Background: an optimization exercise with open tools, aiming at small area, a short achievable clock period and few clock cycles per item. Do not read the settings as production practice.
Only simulation tests tie the RTL to the original design; equivalence was not proved.
Some runs may be left out. An edit can pass the tests and still lose a function that they never use.

<file path="flow/run.sh">
#!/bin/bash
# synth_recipe.tcl (not shown) runs the flow's synth.tcl, then flattens the netlist and writes it again
# the make line also repeats each setting of config.mk as NAME=value (left out here)
make -C /OpenROAD-flow-scripts/flow DESIGN_CONFIG=/design/flow/config.mk WORK_HOME=/design/flow/orfs CLKGATE_MAP_FILE= SYNTH_SCRIPT=/design/flow/synth_recipe.tcl finish
</file>
<file path="flow/design.v">
module TriDiagDet #(
    parameter N = 16,  
    parameter WIDTH = 16  
)(
    input clk,
    input rst,
    input start,
    input ack,
    input [WIDTH*(N-1)-1:0] a_flat,   
    input [WIDTH*N-1:0] b_flat,       
    input [WIDTH*(N-1)-1:0] c_flat,   
    output reg done,
    output reg signed [4*WIDTH-1:0] det
);
    localparam IDLE = 1'd0, CALC = 1'd1;
    reg state;
    reg [$clog2(N):0] i;
    reg signed [4*WIDTH-1:0] D0, D1, D2;
    always @(*) begin
        D2 = $signed($signed($signed(b_flat[i*WIDTH +: WIDTH])*D1) - $signed($signed(a_flat[(i-1)*WIDTH +: WIDTH])*$signed(c_flat[(i-1)*WIDTH +: WIDTH])*D0));
    end
    always @(posedge clk or posedge rst) begin
        if (rst) begin
            state <= IDLE;
            i <= 0;
            D0 <= 0;
            D1 <= 0;
            det <= 0;
            done <= 0;
        end else begin
            case (state)
                IDLE: begin
                    done <= 0;
                    if (start) begin
                        D0 <= $signed(b_flat[0 +: WIDTH]);
                        D1 <= $signed(b_flat[WIDTH +: WIDTH])*$signed(b_flat[0 +: WIDTH]) - $signed(a_flat[0 +: WIDTH])*$signed(c_flat[0 +: WIDTH]);
                        i <= 2;
                        state <= CALC;
                    end
                end
                CALC: begin
                    if (i < N) begin
                        D0 <= D1;
                        D1 <= D2;
                        i <= i + 1;
                    end else begin
                        if (i == N) begin
                            det <= D1;
                            done <= 1;
                            i <= N + 1;
                        end else if (ack) begin
                            done <= 0;
                            state <= IDLE;
                        end
                    end
                end
            endcase
        end
    end
endmodule
</file>
<file path="flow/constraint.sdc">
create_clock -name core_clock -period 22.0 [get_ports {clk}]
set_input_delay 4.4000 -clock core_clock [delete_from_list [all_inputs] [get_ports {clk}]]
set_output_delay 4.4000 -clock core_clock [all_outputs]
set_load 0.01 [all_outputs]
</file>
<file path="flow/config.mk">
export PLATFORM = sky130hd
export DESIGN_NAME = TriDiagDet
export DESIGN_NICKNAME = TriDiagDet
export VERILOG_FILES = /design/flow/design.v
export SDC_FILE = /design/flow/constraint.sdc
export NUM_CORES = 4
export LEC_CHECK = 0
export CAP_MARGIN = 20
export CORE_MARGIN = 2
export CORE_UTILIZATION = 40
export SLEW_MARGIN = 20
</file>
Figure 1. Congestion heat map (run 1).
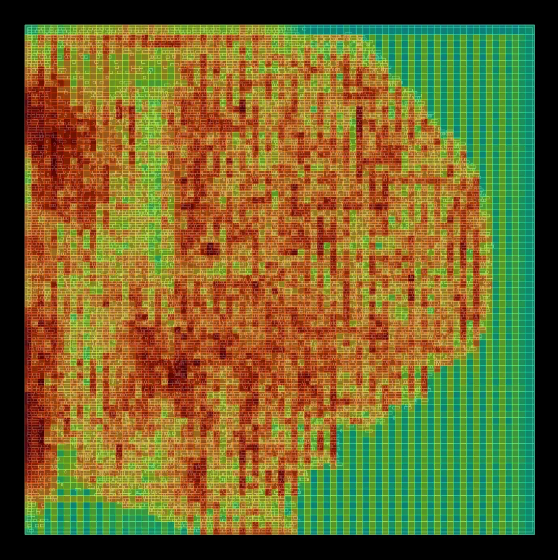
Total GRT Usage: 0.3082
final core utilization: 0.4486

Figure 2. I/O nets highlighted (run 1).
Drawn at 1 px/um.
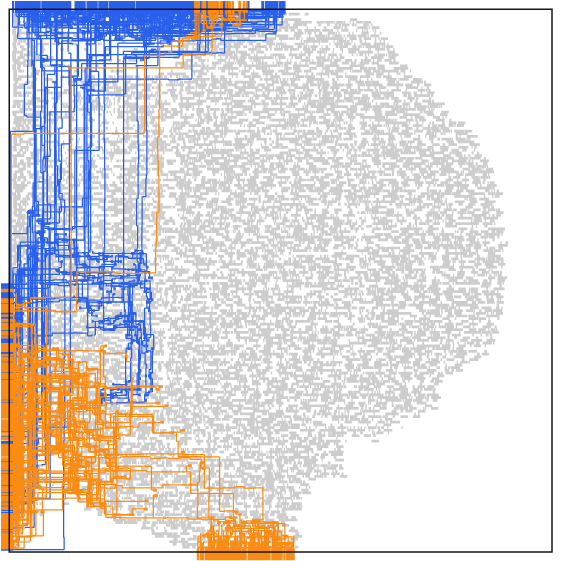
- c_flat: blue (bits 240; direction input; end cells 337; buffers 254; wire 28.0 mm)
- b_flat: orange (bits 256; direction input; end cells 364; buffers 278; wire 23.3 mm)
Top Ports: 805
Port Buf Inserts: 804

Figure 3. Signal metal coverage by tile (run 1).
The die is cut into 27 by 27 equal tiles; black is low, pale yellow is high, scaled to the fullest tile. Values are wire area over tile area, all layers added.
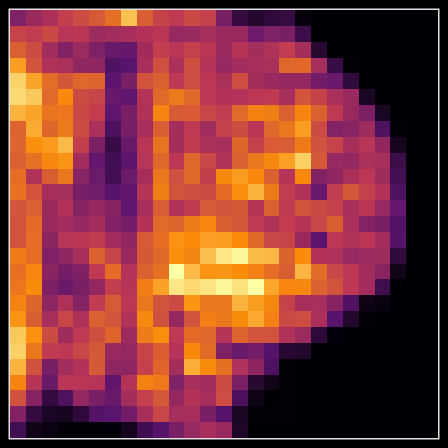
- mean over tiles: 0.26
- tiles over half the peak: 39%
- densest ninth of the die: center
- fullest tile: 0.65
- emptiest ninth of the die: lower right
- nearly empty tiles: 20%
DR WL/cell: 27.28 um
routed vias: 87,348
routed wire length: 443,200 um

==> reports/results.ini, run 1 <==
[run_status]
status=no timing/DRC/antenna violations

[critical_path]
path_class=in2reg
crit_fanout=23
start_kind=input pin
end_kind=register
cp_common_cell=fa_1
slowest_delay_ps=740
worstPathRequired_ps=22430
cp_slowest_cell=xor2_4
cp.arrival_ps=21090

[timing]
timing.final.crit_share=0.9391
max_freq_ghz=0.04840
slew-limit-headroom=0.1330
worst_slack_ps=1340
finalSetupTns_ps=0
rsz0062_at_grt=false
drv_slew=0
tightest_slew_ps=1287
hold_viol=0
fin_crit_ps=20660
setup_violations=0
fin_worst_skew_ps=41.56

[yosys]
synth_top_area_frac=0.5361
synth_commonest_cells=fa_1, inv_1, nand2_1
synthTopCellsByArea=fa_1, inv_1, and2_1
synth_area_um2=115500
synth-edff-count=0
syn_inst=12049
synth_area_per_cell_um2=9.583
synth_cell_types=79
synth_top_cell_by_area=fa_1
async_reset_ff_frac=1.000
ys_warn_count=1
synth.most_common_cell=fa_1
synth.ff_latch_count=199
syn_nets=16418
seq_area_frac_synth=0.04313
synth_flop_cell=dfrtp_1

[drt]
vias_per_cell=5.378
firstDrtPassIters=6
antenna_left=0
route.detailed.drc=0
dr.first_iter.drc_count=8304

[floorplan]
rows=197
core_area_um2=287700
die_area_um2=293000
dieWidth_um=541.3
fp.dieH_um=541.3
initial_core_util=0.4014

[place]
dp_slack_ps=783.1
hpwl_um=351900
place_area_um2=128100
gp_congestion=0.9628

[clock_tree]
clk_pin_slew_ps=90
cts_buffers=25
ctsResizeCount=0
post_cts_buffers=0
cts_root_buf=clkbuf_16
htree_levels=4
clock-sinks=199
cts_buffer_depth=3
cts_hold_buf=0
cts_tree=done
insertion_delay_ps=590

[grt]
grt_remaining_overflow=0
grt_first_pass_wirelength_um=653800
grt_max_degree=107
antenna_found_initial=67
grt_pass1_vias=94408

[min_path]
min_path_type=reg2reg

[finish]
drive_gt1_frac=0.05166
area_delta_synth_final_pct=11.75
final_cell_area_um2=129000
nets=16772

[job]
maxCapViolCount=0

Testbench counts for the RTL of run 1, summed over its fixed seeds: cycles 6,528, items 384.
-- run 1: cell usage in the layout, fill, tap and decap left out, types with 22 or more instances in the layout --
cell and instances:
a21oi_1 217, nor2_1 322, fa_1 3091, diode_2 53
a21o_1 42, nand2b_1 81, nor2b_1 196, dfrtp_1 173
clkbuf_16 25, nand2_1 1693, o21ai_0 172, nand3_1 116
buf_4 241, mux4_2 167, mux2i_1 88, inv_1 2622
ha_1 533, dfrtp_2 22, mux2_2 77, and2_1 1203
xor2_1 36, xnor2_1 159, clkdlybuf4s50_1 804
-- run 1: routing by layer --
metal / GRT usage / wire [um] / vias up
met5: 0 / 149 / -
met3: 0.06716 / 42480 / 948
met4: 0.1811 / 31760 / 20
met1: 0.3918 / 166700 / 45868
li1: - / - / 35836
met2: 0.4846 / 202000 / 4676
-- run 1: cell type report --
class	instances	area, um^2
diodes	53	132.6
clock buffers	27	653.1
clock inverters	6	161.4
fillers	27607	158600
inverters	2625	9861
multi-input cells	8491	98300
flip-flops and latches	199	5022
well taps	3781	4731
repair buffers	1061	10170
-- run 1: logic make-up after synthesis --
| group | count (synthesis) | synth area share |
|---|---|---|
| xor+xnor | 226 | 0.01810 |
| compound gates | 612 | 0.03155 |
| mux | 336 | 0.04810 |
| buf+inv | 3359 | 0.1101 |
| simple gates | 3688 | 0.1548 |
| flops | 199 | 0.04313 |
| fa+ha+maj | 3629 | 0.5943 |
-- run 1: path summary, 6_finish.rpt --
check,startpoint,to,slack [ps],depth (start not counted)
min,D0[10],D0[10],490,2
min reg2reg,D0[10],D0[10],490,2
max,c_flat[2],D1[63],1340,58
max in group asynchronous,rst,det[37],16290,3
max reg2reg,i[1],D1[63],3550,60
min in group asynchronous,rst,det[11],4310,2
-- run 1: stage by stage --
step	cells	hold WS (ps)
final	16243	486.6
after global routing	16222	497.6
after CTS	16190	489.9
after detailed placement	16157	471.4
after global placement	16156	461.1
after floorplan	12049	449.7
-- run 1: sequential cells by signal, indices dropped and copies added, names as in the netlist --
register / flops
i: 5
det: 64
done: 1
state: 1
D0: 64
D1: 64
-- run 1: worst max-delay path, delay by kind of cell --
family          cells  cell delay (ps)
simple gates        8             1370
mux                 2             1200
fa+ha+maj          17             7810
buf+inv            11             1290
xor+xnor            2             1070
compound gates     18             3870
==> run 2: too many edits to list; what changed since run 1 <==
flow/design.v: 60 -> 2653 lines; modules unchanged: 0
  TriDiagDet: edited, 60 -> 2653 lines
Figure 4. Signal metal coverage by tile (run 2).
Drawn at 1 px/um. The die is cut into 21 by 21 equal tiles; black is low, pale yellow is high, scaled to the fullest tile. Values are wire area over tile area, all layers added.
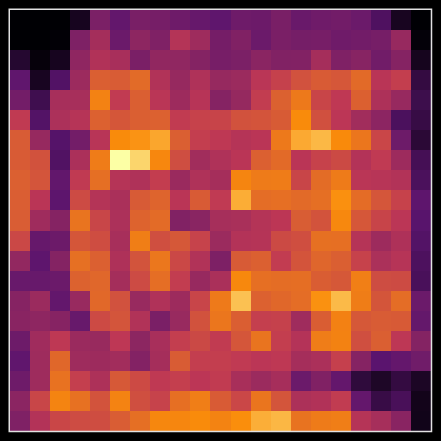
- emptiest ninth of the die: upper left
- fullest tile: 0.81
- mean over tiles: 0.39
- tiles over half the peak: 47%
- nearly empty tiles: 2.0%

Figure 5. Placement by cell class (run 2).
Drawn at 1.5 px/um.
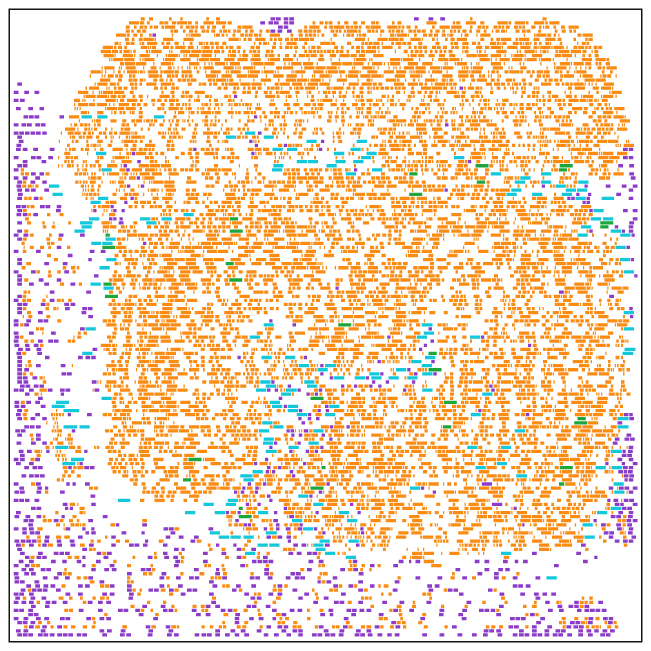
- all other logic: orange (cells 7,174; share of their area 82%)
- flip-flops: cyan (cells 183; share of their area 4.8%)
- other buffers and delay cells: purple (cells 1,014; share of their area 12%)
- clock drivers and dummy loads: green (cells 32; share of their area 0.83%)
final core utilization: 0.4659
final instance area: 80,180 um^2
sequential portion of the cell area: 0.04658
Core Area: 172,100 um^2

==> reports/results.ini, run 2 <==
[critical_path]
cp.arrival_ps=9670  ; -11,420 ps
slowest_delay_ps=700  ; -40 ps
r2r-start=cb[13]
r2r_end=f[38]
start_kind=register
end_kind=register
cp-startpoint=cb[13]
cp_slowest_cell=a211oi_1
reg2reg_slack_ps=12730  ; +9180 ps
path_delay_family=adder cells
path_class=reg2reg
reg2reg_depth=24  ; -60%

[clock_tree]
cts_hold_buf=0  ; unchanged
htree_levels=4  ; unchanged
post_cts_buffers=0  ; unchanged
insertion_delay_ps=580  ; about the same
cts_root_buf=clkbuf_16
ctsResizeCount=0  ; unchanged
cts_tree=done

[timing]
fin_crit_ps=9270  ; -11,390 ps
setup_violations=0  ; unchanged
finalSetupTns_ps=0  ; unchanged
rsz0062_at_grt=false
max_freq_ghz=0.1079  ; +120%
worst_slack_ps=12730  ; +11,390 ps
whs_ps=573.8  ; +87.21 ps
drv_slew=0  ; unchanged
tightest_slew_ps=1236  ; -50.79 ps

[finish]
multi_input_area_um2=58500  ; -40%
regArea_um2=3735  ; -26%
final_cell_mix=xnor2_1, inv_1, fa_1
layout_commonest_cell=xnor2_1

[yosys]
async_reset_ff_frac=0.03825  ; -0.9617
synth_top_area_frac=0.3159  ; -0.2202
synth_fa_ha_area_frac=0.3654  ; -0.2288
synth_area_per_cell_um2=8.561  ; -11%
synth_flop_cell=dfxtp_1
yosys.area_share.simple=0.04568  ; -0.1091
synth.most_common_cell=xnor2_1
ys_warn_count=1  ; unchanged
synth_commonest_cells=xnor2_1, inv_1, fa_1
synthTopCellsByArea=fa_1, xnor2_1, o22ai_1
syn_inst=8114  ; -33%
synth.ff_latch_count=183  ; -8.0%
synth_compound_area_frac=0.2322  ; +0.2006
synth_area_um2=69460  ; -40%
synth_mux_area_frac=0.01056  ; -0.03754

[place]
numPortBuffers=804  ; unchanged
gp_congestion=1.045  ; +8.5%
hpwl_um=309600  ; -12%
dp_slack_ps=12730  ; +11,940 ps
place_area_um2=79430  ; -38%

[drt]
vias=69344  ; -21%
route.detailed.drc=0  ; unchanged
dr.first_iter.drc_count=9673  ; +16%
vias_per_cell=6.457  ; +20%
detail_route.wl_per_cell_um=35.49  ; +30%
firstDrtPassIters=8  ; +2

[floorplan]
boundaryPins=805  ; unchanged
rows=152  ; -23%
die_area_um2=177000  ; -40%
initial_core_util=0.4036  ; +0.002145
dieWidth_um=420.7  ; -22%

[grt]
grt_first_pass_wirelength_um=526800  ; -19%
grt_max_degree=69  ; -36%
grt_pass1_vias=68234  ; -28%
grt_remaining_overflow=0  ; unchanged

[min_path]
min_path_type=reg2reg
hold_end=done
hp-start=done
worstHoldPathCells=2  ; unchanged

[run_status]
status=no timing/DRC/antenna violations

Testbench counts for the RTL of run 2, summed over its fixed seeds: cycles 6,528, items 384.
run 2: changes by cell type after synthesis, sizes merged, moves of 168 or more:
cell | previous run | this run
fa | 3092 | 1096
nand2 | 1695 | 187
o22ai | 12 | 806
nor2 | 327 | 135
inv | 2625 | 1224
and2 | 1204 | 18
ha | 537 | 275
dfrtp | 199 | 5
nor2b | 198 | 30
xnor2 | 179 | 1265
dfxtp | 0 | 176
a22oi | 13 | 525
run 2: cell families (layout without fill, tap and decap cells):
group	Yosys count	after routing
compound gates	2391	2391
buf+inv	2012	2301
xor+xnor	1455	1455
fa+ha+maj	1371	1371
simple gates	630	630
flops	183	183
mux	72	72
other cells	0	26
run 2: worst min-delay path: cells and delay by family (launching register included):
kind | cells | cell delay [ps]
AOI/OAI and AO/OA | 1 | 100
DFF | 1 | 400
and+or+nand+nor | 1 | 50
run 2: routing by layer:
layer,global-route usage,vias up,share of wire
met5,0,-,0.0014
met4,0.2448,56,0.070
met3,0.1438,1068,0.13
met2,0.5974,5074,0.40
met1,0.5609,34986,0.39
li1,-,28160,-
run 2: worst max path at each step:
stage | end | depth (start not counted)
after floorplan | f[60] | 28
after global placement | f[57] | 24
after detailed placement | f[63] | 24
after CTS | f[63] | 24
after global routing | f[63] | 24
final | f[38] | 24
run 2: final cells by class:
class / instances / share of cell area
timing repair buffer: 1014 / 0.1203
tap: 2310 / 0.03605
clock buffer: 17 / 0.005305
sequential: 183 / 0.04658
clock inverter: 15 / 0.002700
multi-input combinational: 5919 / 0.7295
antenna: 26 / 0.0008114
inverter: 1255 / 0.05875
run 2: metrics by stage:
step,instances,util
6_report,10739,0.4659
5_1_grt,10723,0.4656
4_1_cts,10710,0.4652
3_5_place_dp,10678,0.4615
3_3_place_gp,10677,0.4615
2_1_floorplan,8114,-
## Run 3: what changed since run 2
==> flow/flow/run.sh (new file) <==
#!/bin/bash
# Standard synthesis and layout; timing repair aims for extra setup slack
# (the period and constraints are the design's own).
set -euo pipefail
export SETUP_SLACK_MARGIN=16
bash standard.sh synth > synth.log 2>&1
bash standard.sh > layout.log 2>&1
==> flow/standard.sh (new file) <==
#!/bin/bash
# synth_recipe.tcl (not shown) runs the flow's synth.tcl, then flattens the netlist and writes it again
# the make line also repeats each setting of config.mk as NAME=value (left out here)
make -C /OpenROAD-flow-scripts/flow DESIGN_CONFIG=/design/flow/config.mk WORK_HOME=/design/flow/orfs CLKGATE_MAP_FILE= SYNTH_SCRIPT=/design/flow/synth_recipe.tcl "${@:-finish}"
removed: flow/run.sh
Figure 6. Signal wires by layer (run 3).
Drawn at 1 px/um. Only two layers are drawn.
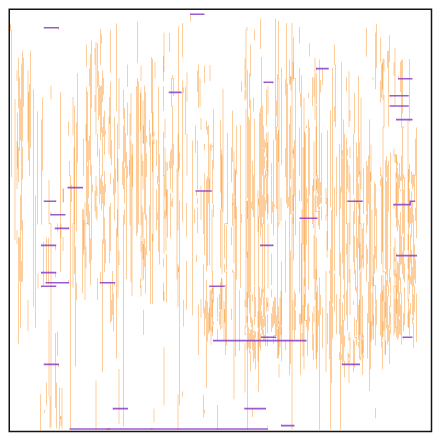
- met5: purple (wire length 749 um)
- met4: orange (wire length 38.5 mm)
DR WL/cell: 37.97 um
routed wire length: 428,100 um
Total GRT Usage: 0.4735

Figure 7. I/O nets highlighted (run 3).
Drawn at 1 px/um.
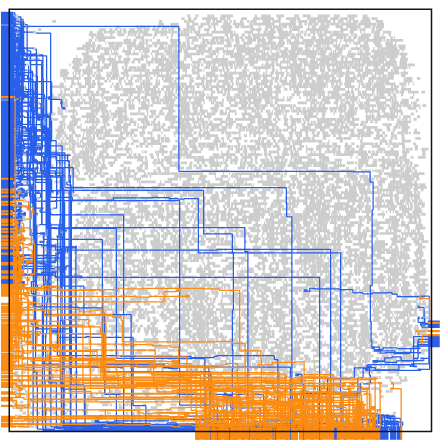
- b_flat: orange (bits 256; direction input; end cells 134; buffers 256; wire 23.5 mm)
- c_flat: blue (bits 240; direction input; end cells 130; buffers 241; wire 27.0 mm)

==> reports/results.ini, run 3 <==
[floorplan]
die_area_um2=177000  ; unchanged
rows=152  ; unchanged
initial_core_util=0.4036  ; unchanged
dieWidth_um=420.7  ; unchanged

[timing]
max_freq_ghz=0.1392  ; +29%
fin_crit_ps=7185  ; -2085 ps
setup_violations=0  ; unchanged
tightest_slew_ps=1120  ; -116.5 ps

[drt]
drt-met1-wl_um=149900  ; about the same
route.detailed.drc=0  ; unchanged
wl_met3_um=66690  ; +34%
dr_wl_met2_um=172400  ; +12%

[clock_tree]
cts_hold_buf=0  ; unchanged
cts_root_buf=clkbuf_16

[yosys]
synth_top_area_frac=0.3159  ; unchanged
syn_inst=8114  ; unchanged
synth_commonest_cells=xnor2_1, inv_1, fa_1
synth_flop_cell=dfxtp_1
synth_area_per_cell_um2=8.561  ; unchanged
synth_mux_area_frac=0.01056  ; unchanged
synth_compound_area_frac=0.2322  ; unchanged
synth.most_common_cell=xnor2_1
ys_warn_count=1  ; unchanged
yosys.area_share.simple=0.04568  ; unchanged
synth.ff_latch_count=183  ; unchanged
synth_fa_ha_area_frac=0.3654  ; unchanged

[grt]
grt_remaining_overflow=0  ; unchanged

[critical_path]
end_kind=register
start_kind=register
cp.arrival_ps=7590  ; -2080 ps
path_delay_family=adder cells

[run_status]
status=no timing/DRC/antenna violations

[min_path]
min_path_type=reg2reg

[finish]
layout_commonest_cell=inv_1
final_cell_mix=inv_1, xnor2_1, fa_1

[place]
place_area_um2=80250  ; +1.0%

## run 3: cell counts after synthesis
No cell type changed its count.
## run 3: through the flow
step,hold WS [ps],std cells,setup WS [ps]
after CTS,536.6,11130,15050
after floorplan,495.9,8114,15570
final,533.2,11276,14820
after detailed placement,517.8,10677,13340
after global placement,514.5,10677,13410
after global routing,584.4,11246,14750
## run 3: what timing repair did
action,CTS,global route
endpoints found under the setup margin,178,106
cloned,59,4
pin swaps,222,196
buffers inserted,362,91
resized for setup,1165,356
## run 3: layout make-up
class	instances	area, um^2	share of cell area
diodes	49	122.6	0.001315
clock buffers	17	425.4	0.004561
clock inverters	15	165.2	0.001771
inverters	1255	4863	0.05215
multi-input cells	5927	63780	0.6838
flip-flops and latches	183	3854	0.04132
well taps	2310	2890	0.03099
repair buffers	1519	17160	0.1840
repair inverters	1	8.758	0.00009391
## run 3: final timing paths
kind | startpoint | to | slack [ps] | depth (start not counted)
max reg2reg | cb[7] | f[51] | 14820 | 24
max in group asynchronous | rst | idle | 17390 | 2
min reg2reg | done | done | 530 | 2
min in group asynchronous | rst | j[2] | 4310 | 2
max | cb[7] | f[51] | 14820 | 24
min | done | done | 530 | 2
## run 3: logic make-up after synthesis
group,Yosys count
AOI/OAI and AO/OA,2391
xor gates and xnor gates,1455
DFF,183
muxes,72
adders and majority gates,1371
buffers and inverters,2012
and+or+nand+nor,630
## run 3: per-layer routing
layer / vias to the layer above / GRT usage
li1: 29283 / -
met1: 36848 / 0.5643
met2: 6608 / 0.6634
met3: 1763 / 0.2261
met4: 68 / 0.3359
met5: - / 0.008748
## run 3: worst reg2reg max path, cell delays in order (launching register included)
cell and delay [ps]:
dfxtp_4 390, buf_4 140, nand2b_1 130, o21ai_2 180, buf_4 480, a22oi_1 240
fa_1 620, fa_1 480, fa_2 390, fa_1 550, inv_2 40, fa_2 540
fa_1 460, ha_4 250, and3_4 150, buf_4 130, and2_1 160, a221oi_2 280
o21ai_1 100, a31o_2 260, a41oi_4 290, o31a_1 330, nor3_1 80, nor4_1 220
o41ai_1 110
## Run 4: what changed since run 3
==> flow/flow/run.sh (replaced) <==
#!/bin/bash
# Layout flow: the standard synthesis, then inverters around full adders
# are removed by choosing each full adder's polarity (flow/fixinv.py; a full
# adder is self-dual), then the standard layout. Timing repair aims for
# extra setup slack; the clock period and constraints are the design's.
set -euo pipefail
export SETUP_SLACK_MARGIN=16
export BUFFER_PORTS_ARGS="-buffer_cell sky130_fd_sc_hd__buf_1"
R=orfs/results/sky130hd/TriDiagDet/base
bash standard.sh synth > synth.log 2>&1
cp $R/1_2_yosys.v 1_2_yosys.standard.v
python3 flow/fixinv.py 1_2_yosys.standard.v $R/1_2_yosys.v > fixinv.log 2>&1
rm -f $R/1_synth.odb $R/1_synth.sdc
bash standard.sh > layout.log 2>&1
==> flow/flow/fixinv.py (new file) <==
#!/usr/bin/env python3
"""Remove inverters around full adders in a flat Yosys netlist.

A full adder is self-dual: FA(~a, ~b, ~c) = (~sum, ~cout). Each fa cell may
therefore be used "inverted" (its pins carry the complements of the logical
signals). This script deletes the netlist's inverters (not those on ports),
chooses a polarity for every fa cell by local search so that as few
complemented signals are needed as possible, and adds back one inverter per
signal that still needs its complement. Other cells are left as they are.

usage: fixinv.py IN.v OUT.v
"""
import re
import sys
from collections import defaultdict

src = open(sys.argv[1]).read()
m = re.search(r'module\s+(\w+)\s*\((.*?)\);', src, re.S)
mod_start = m.end()
end_idx = src.rindex('endmodule')
body = src[mod_start:end_idx]

# declarations and instances
decl_re = re.compile(r'^\s*(input|output|wire|inout)\s+(\[\d+:\d+\]\s+)?(\S+)\s*;\s*$', re.M)
inst_re = re.compile(r'^\s*(sky130_fd_sc_hd__\w+)\s+(\S+)\s*\((.*?)\);\s*$', re.M | re.S)
pin_re = re.compile(r'\.(\w+)\(\s*(.*?)\s*\)\s*(?:,|$)', re.S)

decls = []
ports = set()
for d in decl_re.finditer(body):
    kind, rng, name = d.group(1), d.group(2), d.group(3)
    decls.append((kind, rng, name))
    if kind in ('input', 'output', 'inout'):
        if rng:
            hi, lo = map(int, re.findall(r'\d+', rng))
            for i in range(min(hi, lo), max(hi, lo) + 1):
                ports.add('%s[%d]' % (name, i))
        ports.add(name)

insts = []
for im in inst_re.finditer(body):
    ty, name, pins = im.group(1), im.group(2), im.group(3)
    pl = [(p, n) for p, n in pin_re.findall(pins)]
    insts.append([ty, name, pl])
if 'assign' in body:
    sys.exit('assign statements not supported')

OUTP = {'Y', 'X', 'SUM', 'COUT', 'Q', 'Q_N', 'HI', 'LO'}

def norm(n):
    n = n.strip()
    if n.startswith('\\'):
        n = n[1:].strip()
    return n

def is_inv(ty):
    return re.match(r'sky130_fd_sc_hd__(clk)?inv_\d+$', ty) is not None

def is_fa(ty):
    return re.match(r'sky130_fd_sc_hd__fa_\d+$', ty) is not None

# inverters to remove: input and output not ports
inv_of = {}   # output net -> input net
removed = set()
for k, (ty, name, pl) in enumerate(insts):
    if is_inv(ty):
        d = dict((p, norm(n)) for p, n in pl)
        if d['A'] in ports or d['Y'] in ports or d['A'].startswith("1'"):
            continue
        inv_of[d['Y']] = d['A']
        removed.add(k)

def root(n):
    q = 0
    seen = 0
    while n in inv_of:
        n = inv_of[n]
        q ^= 1
        seen += 1
        assert seen < 1000
    return n, q

# drivers
driver = {}   # net -> (inst index, pin)
for k, (ty, name, pl) in enumerate(insts):
    if k in removed:
        continue
    for p, n in pl:
        if p in OUTP:
            driver[norm(n)] = (k, p)

fa_idx = [k for k, (ty, _, _) in enumerate(insts) if is_fa(ty)]
pol = defaultdict(int)  # inst index -> polarity (only fa may be 1)

# sinks: list of (inst index, pin, root, parity); ports handled as fixed sinks
sinks_of_root = defaultdict(list)
sink_list = []
for k, (ty, name, pl) in enumerate(insts):
    if k in removed:
        continue
    for pi, (p, n) in enumerate(pl):
        if p in OUTP:
            continue
        nn = norm(n)
        r, q = root(nn)
        s = (k, pi, r, q)
        sink_list.append(s)
        sinks_of_root[r].append(s)
# output ports driven through removed inverters: ports are never inverter
# outputs here (kept), so nothing to do.

def drv_pol(r):
    d = driver.get(r)
    if d is None:
        return 0
    return pol[d[0]]

def root_cost(r):
    pd = drv_pol(r)
    for (k, pi, _, q) in sinks_of_root[r]:
        if q ^ pol[k] ^ pd:
            return 1
    return 0

roots_of_inst = defaultdict(set)
for k in fa_idx:
    ty, name, pl = insts[k]
    for p, n in pl:
        nn = norm(n)
        if p in OUTP:
            roots_of_inst[k].add(nn)
        else:
            roots_of_inst[k].add(root(nn)[0])

before = sum(root_cost(r) for r in sinks_of_root)
changed = True
it = 0
while changed and it < 50:
    changed = False
    it += 1
    for k in fa_idx:
        rs = roots_of_inst[k]
        c0 = sum(root_cost(r) for r in rs)
        pol[k] ^= 1
        c1 = sum(root_cost(r) for r in rs)
        if c1 < c0:
            changed = True
        else:
            pol[k] ^= 1
after = sum(root_cost(r) for r in sinks_of_root)
sys.stderr.write('inverters removed %d, needed before %d, after %d (%d passes), fa inverted %d\n'
                 % (len(removed), before, after, it, sum(pol[k] for k in fa_idx)))

# rebuild
inv_net = {}
new_insts = []
cnt = 0

def esc(n):
    return n if re.match(r'^[A-Za-z_][A-Za-z0-9_$]*(\[\d+\])?$', n) and not re.search(r'\[\d+\]$', n) or n in ports else '\\' + n + ' '

for k, (ty, name, pl) in enumerate(insts):
    if k in removed:
        continue
    newpl = []
    for p, n in pl:
        if p in OUTP:
            newpl.append((p, n))
            continue
        nn = norm(n)
        r, q = root(nn)
        need = q ^ pol[k] ^ drv_pol(r)
        if need:
            if r not in inv_net:
                cnt += 1
                inv_net[r] = '_polinv_n%d_' % cnt
            newpl.append((p, inv_net[r]))
        else:
            newpl.append((p, r))
    insts[k][2] = newpl

used = set()
for k, (ty, name, pl) in enumerate(insts):
    if k in removed:
        continue
    for p, n in pl:
        used.add(norm(n))
for r in inv_net:
    used.add(r)

def fmt_net(n):
    n = norm(n)
    if n in ports:
        return n
    if re.match(r'^[A-Za-z_][A-Za-z0-9_$]*$', n):
        return n
    return '\\' + n + ' '

out = [src[:mod_start]]
for kind, rng, name in decls:
    nm = norm(name)
    if kind == 'wire' and not rng and nm not in used and nm not in ports:
        continue
    out.append('  %s %s%s ;' % (kind, rng or '', name))
for r, n in inv_net.items():
    out.append('  wire %s;' % n)
for k, (ty, name, pl) in enumerate(insts):
    if k in removed:
        continue
    out.append('  %s %s (' % (ty, name))
    out.append(',\n'.join('    .%s(%s)' % (p, fmt_net(n)) for p, n in pl))
    out.append('  );')
for i, (r, n) in enumerate(inv_net.items()):
    out.append('  sky130_fd_sc_hd__inv_1 _polinv_%d_ (' % i)
    out.append('    .A(%s),\n    .Y(%s)' % (fmt_net(r), n))
    out.append('  );')
out.append('endmodule\n')
open(sys.argv[2], 'w').write('\n'.join(out))
--- a/flow/config.mk
+++ b/flow/config.mk
@@ -8,4 +8,5 @@
 export CAP_MARGIN = 20
 export CORE_MARGIN = 2
-export CORE_UTILIZATION = 40
+export CORE_UTILIZATION = 60
 export SLEW_MARGIN = 20
+export TNS_END_PERCENT = 0
==> reports/results.ini, run 4 <==
[run_status]
status=stopped before the end
lastStage=5_1_grt
error_line=[ERROR GRT-0116] Global routing finished with congestion. Check the congestion regions in the DRC Viewer.

[floorplan]
dieWidth_um=336.7  ; -20%
boundaryPins=805
rows=122  ; -20%
initial_core_util=0.6027  ; +0.1991
fp.dieH_um=336.7

[clock_tree]
htree_levels=4
cts_hold_buf=0  ; unchanged
cts_buffers=17
cts_buffer_depth=2
cts_root_buf=clkbuf_16

[yosys]
synth_area_um2=66420
synth_area_per_cell_um2=9.093  ; +6.2%
ys_warn_count=1  ; unchanged
syn_inst=7305  ; -10%
syn_nets=9416

[place]
numPortBuffers=804
place_inst=9029  ; -15%
gp_congestion=1.112
hpwl_um=277000
place_area_um2=70290  ; -12%

[grt]
grt_max_degree=74

-- run 4: metrics by stage --
step | worst slack (ps)
after floorplan | 15310
after global placement | 13640
after detailed placement | 13470
after CTS | 15230
-- run 4: worst max path at each step --
| stage | from | to | slack [ps] |
|---|---|---|---|
| floorplan | cb[11] | f[60] | 15310 |
| global placement | cb[5] | f[62] | 13640 |
| detailed placement | cb[5] | f[62] | 13470 |
| CTS | cb[11] | f[51] | 15230 |
-- run 4: timing repair --
action | 4_1_cts
endpoints found under the setup margin | 120
setup buffers | 154
pin swaps | 251
hold endpoints to repair | 0
gates resized for setup | 613
cloned | 38
## Run 5: what changed since run 4
--- a/flow/flow/fixinv.py
+++ b/flow/flow/fixinv.py
@@ -148,4 +148,30 @@
         else:
             pol[k] ^= 1
+# simulated annealing on top of the greedy result (deterministic seed)
+import random
+import math
+rng = random.Random(1)
+cur = sum(root_cost(r) for r in sinks_of_root)
+best = cur
+best_pol = {k: pol[k] for k in fa_idx}
+T = 1.0
+steps = 40 * len(fa_idx)
+for step in range(steps):
+    k = fa_idx[rng.randrange(len(fa_idx))]
+    rs = roots_of_inst[k]
+    c0 = sum(root_cost(r) for r in rs)
+    pol[k] ^= 1
+    c1 = sum(root_cost(r) for r in rs)
+    d = c1 - c0
+    if d <= 0 or rng.random() < math.exp(-d / T):
+        cur += d
+        if cur < best:
+            best = cur
+            best_pol = {kk: pol[kk] for kk in fa_idx}
+    else:
+        pol[k] ^= 1
+    T = max(0.05, 1.0 * (1 - step / steps))
+for k in fa_idx:
+    pol[k] = best_pol[k]
 after = sum(root_cost(r) for r in sinks_of_root)
 sys.stderr.write('inverters removed %d, needed before %d, after %d (%d passes), fa inverted %d\n'
--- a/flow/config.mk
+++ b/flow/config.mk
@@ -8,5 +8,5 @@
 export CAP_MARGIN = 20
 export CORE_MARGIN = 2
-export CORE_UTILIZATION = 60
+export CORE_UTILIZATION = 55
 export SLEW_MARGIN = 20
 export TNS_END_PERCENT = 0
Figure 8. Placement by cell class (run 5).
Drawn at 2 px/um.
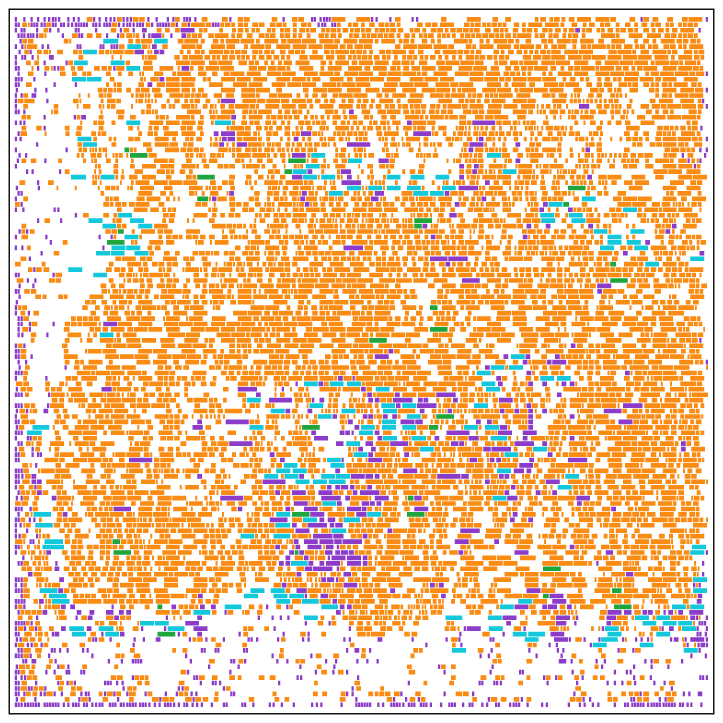
- flip-flops: cyan (cells 183; share of their area 5.1%)
- other buffers and delay cells: purple (cells 1,191; share of their area 10%)
- clock drivers and dummy loads: green (cells 32; share of their area 0.78%)
- all other logic: orange (cells 6,366; share of their area 84%)

Figure 9. Signal wires by layer (run 5).
Drawn at 1.5 px/um. Only two layers are drawn.
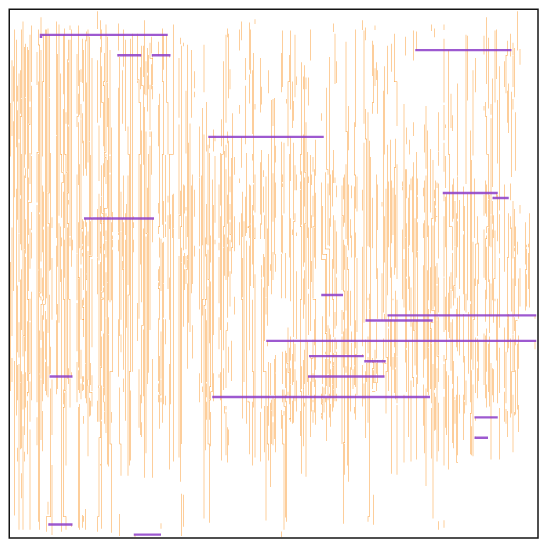
- met4: orange (wire length 44.7 mm)
- met5: purple (wire length 977 um)
Total GRT Usage: 0.5882
routed wire length: 372,000 um
DR WL/cell: 39.47 um
routed vias: 71,121

==> reports/results.ini, run 5 <==
[run_status]
status=no timing/DRC/antenna violations

[clock_tree]
htree_levels=4  ; unchanged
cts_hold_buf=0  ; unchanged
insertion_delay_ps=590
cts_buffer_depth=2  ; unchanged
cts_root_buf=clkbuf_16
cts_buffers=17  ; unchanged
clock-sinks=183
cts_tree=done
clk_pin_slew_ps=100

[finish]
drive_gt1_frac=0.1113
nFillCells=10095
area_delta_synth_final_pct=14.89
top_regs=f: 64 flops, g: 64 flops
final_cell_mix=xnor2_1, fa_1, buf_1
utilization=0.6368
layout_commonest_cell=xnor2_1
nets=9870

[floorplan]
core_area_um2=119800
die_area_um2=123500
initial_core_util=0.5543  ; -0.04843
dieWidth_um=351.5  ; +4.4%
boundaryPins=805  ; unchanged
rows=127  ; +4.1%
fp.dieH_um=351.5  ; +4.4%

[timing]
finalSetupTns_ps=0
fin_worst_skew_ps=28.76
tightest_slew_ps=1313
setup_violations=0
max_freq_ghz=0.1398
slew-limit-headroom=0.1235
fin_crit_ps=7152
timing.final.crit_share=0.3251
rsz0062_at_grt=true
drv_slew=0
hold_viol=0

[grt]
grt_pass1_vias=68624
grt_max_degree=105
antenna_found_initial=59
grt_first_pass_wirelength_um=511300
grt_remaining_overflow=0

[place]
gp_congestion=1.113  ; +0.12%
hpwl_um=275600  ; -0.54%
numPortBuffers=804  ; unchanged

[drt]
antenna_left=0
dr.first_iter.drc_count=13206
firstDrtPassIters=20
vias_per_cell=7.546
route.detailed.drc=0

[critical_path]
start_kind=register
path_class=reg2reg
crit_fanout=18
end_kind=register
worstPathRequired_ps=22410
cp.arrival_ps=7560

[yosys]
synth_area_per_cell_um2=9.096  ; about the same
syn_inst=7301  ; -0.055%
syn_nets=9412  ; -0.042%
ys_warn_count=1  ; unchanged
synth_area_um2=66410  ; about the same

[job]
maxCapViolCount=0

[min_path]
min_path_type=reg2reg

-- run 5: worst max-delay path, stage by stage, from the launching register on --
cell and delay [ps]:
dfxtp_1 390, buf_12 280, clkinvlp_4 360, xnor2_2 330
a22oi_2 110, fa_1 560, fa_1 450, fa_1 430
fa_1 560, inv_1 70, fa_2 640, fa_2 500
ha_4 270, buf_4 140, a21o_1 150, a21o_1 190
a221oi_2 270, buf_4 190, nand2_1 90, nand2_1 130
o21ai_0 120, xnor2_1 150, o21ai_1 530
-- run 5: through the flow --
stage / cells / area (um^2) / hold slack [ps] / setup slack, ps
after floorplan: 7301 / 66800 / 495.9 / 15310
after global placement: 9155 / 70450 / 516.3 / 13530
after detailed placement: 9155 / 70450 / 514.7 / 13460
after CTS: 9312 / 74400 / 545.7 / 15130
after global routing: 9396 / 76230 / 589.6 / 14800
final: 9425 / 76300 / 553.4 / 14850
-- run 5: final timing paths --
path | slack [ps] | start | to | cells past startpoint
worst max-delay path | 14850 | f[2] | f[25] | 22
worst min-delay path | 550 | done | done | 2
max in group asynchronous | 17660 | rst | j[0] | 2
worst max register to register | 14850 | f[2] | f[25] | 22
min in group asynchronous | 4060 | rst | busy | 2
worst min register to register | 550 | done | done | 2
-- run 5: per-layer routing --
layer  global-route usage  up-vias  wire (um)
li1                     -    26911          -
met1               0.6707    34455     121300
met2               0.7542     7369     138700
met3               0.3454     2344      66290
met4               0.5385       42      44740
met5              0.05024        -        977
-- run 5: what timing repair did --
| action | CTS | global route |
|---|---|---|
| gates cloned | 25 | 8 |
| gates resized for setup | 403 | 231 |
| setup buffers | 100 | 61 |
| setup endpoints to repair | 128 | 119 |
| pin swaps | 83 | 154 |
-- run 5: layout make-up --
| class | instances | area [um^2] | area share |
|---|---|---|---|
| inverter | 442 | 1764 | 0.02312 |
| multi-input combinational | 5924 | 60450 | 0.7922 |
| sequential | 183 | 3775 | 0.04948 |
| clock buffer | 19 | 452.9 | 0.005936 |
| timing repair buffer | 1191 | 7614 | 0.09979 |
| antenna | 41 | 102.6 | 0.001345 |
| tap | 1612 | 2017 | 0.02643 |
| clock inverter | 13 | 126.4 | 0.001656 |
## Run 6: what changed since run 5
--- a/flow/flow/run.sh
+++ b/flow/flow/run.sh
@@ -4,4 +4,5 @@
 # adder is self-dual), then the standard layout. Timing repair aims for
 # extra setup slack; the clock period and constraints are the design's.
+# Every port still gets a buffer, the smallest one (buf_1).
 set -euo pipefail
 export SETUP_SLACK_MARGIN=16
--- a/flow/flow/fixinv.py
+++ b/flow/flow/fixinv.py
@@ -7,8 +7,11 @@
 chooses a polarity for every fa cell by local search so that as few
 complemented signals are needed as possible, and adds back one inverter per
-signal that still needs its complement. Other cells are left as they are.
+signal that still needs its complement. A few single-output cells may also
+be swapped for their complement (xor2/xnor2, a22oi/a22o, o22ai/o22a) when
+that saves an inverter's area. Registers and ports are left as they are.
 
 usage: fixinv.py IN.v OUT.v
 """
+import os
 import re
 import sys
@@ -60,4 +63,24 @@
     return re.match(r'sky130_fd_sc_hd__fa_\d+$', ty) is not None
 
+
+# single-output cells with a complemented counterpart: base -> (other, area delta um2)
+FLIP = {'xor2': ('xnor2', 0.0), 'xnor2': ('xor2', 0.0),
+        'a22oi': ('a22o', 1.26), 'a22o': ('a22oi', -1.26),
+        'o22ai': ('o22a', 2.5), 'o22a': ('o22ai', -2.5)}
+lib_cells = set(re.findall(r'cell\s*\(\s*"(sky130_fd_sc_hd__\w+)"', open(
+    os.path.join(os.environ.get('FLOW_HOME', '/OpenROAD-flow-scripts/flow'),
+                 'platforms/sky130hd/lib/sky130_fd_sc_hd__tt_025C_1v80.lib')).read()))
+
+
+def flip_of(ty):
+    m = re.match(r'sky130_fd_sc_hd__(\w+?)_(\d+)$', ty)
+    if not m or m.group(1) not in FLIP:
+        return None
+    other, delta = FLIP[m.group(1)]
+    cand = 'sky130_fd_sc_hd__%s_%s' % (other, m.group(2))
+    if cand in lib_cells:
+        return cand, delta
+    return None
+
 # inverters to remove: input and output not ports
 inv_of = {}   # output net -> input net
@@ -91,4 +114,6 @@
 
 fa_idx = [k for k, (ty, _, _) in enumerate(insts) if is_fa(ty)]
+fl_idx = [k for k, (ty, _, _) in enumerate(insts) if k not in removed and flip_of(ty)]
+flippable = set(fl_idx)
 pol = defaultdict(int)  # inst index -> polarity (only fa may be 1)
 
@@ -116,12 +141,21 @@
     return pol[d[0]]
 
+def sink_pol(k):
+    return 0 if k in flippable else pol[k]
+
+
 def root_cost(r):
     pd = drv_pol(r)
     for (k, pi, _, q) in sinks_of_root[r]:
-        if q ^ pol[k] ^ pd:
+        if q ^ sink_pol(k) ^ pd:
             return 1
     return 0
 
 roots_of_inst = defaultdict(set)
+for k in fl_idx:
+    ty, name, pl = insts[k]
+    for p, n in pl:
+        if p in OUTP:
+            roots_of_inst[k].add(norm(n))
 for k in fa_idx:
     ty, name, pl = insts[k]
@@ -133,4 +167,12 @@
             roots_of_inst[k].add(root(nn)[0])
 
+def node_cost(k, rs):
+    c = 3.75 * sum(root_cost(r) for r in rs)
+    if k in flippable and pol[k]:
+        c += flip_of(insts[k][0])[1]
+    return c
+
+
+nodes = fa_idx + fl_idx
 before = sum(root_cost(r) for r in sinks_of_root)
 changed = True
@@ -139,10 +181,10 @@
     changed = False
     it += 1
-    for k in fa_idx:
+    for k in nodes:
         rs = roots_of_inst[k]
-        c0 = sum(root_cost(r) for r in rs)
+        c0 = node_cost(k, rs)
         pol[k] ^= 1
-        c1 = sum(root_cost(r) for r in rs)
-        if c1 < c0:
+        c1 = node_cost(k, rs)
+        if c1 < c0 - 1e-9:
             changed = True
         else:
@@ -152,29 +194,42 @@
 import math
 rng = random.Random(1)
-cur = sum(root_cost(r) for r in sinks_of_root)
+def total_cost():
+    return 3.75 * sum(root_cost(r) for r in sinks_of_root) + sum(
+        flip_of(insts[k][0])[1] for k in fl_idx if pol[k])
+
+
+cur = total_cost()
 best = cur
-best_pol = {k: pol[k] for k in fa_idx}
+best_pol = {k: pol[k] for k in nodes}
 T = 1.0
-steps = 40 * len(fa_idx)
+steps = 40 * len(nodes)
 for step in range(steps):
-    k = fa_idx[rng.randrange(len(fa_idx))]
+    k = nodes[rng.randrange(len(nodes))]
     rs = roots_of_inst[k]
-    c0 = sum(root_cost(r) for r in rs)
+    c0 = node_cost(k, rs)
     pol[k] ^= 1
-    c1 = sum(root_cost(r) for r in rs)
+    c1 = node_cost(k, rs)
     d = c1 - c0
-    if d <= 0 or rng.random() < math.exp(-d / T):
+    if d <= 0 or rng.random() < math.exp(-d / (3.75 * T)):
         cur += d
         if cur < best:
             best = cur
-            best_pol = {kk: pol[kk] for kk in fa_idx}
+            best_pol = {kk: pol[kk] for kk in nodes}
     else:
         pol[k] ^= 1
     T = max(0.05, 1.0 * (1 - step / steps))
-for k in fa_idx:
+for k in nodes:
     pol[k] = best_pol[k]
 after = sum(root_cost(r) for r in sinks_of_root)
 sys.stderr.write('inverters removed %d, needed before %d, after %d (%d passes), fa inverted %d\n'
                  % (len(removed), before, after, it, sum(pol[k] for k in fa_idx)))
+sys.stderr.write('cells swapped for their complement: %d\n' % sum(pol[k] for k in fl_idx))
+for k in fl_idx:
+    if pol[k]:
+        nt = flip_of(insts[k][0])[0]
+        # output pin is X on a non-inverting cell and Y on an inverting one
+        npin = 'Y' if re.match(r'sky130_fd_sc_hd__(xnor2|a22oi|o22ai)_', nt) else 'X'
+        insts[k][0] = nt
+        insts[k][2] = [((npin if p in ('X', 'Y') else p), n) for p, n in insts[k][2]]
 
 # rebuild
@@ -196,5 +251,5 @@
         nn = norm(n)
         r, q = root(nn)
-        need = q ^ pol[k] ^ drv_pol(r)
+        need = q ^ sink_pol(k) ^ drv_pol(r)
         if need:
             if r not in inv_net:
Figure 10. Placement by cell class (run 6).
Drawn at 2 px/um.
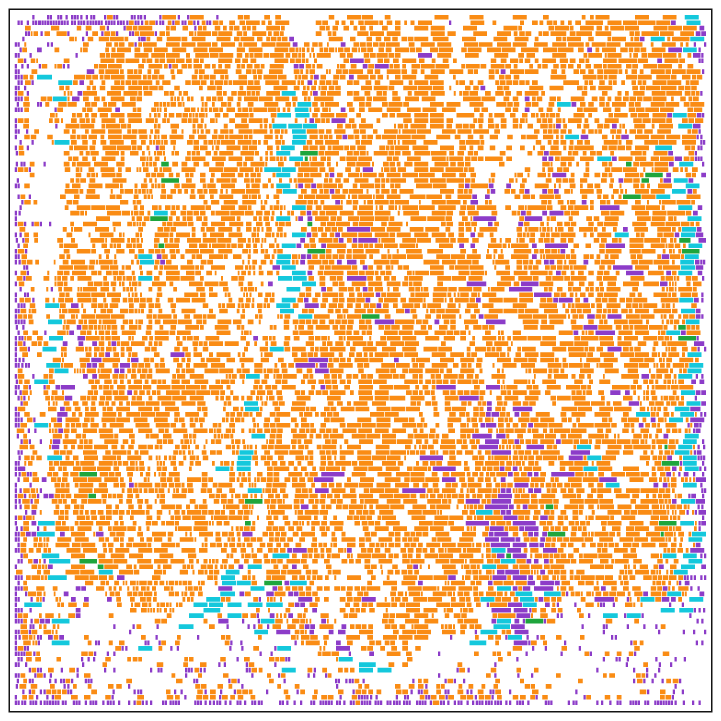
- flip-flops: cyan (cells 183; share of their area 5.1%)
- all other logic: orange (cells 6,182; share of their area 84%)
- other buffers and delay cells: purple (cells 1,212; share of their area 11%)
- clock drivers and dummy loads: green (cells 32; share of their area 0.76%)

Figure 11. I/O nets highlighted (run 6).
Drawn at 1 px/um.
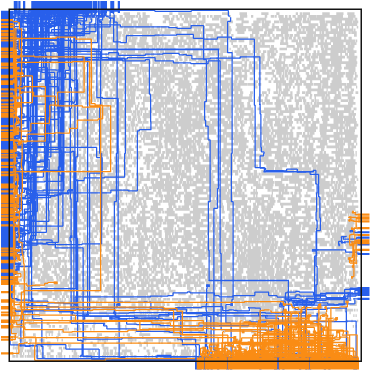
- c_flat: blue (bits 240; direction input; end cells 130; buffers 240; wire 26.0 mm)
- b_flat: orange (bits 256; direction input; end cells 134; buffers 256; wire 14,100 um)

==> reports/results.ini, run 6 <==
[floorplan]
core_area_um2=119500  ; -0.26%
fp.dieH_um=350.4  ; -0.30%
initial_core_util=0.5524  ; -0.001856
die_area_um2=122800  ; -0.59%
dieWidth_um=350.4  ; -0.30%
rows=127  ; unchanged
boundaryPins=805  ; unchanged

[finish]
nFillCells=10016  ; -0.78%
layout_commonest_cell=xnor2_1
fin_cells=9249  ; -1.9%
nets=9707  ; -1.7%
top_regs=f: 64 flops, g: 64 flops
final_cell_mix=xnor2_1, fa_1, buf_1
utilization=0.6389  ; +0.002039
drive_gt1_frac=0.1220  ; +0.01066
area_delta_synth_final_pct=15.65

[timing]
hold_viol=0  ; unchanged
fin_crit_ps=7272  ; +119.6 ps
max_freq_ghz=0.1375  ; -1.6%
worst_slack_ps=14730  ; -119.6 ps
slew-limit-headroom=0.04768  ; -0.07586
rsz0062_at_grt=true
fin_worst_skew_ps=36.15  ; +7.385 ps
tightest_slew_ps=1428  ; +115.6 ps
drv_slew=0  ; unchanged
finalSetupTns_ps=0  ; unchanged
setup_violations=0  ; unchanged
timing.final.crit_share=0.3305  ; +0.005436

[place]
hpwl_um=274200  ; -0.51%
numPortBuffers=804  ; unchanged
place_inst=8973  ; -2.0%
gp_congestion=1.131  ; +1.6%
dp_slack_ps=12760  ; -701.6 ps

[drt]
vias_per_cell=7.599  ; +0.70%
wl_um=369300  ; -0.72%
firstDrtPassIters=14  ; -30%
detail_route.wl_per_cell_um=39.93  ; +1.2%
route.detailed.drc=0  ; unchanged
dr.first_iter.drc_count=11410  ; -14%
vias=70284  ; -1.2%
antenna_left=0  ; unchanged

[critical_path]
path_class=reg2reg
reg2reg_slack_ps=14730  ; -120 ps
end_kind=register
crit_fanout=28  ; +10
cp.arrival_ps=7710  ; +150 ps
worstPathRequired_ps=22440  ; +30 ps
start_kind=register
reg2reg_depth=25  ; +14%

[grt]
grt_first_pass_wirelength_um=505900  ; -1.0%
grt_remaining_overflow=0  ; unchanged
grt_max_degree=79  ; -25%
grt_pass1_vias=69531  ; +1.3%
grt_usage=0.5839  ; -0.004250
antenna_found_initial=46  ; -22%

[min_path]
worstHoldPathCells=2  ; unchanged
min_path_type=reg2reg

[clock_tree]
clk_pin_slew_ps=100  ; about the same
cts_tree=done
cts_buffers=17  ; unchanged
insertion_delay_ps=590  ; about the same
cts_buffer_depth=2  ; unchanged
clock-sinks=183  ; unchanged
cts_root_buf=clkbuf_16
htree_levels=4  ; unchanged

[yosys]
syn_inst=7115  ; -2.5%
syn_nets=9226  ; -2.0%
ys_warn_count=1  ; unchanged
synth_area_um2=66010  ; -0.60%
synth_area_per_cell_um2=9.278  ; +2.0%

[run_status]
status=no timing/DRC/antenna violations

[job]
maxCapViolCount=0  ; unchanged

## run 6: cell types whose count changed in the layout (fill, tap and decap cells not counted), sizes merged, moves of 16 or more
cell / delta
a22o: +208
a22oi: -208
buf: +17
inv: -189
o22a: +16
o22ai: -16
## run 6: stage by stage
stage / hold slack (ps) / area (um^2)
3_5_place_dp: 520.9 / 70160
3_3_place_gp: 515.3 / 70150
6_report: 542.5 / 76340
5_1_grt: 585.6 / 76300
2_1_floorplan: 495.9 / 66520
4_1_cts: 541.9 / 74220
## run 6: layout make-up
cell class | instances | area [um^2] | share of cell area
sequential | 183 | 3771 | 0.04940
antenna | 28 | 70.07 | 0.0009178
multi-input combinational | 5925 | 61010 | 0.7992
tap | 1612 | 2017 | 0.02642
clock inverter | 15 | 137.6 | 0.001803
inverter | 256 | 1037 | 0.01359
timing repair inverter | 1 | 5.005 | 0.00006556
timing repair buffer | 1212 | 7866 | 0.1030
clock buffer | 17 | 425.4 | 0.005573
## run 6: path summary, 6_finish.rpt
kind,from,endpoint
worst min-delay path,done,done
worst min register to register,done,done
worst max register to register,cb[5],f[57]
max in group asynchronous,rst,j[0]
min in group asynchronous,rst,done
worst max-delay path,cb[5],f[57]
## run 6: worst max-delay path, cell delays in order, from the launching register on
cell	delay (ps)
dfxtp_4	430
nand3b_1	520
o21a_4	260
buf_6	310
nor2_1	100
a21oi_1	160
inv_1	90
fa_1	510
fa_1	460
fa_1	500
fa_1	580
fa_1	460
ha_4	340
nand3_1	80
o211ai_1	230
a311oi_1	90
buf_4	200
or4_4	580
a2111oi_4	300
buf_4	230
buf_6	120
o31ai_2	70
nand2b_1	130
a31oi_1	110
xor2_1	170
o21ai_1	70
## run 6: metal layers
layer  up-vias  share of wire  GRT usage
met2      7153           0.38     0.7722
met4        54           0.11     0.4716
met1     34082           0.32     0.6413
met5         -         0.0035    0.07300
li1      26568              -          -
met3      2427           0.19     0.3851
## run 6: what timing repair did
item                                   4_1_cts  5_1_grt
pin swaps                                  125      133
endpoints found under the hold margin        0        0
gates resized for setup                    395      253
gates cloned                                28        8
setup buffers                              111       63
setup endpoints to repair                  116      120
hold buffers                                 0        0
## Run 7: large edit since run 6, in outline
flow/design.v: 2653 -> 3429 lines; modules unchanged: 0
  TriDiagDet: edited, 2653 -> 3429 lines
Figure 12. Signal wires by layer (run 7).
Drawn at 1.5 px/um. Only two layers are drawn.
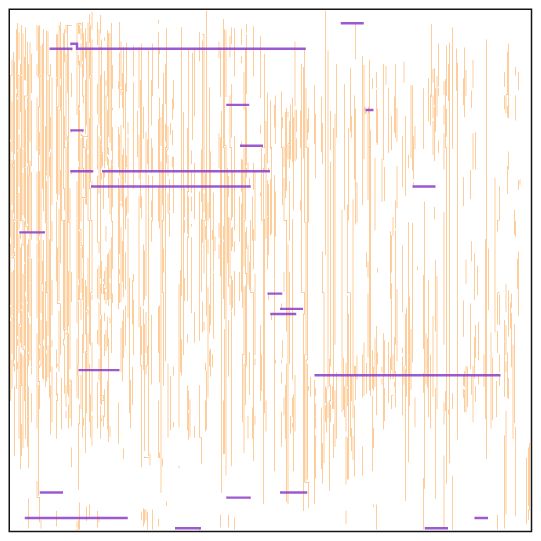
- met4: orange (wire length 36.6 mm)
- met5: purple (wire length 819 um)
routed wire length: 359,600 um
DR WL/cell: 40.28 um
Total GRT Usage: 0.5783
routed vias: 67,642

Figure 13. Signal metal coverage by tile (run 7).
Drawn at 1 px/um. The die is cut into 35 by 35 equal tiles; black is low, pale yellow is high, scaled to the fullest tile. Values are wire area over tile area, all layers added.
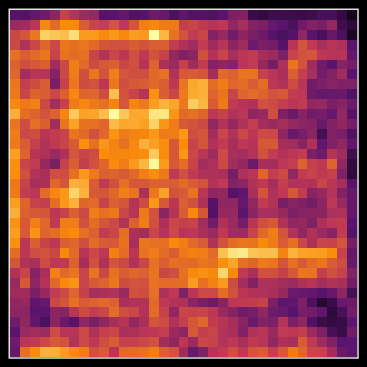
- tiles over half the peak: 57%
- emptiest ninth of the die: upper right
- fullest tile: 1.1
- mean over tiles: 0.59

==> reports/results.ini, run 7 <==
[timing]
max_freq_ghz=0.1343  ; -2.3%
fin_worst_skew_ps=45.79  ; +9.638 ps
hold_viol=0  ; unchanged
slew-limit-headroom=0.07385  ; +0.02618
setup_violations=0  ; unchanged
tightest_slew_ps=1389  ; -39.26 ps
rsz0062_at_grt=true

[floorplan]
core_area_um2=116500  ; -2.5%
initial_core_util=0.5559  ; +0.003481
fp.dieH_um=347.2  ; -0.93%
die_area_um2=120500  ; -1.9%

[place]
numPortBuffers=804  ; unchanged
gp_congestion=1.151  ; +1.8%

[critical_path]
start_kind=register
reg2reg_depth=21  ; -16%
r2r_end=f[23]
crit_fanout=18  ; -36%

[drt]
vias_per_cell=7.576  ; -0.31%
firstDrtPassIters=17  ; +3
dr.first_iter.drc_count=11691  ; +2.5%
route.detailed.drc=0  ; unchanged

[min_path]
min_path_type=reg2reg
worstHoldPathCells=2  ; unchanged
hp-start=done

[clock_tree]
cts_root_buf=clkbuf_16
cts_hold_buf=0  ; unchanged
clock-sinks=183  ; unchanged
clk_pin_slew_ps=90  ; about the same
insertion_delay_ps=580  ; about the same
htree_levels=4  ; unchanged
cts_buffer_depth=2  ; unchanged
cts_buffers=17  ; unchanged

[finish]
layout_commonest_cell=xnor2_1
top_regs=f: 64 flops, g: 64 flops
nets=9471  ; -2.4%
final_cell_mix=xnor2_1, fa_1, buf_1
area_delta_synth_final_pct=12.94

[yosys]
ys_warn_count=1  ; unchanged
syn_inst=6915  ; -2.8%
syn_nets=9031  ; -2.1%

[run_status]
status=no timing/DRC/antenna violations

[grt]
grt_pass1_vias=65681  ; -5.5%
antenna_found_initial=48  ; +4.3%
grt_remaining_overflow=0  ; unchanged

Testbench counts for the RTL of run 7, summed over its fixed seeds: cycles 6,528, items 384.
## run 7: layer usage
layer	up-vias	part of all wire	GRT usage	wire (um)
met3	1891	0.20	0.3919	71550
met2	6817	0.37	0.7392	132700
li1	25692	-	-	-
met5	-	0.0023	0.03201	818
met4	48	0.10	0.4276	36620
met1	33194	0.33	0.6689	118000
## run 7: stage by stage
| stage | hold WS (ps) | std cells | area [um^2] | utilization | worst slack (ps) |
|---|---|---|---|---|---|
| finish | 560.1 | 8929 | 73160 | 0.6278 | 14550 |
| detailed placement | 525.1 | 8696 | 68800 | 0.5904 | 13160 |
| floorplan | 531.6 | 6915 | 65370 | - | 15270 |
| global placement | 503.3 | 8696 | 68800 | 0.5904 | 13280 |
| global route | 582.2 | 8898 | 73080 | 0.6272 | 14570 |
| CTS | 546.3 | 8808 | 71030 | 0.6096 | 14610 |
## run 7: layout make-up
cell class	instances	area (um^2)	share of cell area
antenna	37	92.59	0.001266
clock buffer	17	425.4	0.005815
clock inverter	15	196.4	0.002685
inverter	286	1147	0.01568
multi-input combinational	5722	58740	0.8030
sequential	183	3775	0.05160
tap	1524	1907	0.02607
timing repair buffer	1142	6845	0.09357
timing repair inverter	3	22.52	0.0003079
## run 7: worst max path at each step
| stage | start | to | cells after the start |
|---|---|---|---|
| after floorplan | cb[11] | f[62] | 26 |
| after global placement | cb[5] | f[62] | 24 |
| after detailed placement | cb[5] | f[62] | 24 |
| after CTS | cb[4] | f[62] | 23 |
| after global routing | cb[11] | f[62] | 24 |
| final | cb[5] | f[23] | 21 |
## run 7: what timing repair did
item                       4_1_cts  5_1_grt
setup endpoints to repair      117      116
setup buffers                   63       70
pin swaps                       11       90
cloned                          17       12
resized for setup              151      268
## run 7: worst max-delay path, stage by stage (launching register included)
cell and delay [ps]:
dfxtp_4 380, ha_2 200, nor2b_4 250, buf_4 170
buf_8 230, xnor2_1 250, o22ai_1 660, fa_1 550
fa_1 540, fa_1 580, fa_1 420, ha_1 360
a21oi_1 170, o211ai_1 220, a21oi_1 450, o21ai_0 260
a21o_1 250, a21oi_1 220, o21ai_0 100, a21oi_1 180
xor2_1 440, o21ai_1 320
--- run 8: outline of the changes from run 7 ---
flow/design.v: 3429 -> 4205 lines; modules unchanged: 0
  TriDiagDet: edited, 3429 -> 4205 lines
--- a/flow/flow/run.sh
+++ b/flow/flow/run.sh
@@ -4,5 +4,4 @@
 # adder is self-dual), then the standard layout. Timing repair aims for
 # extra setup slack; the clock period and constraints are the design's.
-# Every port still gets a buffer, the smallest one (buf_1).
 set -euo pipefail
 export SETUP_SLACK_MARGIN=16
--- a/flow/flow/fixinv.py
+++ b/flow/flow/fixinv.py
@@ -7,11 +7,8 @@
 chooses a polarity for every fa cell by local search so that as few
 complemented signals are needed as possible, and adds back one inverter per
-signal that still needs its complement. A few single-output cells may also
-be swapped for their complement (xor2/xnor2, a22oi/a22o, o22ai/o22a) when
-that saves an inverter's area. Registers and ports are left as they are.
+signal that still needs its complement. Other cells are left as they are.
 
 usage: fixinv.py IN.v OUT.v
 """
-import os
 import re
 import sys
@@ -63,24 +60,4 @@
     return re.match(r'sky130_fd_sc_hd__fa_\d+$', ty) is not None
 
-
-# single-output cells with a complemented counterpart: base -> (other, area delta um2)
-FLIP = {'xor2': ('xnor2', 0.0), 'xnor2': ('xor2', 0.0),
-        'a22oi': ('a22o', 1.26), 'a22o': ('a22oi', -1.26),
-        'o22ai': ('o22a', 2.5), 'o22a': ('o22ai', -2.5)}
-lib_cells = set(re.findall(r'cell\s*\(\s*"(sky130_fd_sc_hd__\w+)"', open(
-    os.path.join(os.environ.get('FLOW_HOME', '/OpenROAD-flow-scripts/flow'),
-                 'platforms/sky130hd/lib/sky130_fd_sc_hd__tt_025C_1v80.lib')).read()))
-
-
-def flip_of(ty):
-    m = re.match(r'sky130_fd_sc_hd__(\w+?)_(\d+)$', ty)
-    if not m or m.group(1) not in FLIP:
-        return None
-    other, delta = FLIP[m.group(1)]
-    cand = 'sky130_fd_sc_hd__%s_%s' % (other, m.group(2))
-    if cand in lib_cells:
-        return cand, delta
-    return None
-
 # inverters to remove: input and output not ports
 inv_of = {}   # output net -> input net
@@ -114,6 +91,4 @@
 
 fa_idx = [k for k, (ty, _, _) in enumerate(insts) if is_fa(ty)]
-fl_idx = [k for k, (ty, _, _) in enumerate(insts) if k not in removed and flip_of(ty)]
-flippable = set(fl_idx)
 pol = defaultdict(int)  # inst index -> polarity (only fa may be 1)
 
@@ -141,21 +116,12 @@
     return pol[d[0]]
 
-def sink_pol(k):
-    return 0 if k in flippable else pol[k]
-
-
 def root_cost(r):
     pd = drv_pol(r)
     for (k, pi, _, q) in sinks_of_root[r]:
-        if q ^ sink_pol(k) ^ pd:
+        if q ^ pol[k] ^ pd:
             return 1
     return 0
 
 roots_of_inst = defaultdict(set)
-for k in fl_idx:
-    ty, name, pl = insts[k]
-    for p, n in pl:
-        if p in OUTP:
-            roots_of_inst[k].add(norm(n))
 for k in fa_idx:
     ty, name, pl = insts[k]
@@ -167,12 +133,4 @@
             roots_of_inst[k].add(root(nn)[0])
 
-def node_cost(k, rs):
-    c = 3.75 * sum(root_cost(r) for r in rs)
-    if k in flippable and pol[k]:
-        c += flip_of(insts[k][0])[1]
-    return c
-
-
-nodes = fa_idx + fl_idx
 before = sum(root_cost(r) for r in sinks_of_root)
 changed = True
@@ -181,10 +139,10 @@
     changed = False
     it += 1
-    for k in nodes:
+    for k in fa_idx:
         rs = roots_of_inst[k]
-        c0 = node_cost(k, rs)
+        c0 = sum(root_cost(r) for r in rs)
         pol[k] ^= 1
-        c1 = node_cost(k, rs)
-        if c1 < c0 - 1e-9:
+        c1 = sum(root_cost(r) for r in rs)
+        if c1 < c0:
             changed = True
         else:
@@ -194,42 +152,29 @@
 import math
 rng = random.Random(1)
-def total_cost():
-    return 3.75 * sum(root_cost(r) for r in sinks_of_root) + sum(
-        flip_of(insts[k][0])[1] for k in fl_idx if pol[k])
-
-
-cur = total_cost()
+cur = sum(root_cost(r) for r in sinks_of_root)
 best = cur
-best_pol = {k: pol[k] for k in nodes}
+best_pol = {k: pol[k] for k in fa_idx}
 T = 1.0
-steps = 40 * len(nodes)
+steps = 40 * len(fa_idx)
 for step in range(steps):
-    k = nodes[rng.randrange(len(nodes))]
+    k = fa_idx[rng.randrange(len(fa_idx))]
     rs = roots_of_inst[k]
-    c0 = node_cost(k, rs)
+    c0 = sum(root_cost(r) for r in rs)
     pol[k] ^= 1
-    c1 = node_cost(k, rs)
+    c1 = sum(root_cost(r) for r in rs)
     d = c1 - c0
-    if d <= 0 or rng.random() < math.exp(-d / (3.75 * T)):
+    if d <= 0 or rng.random() < math.exp(-d / T):
         cur += d
         if cur < best:
             best = cur
-            best_pol = {kk: pol[kk] for kk in nodes}
+            best_pol = {kk: pol[kk] for kk in fa_idx}
     else:
         pol[k] ^= 1
     T = max(0.05, 1.0 * (1 - step / steps))
-for k in nodes:
+for k in fa_idx:
     pol[k] = best_pol[k]
 after = sum(root_cost(r) for r in sinks_of_root)
 sys.stderr.write('inverters removed %d, needed before %d, after %d (%d passes), fa inverted %d\n'
                  % (len(removed), before, after, it, sum(pol[k] for k in fa_idx)))
-sys.stderr.write('cells swapped for their complement: %d\n' % sum(pol[k] for k in fl_idx))
-for k in fl_idx:
-    if pol[k]:
-        nt = flip_of(insts[k][0])[0]
-        # output pin is X on a non-inverting cell and Y on an inverting one
-        npin = 'Y' if re.match(r'sky130_fd_sc_hd__(xnor2|a22oi|o22ai)_', nt) else 'X'
-        insts[k][0] = nt
-        insts[k][2] = [((npin if p in ('X', 'Y') else p), n) for p, n in insts[k][2]]
 
 # rebuild
@@ -251,5 +196,5 @@
         nn = norm(n)
         r, q = root(nn)
-        need = q ^ sink_pol(k) ^ drv_pol(r)
+        need = q ^ pol[k] ^ drv_pol(r)
         if need:
             if r not in inv_net:
--- a/flow/config.mk
+++ b/flow/config.mk
@@ -8,5 +8,5 @@
 export CAP_MARGIN = 20
 export CORE_MARGIN = 2
-export CORE_UTILIZATION = 55
+export CORE_UTILIZATION = 50
 export SLEW_MARGIN = 20
 export TNS_END_PERCENT = 0
Figure 14. Signal wires by layer (run 8).
Drawn at 1 px/um. Only two layers are drawn.
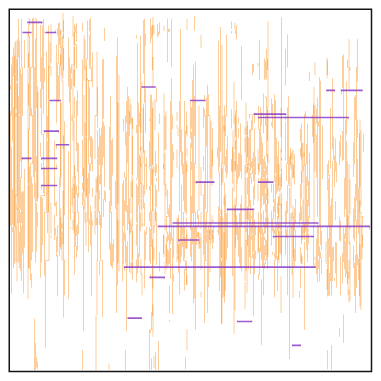
- met5: purple (wire length 1,000 um)
- met4: orange (wire length 36.0 mm)

Figure 15. Signal metal coverage by tile (run 8).
Drawn at 1 px/um. The die is cut into 36 by 36 equal tiles; black is low, pale yellow is high, scaled to the fullest tile. Values are wire area over tile area, all layers added.
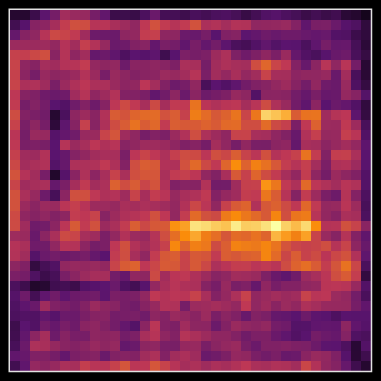
- mean over tiles: 0.55
- tiles over half the peak: 24%
- fullest tile: 1.3

==> reports/results.ini, run 8 <==
[run_status]
status=no timing/DRC/antenna violations

[clock_tree]
htree_levels=4  ; unchanged
cts_root_buf=clkbuf_16
insertion_delay_ps=600  ; +20 ps
cts_buffer_depth=2  ; unchanged
clock-sinks=183  ; unchanged
cts_hold_buf=0  ; unchanged
cts_buffers=17  ; unchanged
clk_pin_slew_ps=110  ; +20 ps

[floorplan]
fp.dieH_um=360.9  ; +3.9%
initial_core_util=0.5051  ; -0.05076
core_area_um2=126100  ; +8.2%
die_area_um2=130200  ; +8.0%
boundaryPins=805

[timing]
tightest_slew_ps=1360  ; -29.36 ps
rsz0062_at_grt=true
setup_violations=0  ; unchanged
slew-limit-headroom=0.09343  ; +0.01957
timing.final.crit_share=0.3361
worst_slack_ps=14610  ; +51.80 ps
hold_viol=0  ; unchanged
max_freq_ghz=0.1352  ; +0.70%
fin_worst_skew_ps=28.80  ; -16.99 ps

[grt]
antenna_found_initial=70  ; +46%
grt_remaining_overflow=0  ; unchanged
grt_usage=0.5458  ; -0.03254
grt_pass1_vias=65203  ; -0.73%

[place]
gp_congestion=1.070  ; -7.0%
dp_slack_ps=12740  ; -420.7 ps
place_area_um2=68280  ; -0.75%
numPortBuffers=804  ; unchanged

[job]
maxCapViolCount=0

[yosys]
ys_warn_count=1  ; unchanged
syn_nets=8961  ; -0.78%
syn_inst=6841  ; -1.1%

[critical_path]
start_kind=register
cp_slowest_cell=o21ai_0
crit_fanout=6  ; -12
r2r_end=f[23]
cp_common_cell=fa_1
reg2reg_depth=25  ; +19%
slowest_delay_ps=730  ; +70 ps

[finish]
final_cell_mix=xnor2_1, fa_1, buf_1
utilization=0.5894  ; -0.03845
nets=9476  ; +0.053%
layout_commonest_cell=xnor2_1
area_delta_synth_final_pct=16.68
top_regs=f: 64 flops, g: 64 flops
final_cell_area_um2=74300  ; +1.6%

[drt]
firstDrtPassIters=13  ; -4
antenna_left=0
vias_per_cell=7.343  ; -3.1%
route.detailed.drc=0  ; unchanged
wl_um=366500  ; +1.9%
vias=66585  ; -1.6%
dr.first_iter.drc_count=11610  ; -0.69%
detail_route.wl_per_cell_um=40.41  ; +0.34%

[min_path]
hp-start=done
min_path_type=reg2reg
worstHoldPathCells=2  ; unchanged

Testbench counts for the RTL of run 8, summed over its fixed seeds: cycles 6,528, items 384.
run 8: stage by stage:
| step | std cells | hold WS [ps] |
|---|---|---|
| 6_report | 9068 | 558.6 |
| 4_1_cts | 8955 | 561.2 |
| 2_1_floorplan | 6841 | 565.9 |
| 3_3_place_gp | 8790 | 529.2 |
| 3_5_place_dp | 8791 | 544.4 |
| 5_1_grt | 9033 | 602.6 |
run 8: timing repair:
item	in CTS	in global routing
endpoints found under the hold margin	0	0
setup buffers	95	54
endpoints found under the setup margin	125	135
cloned	37	9
gates resized for setup	299	216
pin swaps	139	146
run 8: per-layer routing:
| layer | GRT usage | wire length (um) |
|---|---|---|
| met1 | 0.6652 | 125900 |
| met4 | 0.4140 | 36010 |
| met3 | 0.2956 | 66600 |
| met2 | 0.7088 | 137000 |
| met5 | 0.02849 | 1003 |
run 8: worst max path at each step:
| stage | start | cells past startpoint | to | slack, ps |
|---|---|---|---|---|
| after floorplan | cb[5] | 25 | f[62] | 15510 |
| after global placement | cb[5] | 24 | f[45] | 12730 |
| after detailed placement | cb[5] | 24 | f[45] | 12740 |
| after CTS | cb[1] | 25 | f[63] | 14780 |
| after global routing | cb[7] | 25 | f[45] | 14440 |
| final | cb[1] | 25 | f[23] | 14610 |
run 8: layout make-up:
class                      instances  area (um^2)  share of cell area
multi-input combinational       5612        58610              0.7889
inverter                         341         1326             0.01785
timing repair inverter             3        22.52           0.0003031
tap                             1650         2064             0.02779
antenna                           49        122.6            0.001650
clock inverter                    15        165.2            0.002223
timing repair buffer            1198         7790              0.1048
sequential                       183         3767             0.05071
clock buffer                      17        425.4            0.005726
run 8: worst max-delay path: cells and delay by family, from the launching register on:
family | cells | cell delay (ps)
simple gates | 3 | 460
flops | 1 | 400
buf+inv | 4 | 600
xor+xnor | 2 | 340
fa+ha+maj | 8 | 3210
compound gates | 8 | 2190

==> screenshots <==
Signal metal coverage by tile.
image #1
Drawn at 1 px/um. The die is cut into 21 by 21 equal tiles; black is low, pale yellow is high, scaled to the fullest tile. Values are wire area over tile area, all layers added.
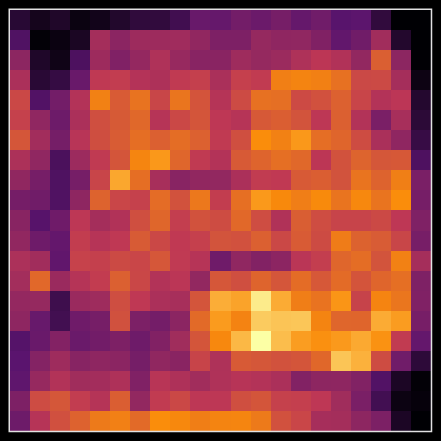
image #2
Drawn at 1 px/um. The die is cut into 35 by 35 equal tiles; black is low, pale yellow is high, scaled to the fullest tile. Values are wire area over tile area, all layers added.
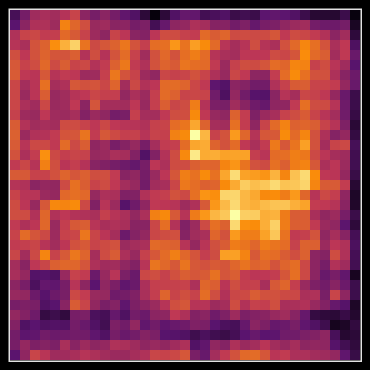
image #3
Drawn at 1 px/um. The die is cut into 35 by 35 equal tiles; black is low, pale yellow is high, scaled to the fullest tile. Values are wire area over tile area, all layers added.
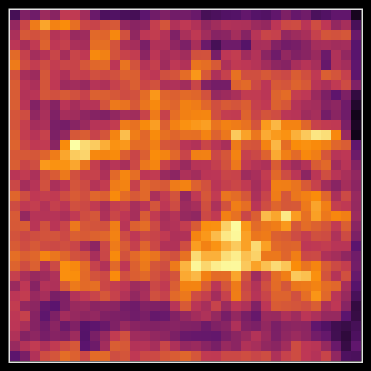
run 6: image #2
run 3: image #1
run 5: image #3


==> screenshots <==
Placement by cell class.
panel A
Drawn at 2 px/um.
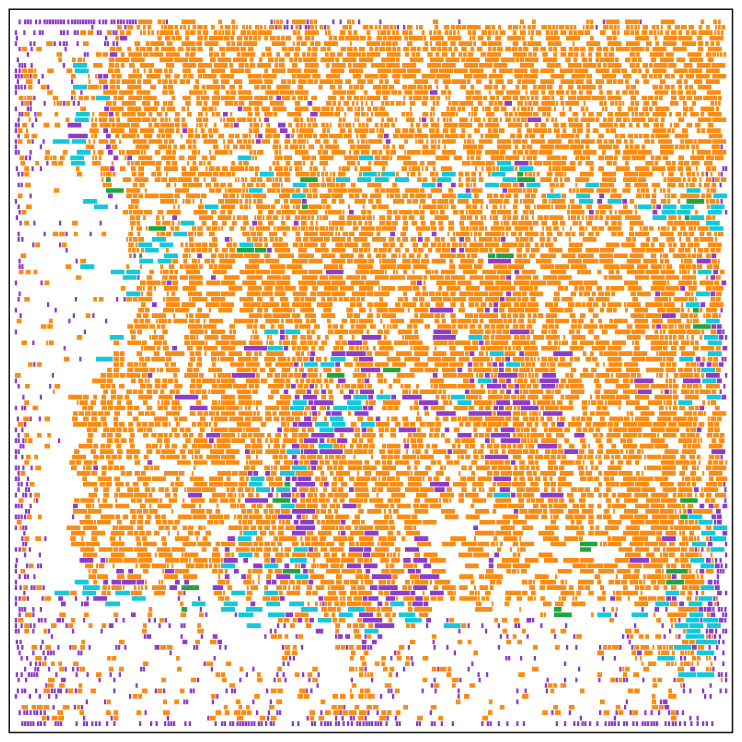
panel B
Drawn at 1 px/um.
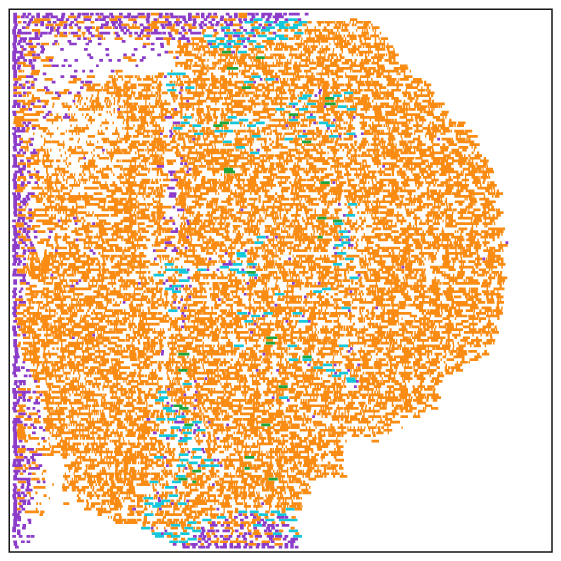
panel C
Drawn at 1.5 px/um.
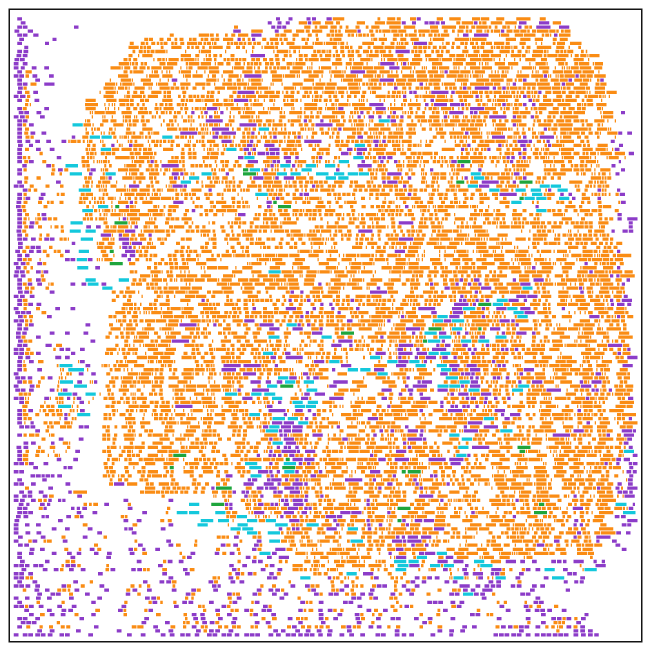
panel D
Drawn at 2 px/um.
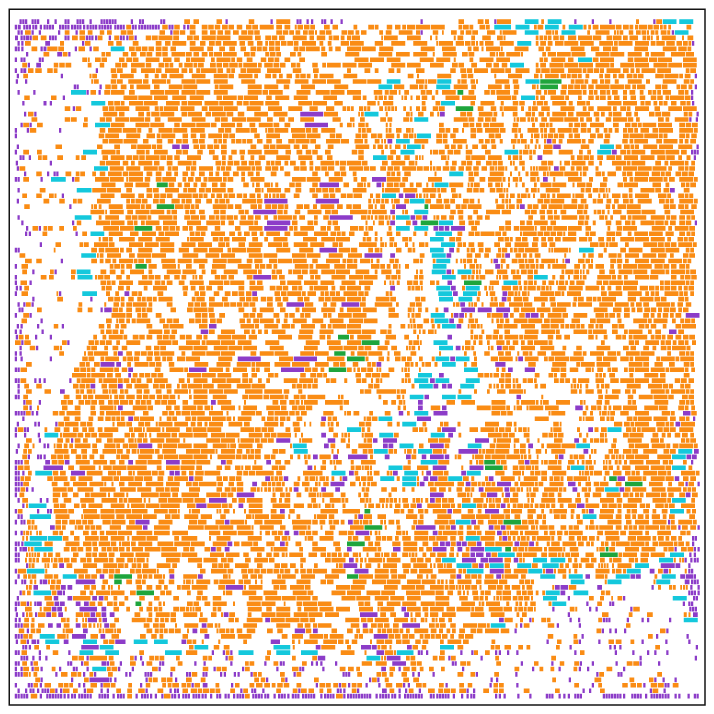
| from | picture |
|---|---|
| run 3 | panel C |
| run 1 | panel B |
| run 8 | panel A |
| run 7 | panel D |

Key to panel D:
- clock drivers and dummy loads: green (cells 32; share of their area 0.87%)
- all other logic: orange (cells 6,011; share of their area 84%)
- other buffers and delay cells: purple (cells 1,142; share of their area 9.6%)
- flip-flops: cyan (cells 183; share of their area 5.3%)

separate check: timing with driven ports:
How much do the figures lean on ideal ports? The routed layouts below were timed once more, with nothing changed but the port constraints. Step 1 sets driving cells, clkbuf_16 on the clock port and buf_2 on the other inputs (assumed; they add their load-dependent delay and slew). Step 2 adds t to the input delays and takes it off the output delays; t is the mean of the earliest and latest rising clock arrival at the registers after step 1. Input paths then give back, and output paths get back, about the clock's delay inside the block. a / b / c = ideal / step 1 / step 2; a / b = the first two.
| run | shift t [ns] | setup WS [ns] | hold slack, ns | worst data-port slew with drivers (ns) |
|---|---|---|---|---|
| run 1 | 0.651 | 1.340 / 1.391 / 0.740 | 0.487 / 0.487 / 0.487 | 0.43 |
| run 2 | 0.657 | 12.730 / 12.730 / 12.730 | 0.574 / 0.574 / 0.574 | 0.51 |
| run 3 | 0.659 | 14.815 / 14.815 / 14.815 | 0.533 / 0.533 / 0.533 | 0.57 |
| run 5 | 0.659 | 14.848 / 14.848 / 14.848 | 0.553 / 0.553 / 0.553 | 0.42 |
| run 6 | 0.657 | 14.728 / 14.728 / 14.728 | 0.542 / 0.542 / 0.542 | 0.36 |
| run 7 | 0.633 | 14.554 / 14.554 / 14.554 | 0.560 / 0.560 / 0.560 | 0.45 |
| run 8 | 0.676 | 14.605 / 14.605 / 14.605 | 0.559 / 0.559 / 0.559 | 0.36 |
After both steps setup and hold are still met in every run listed. For run 1, which loses most, drivers alone change the setup slack by +0.051 ns; drivers and shift together by -0.600 ns.
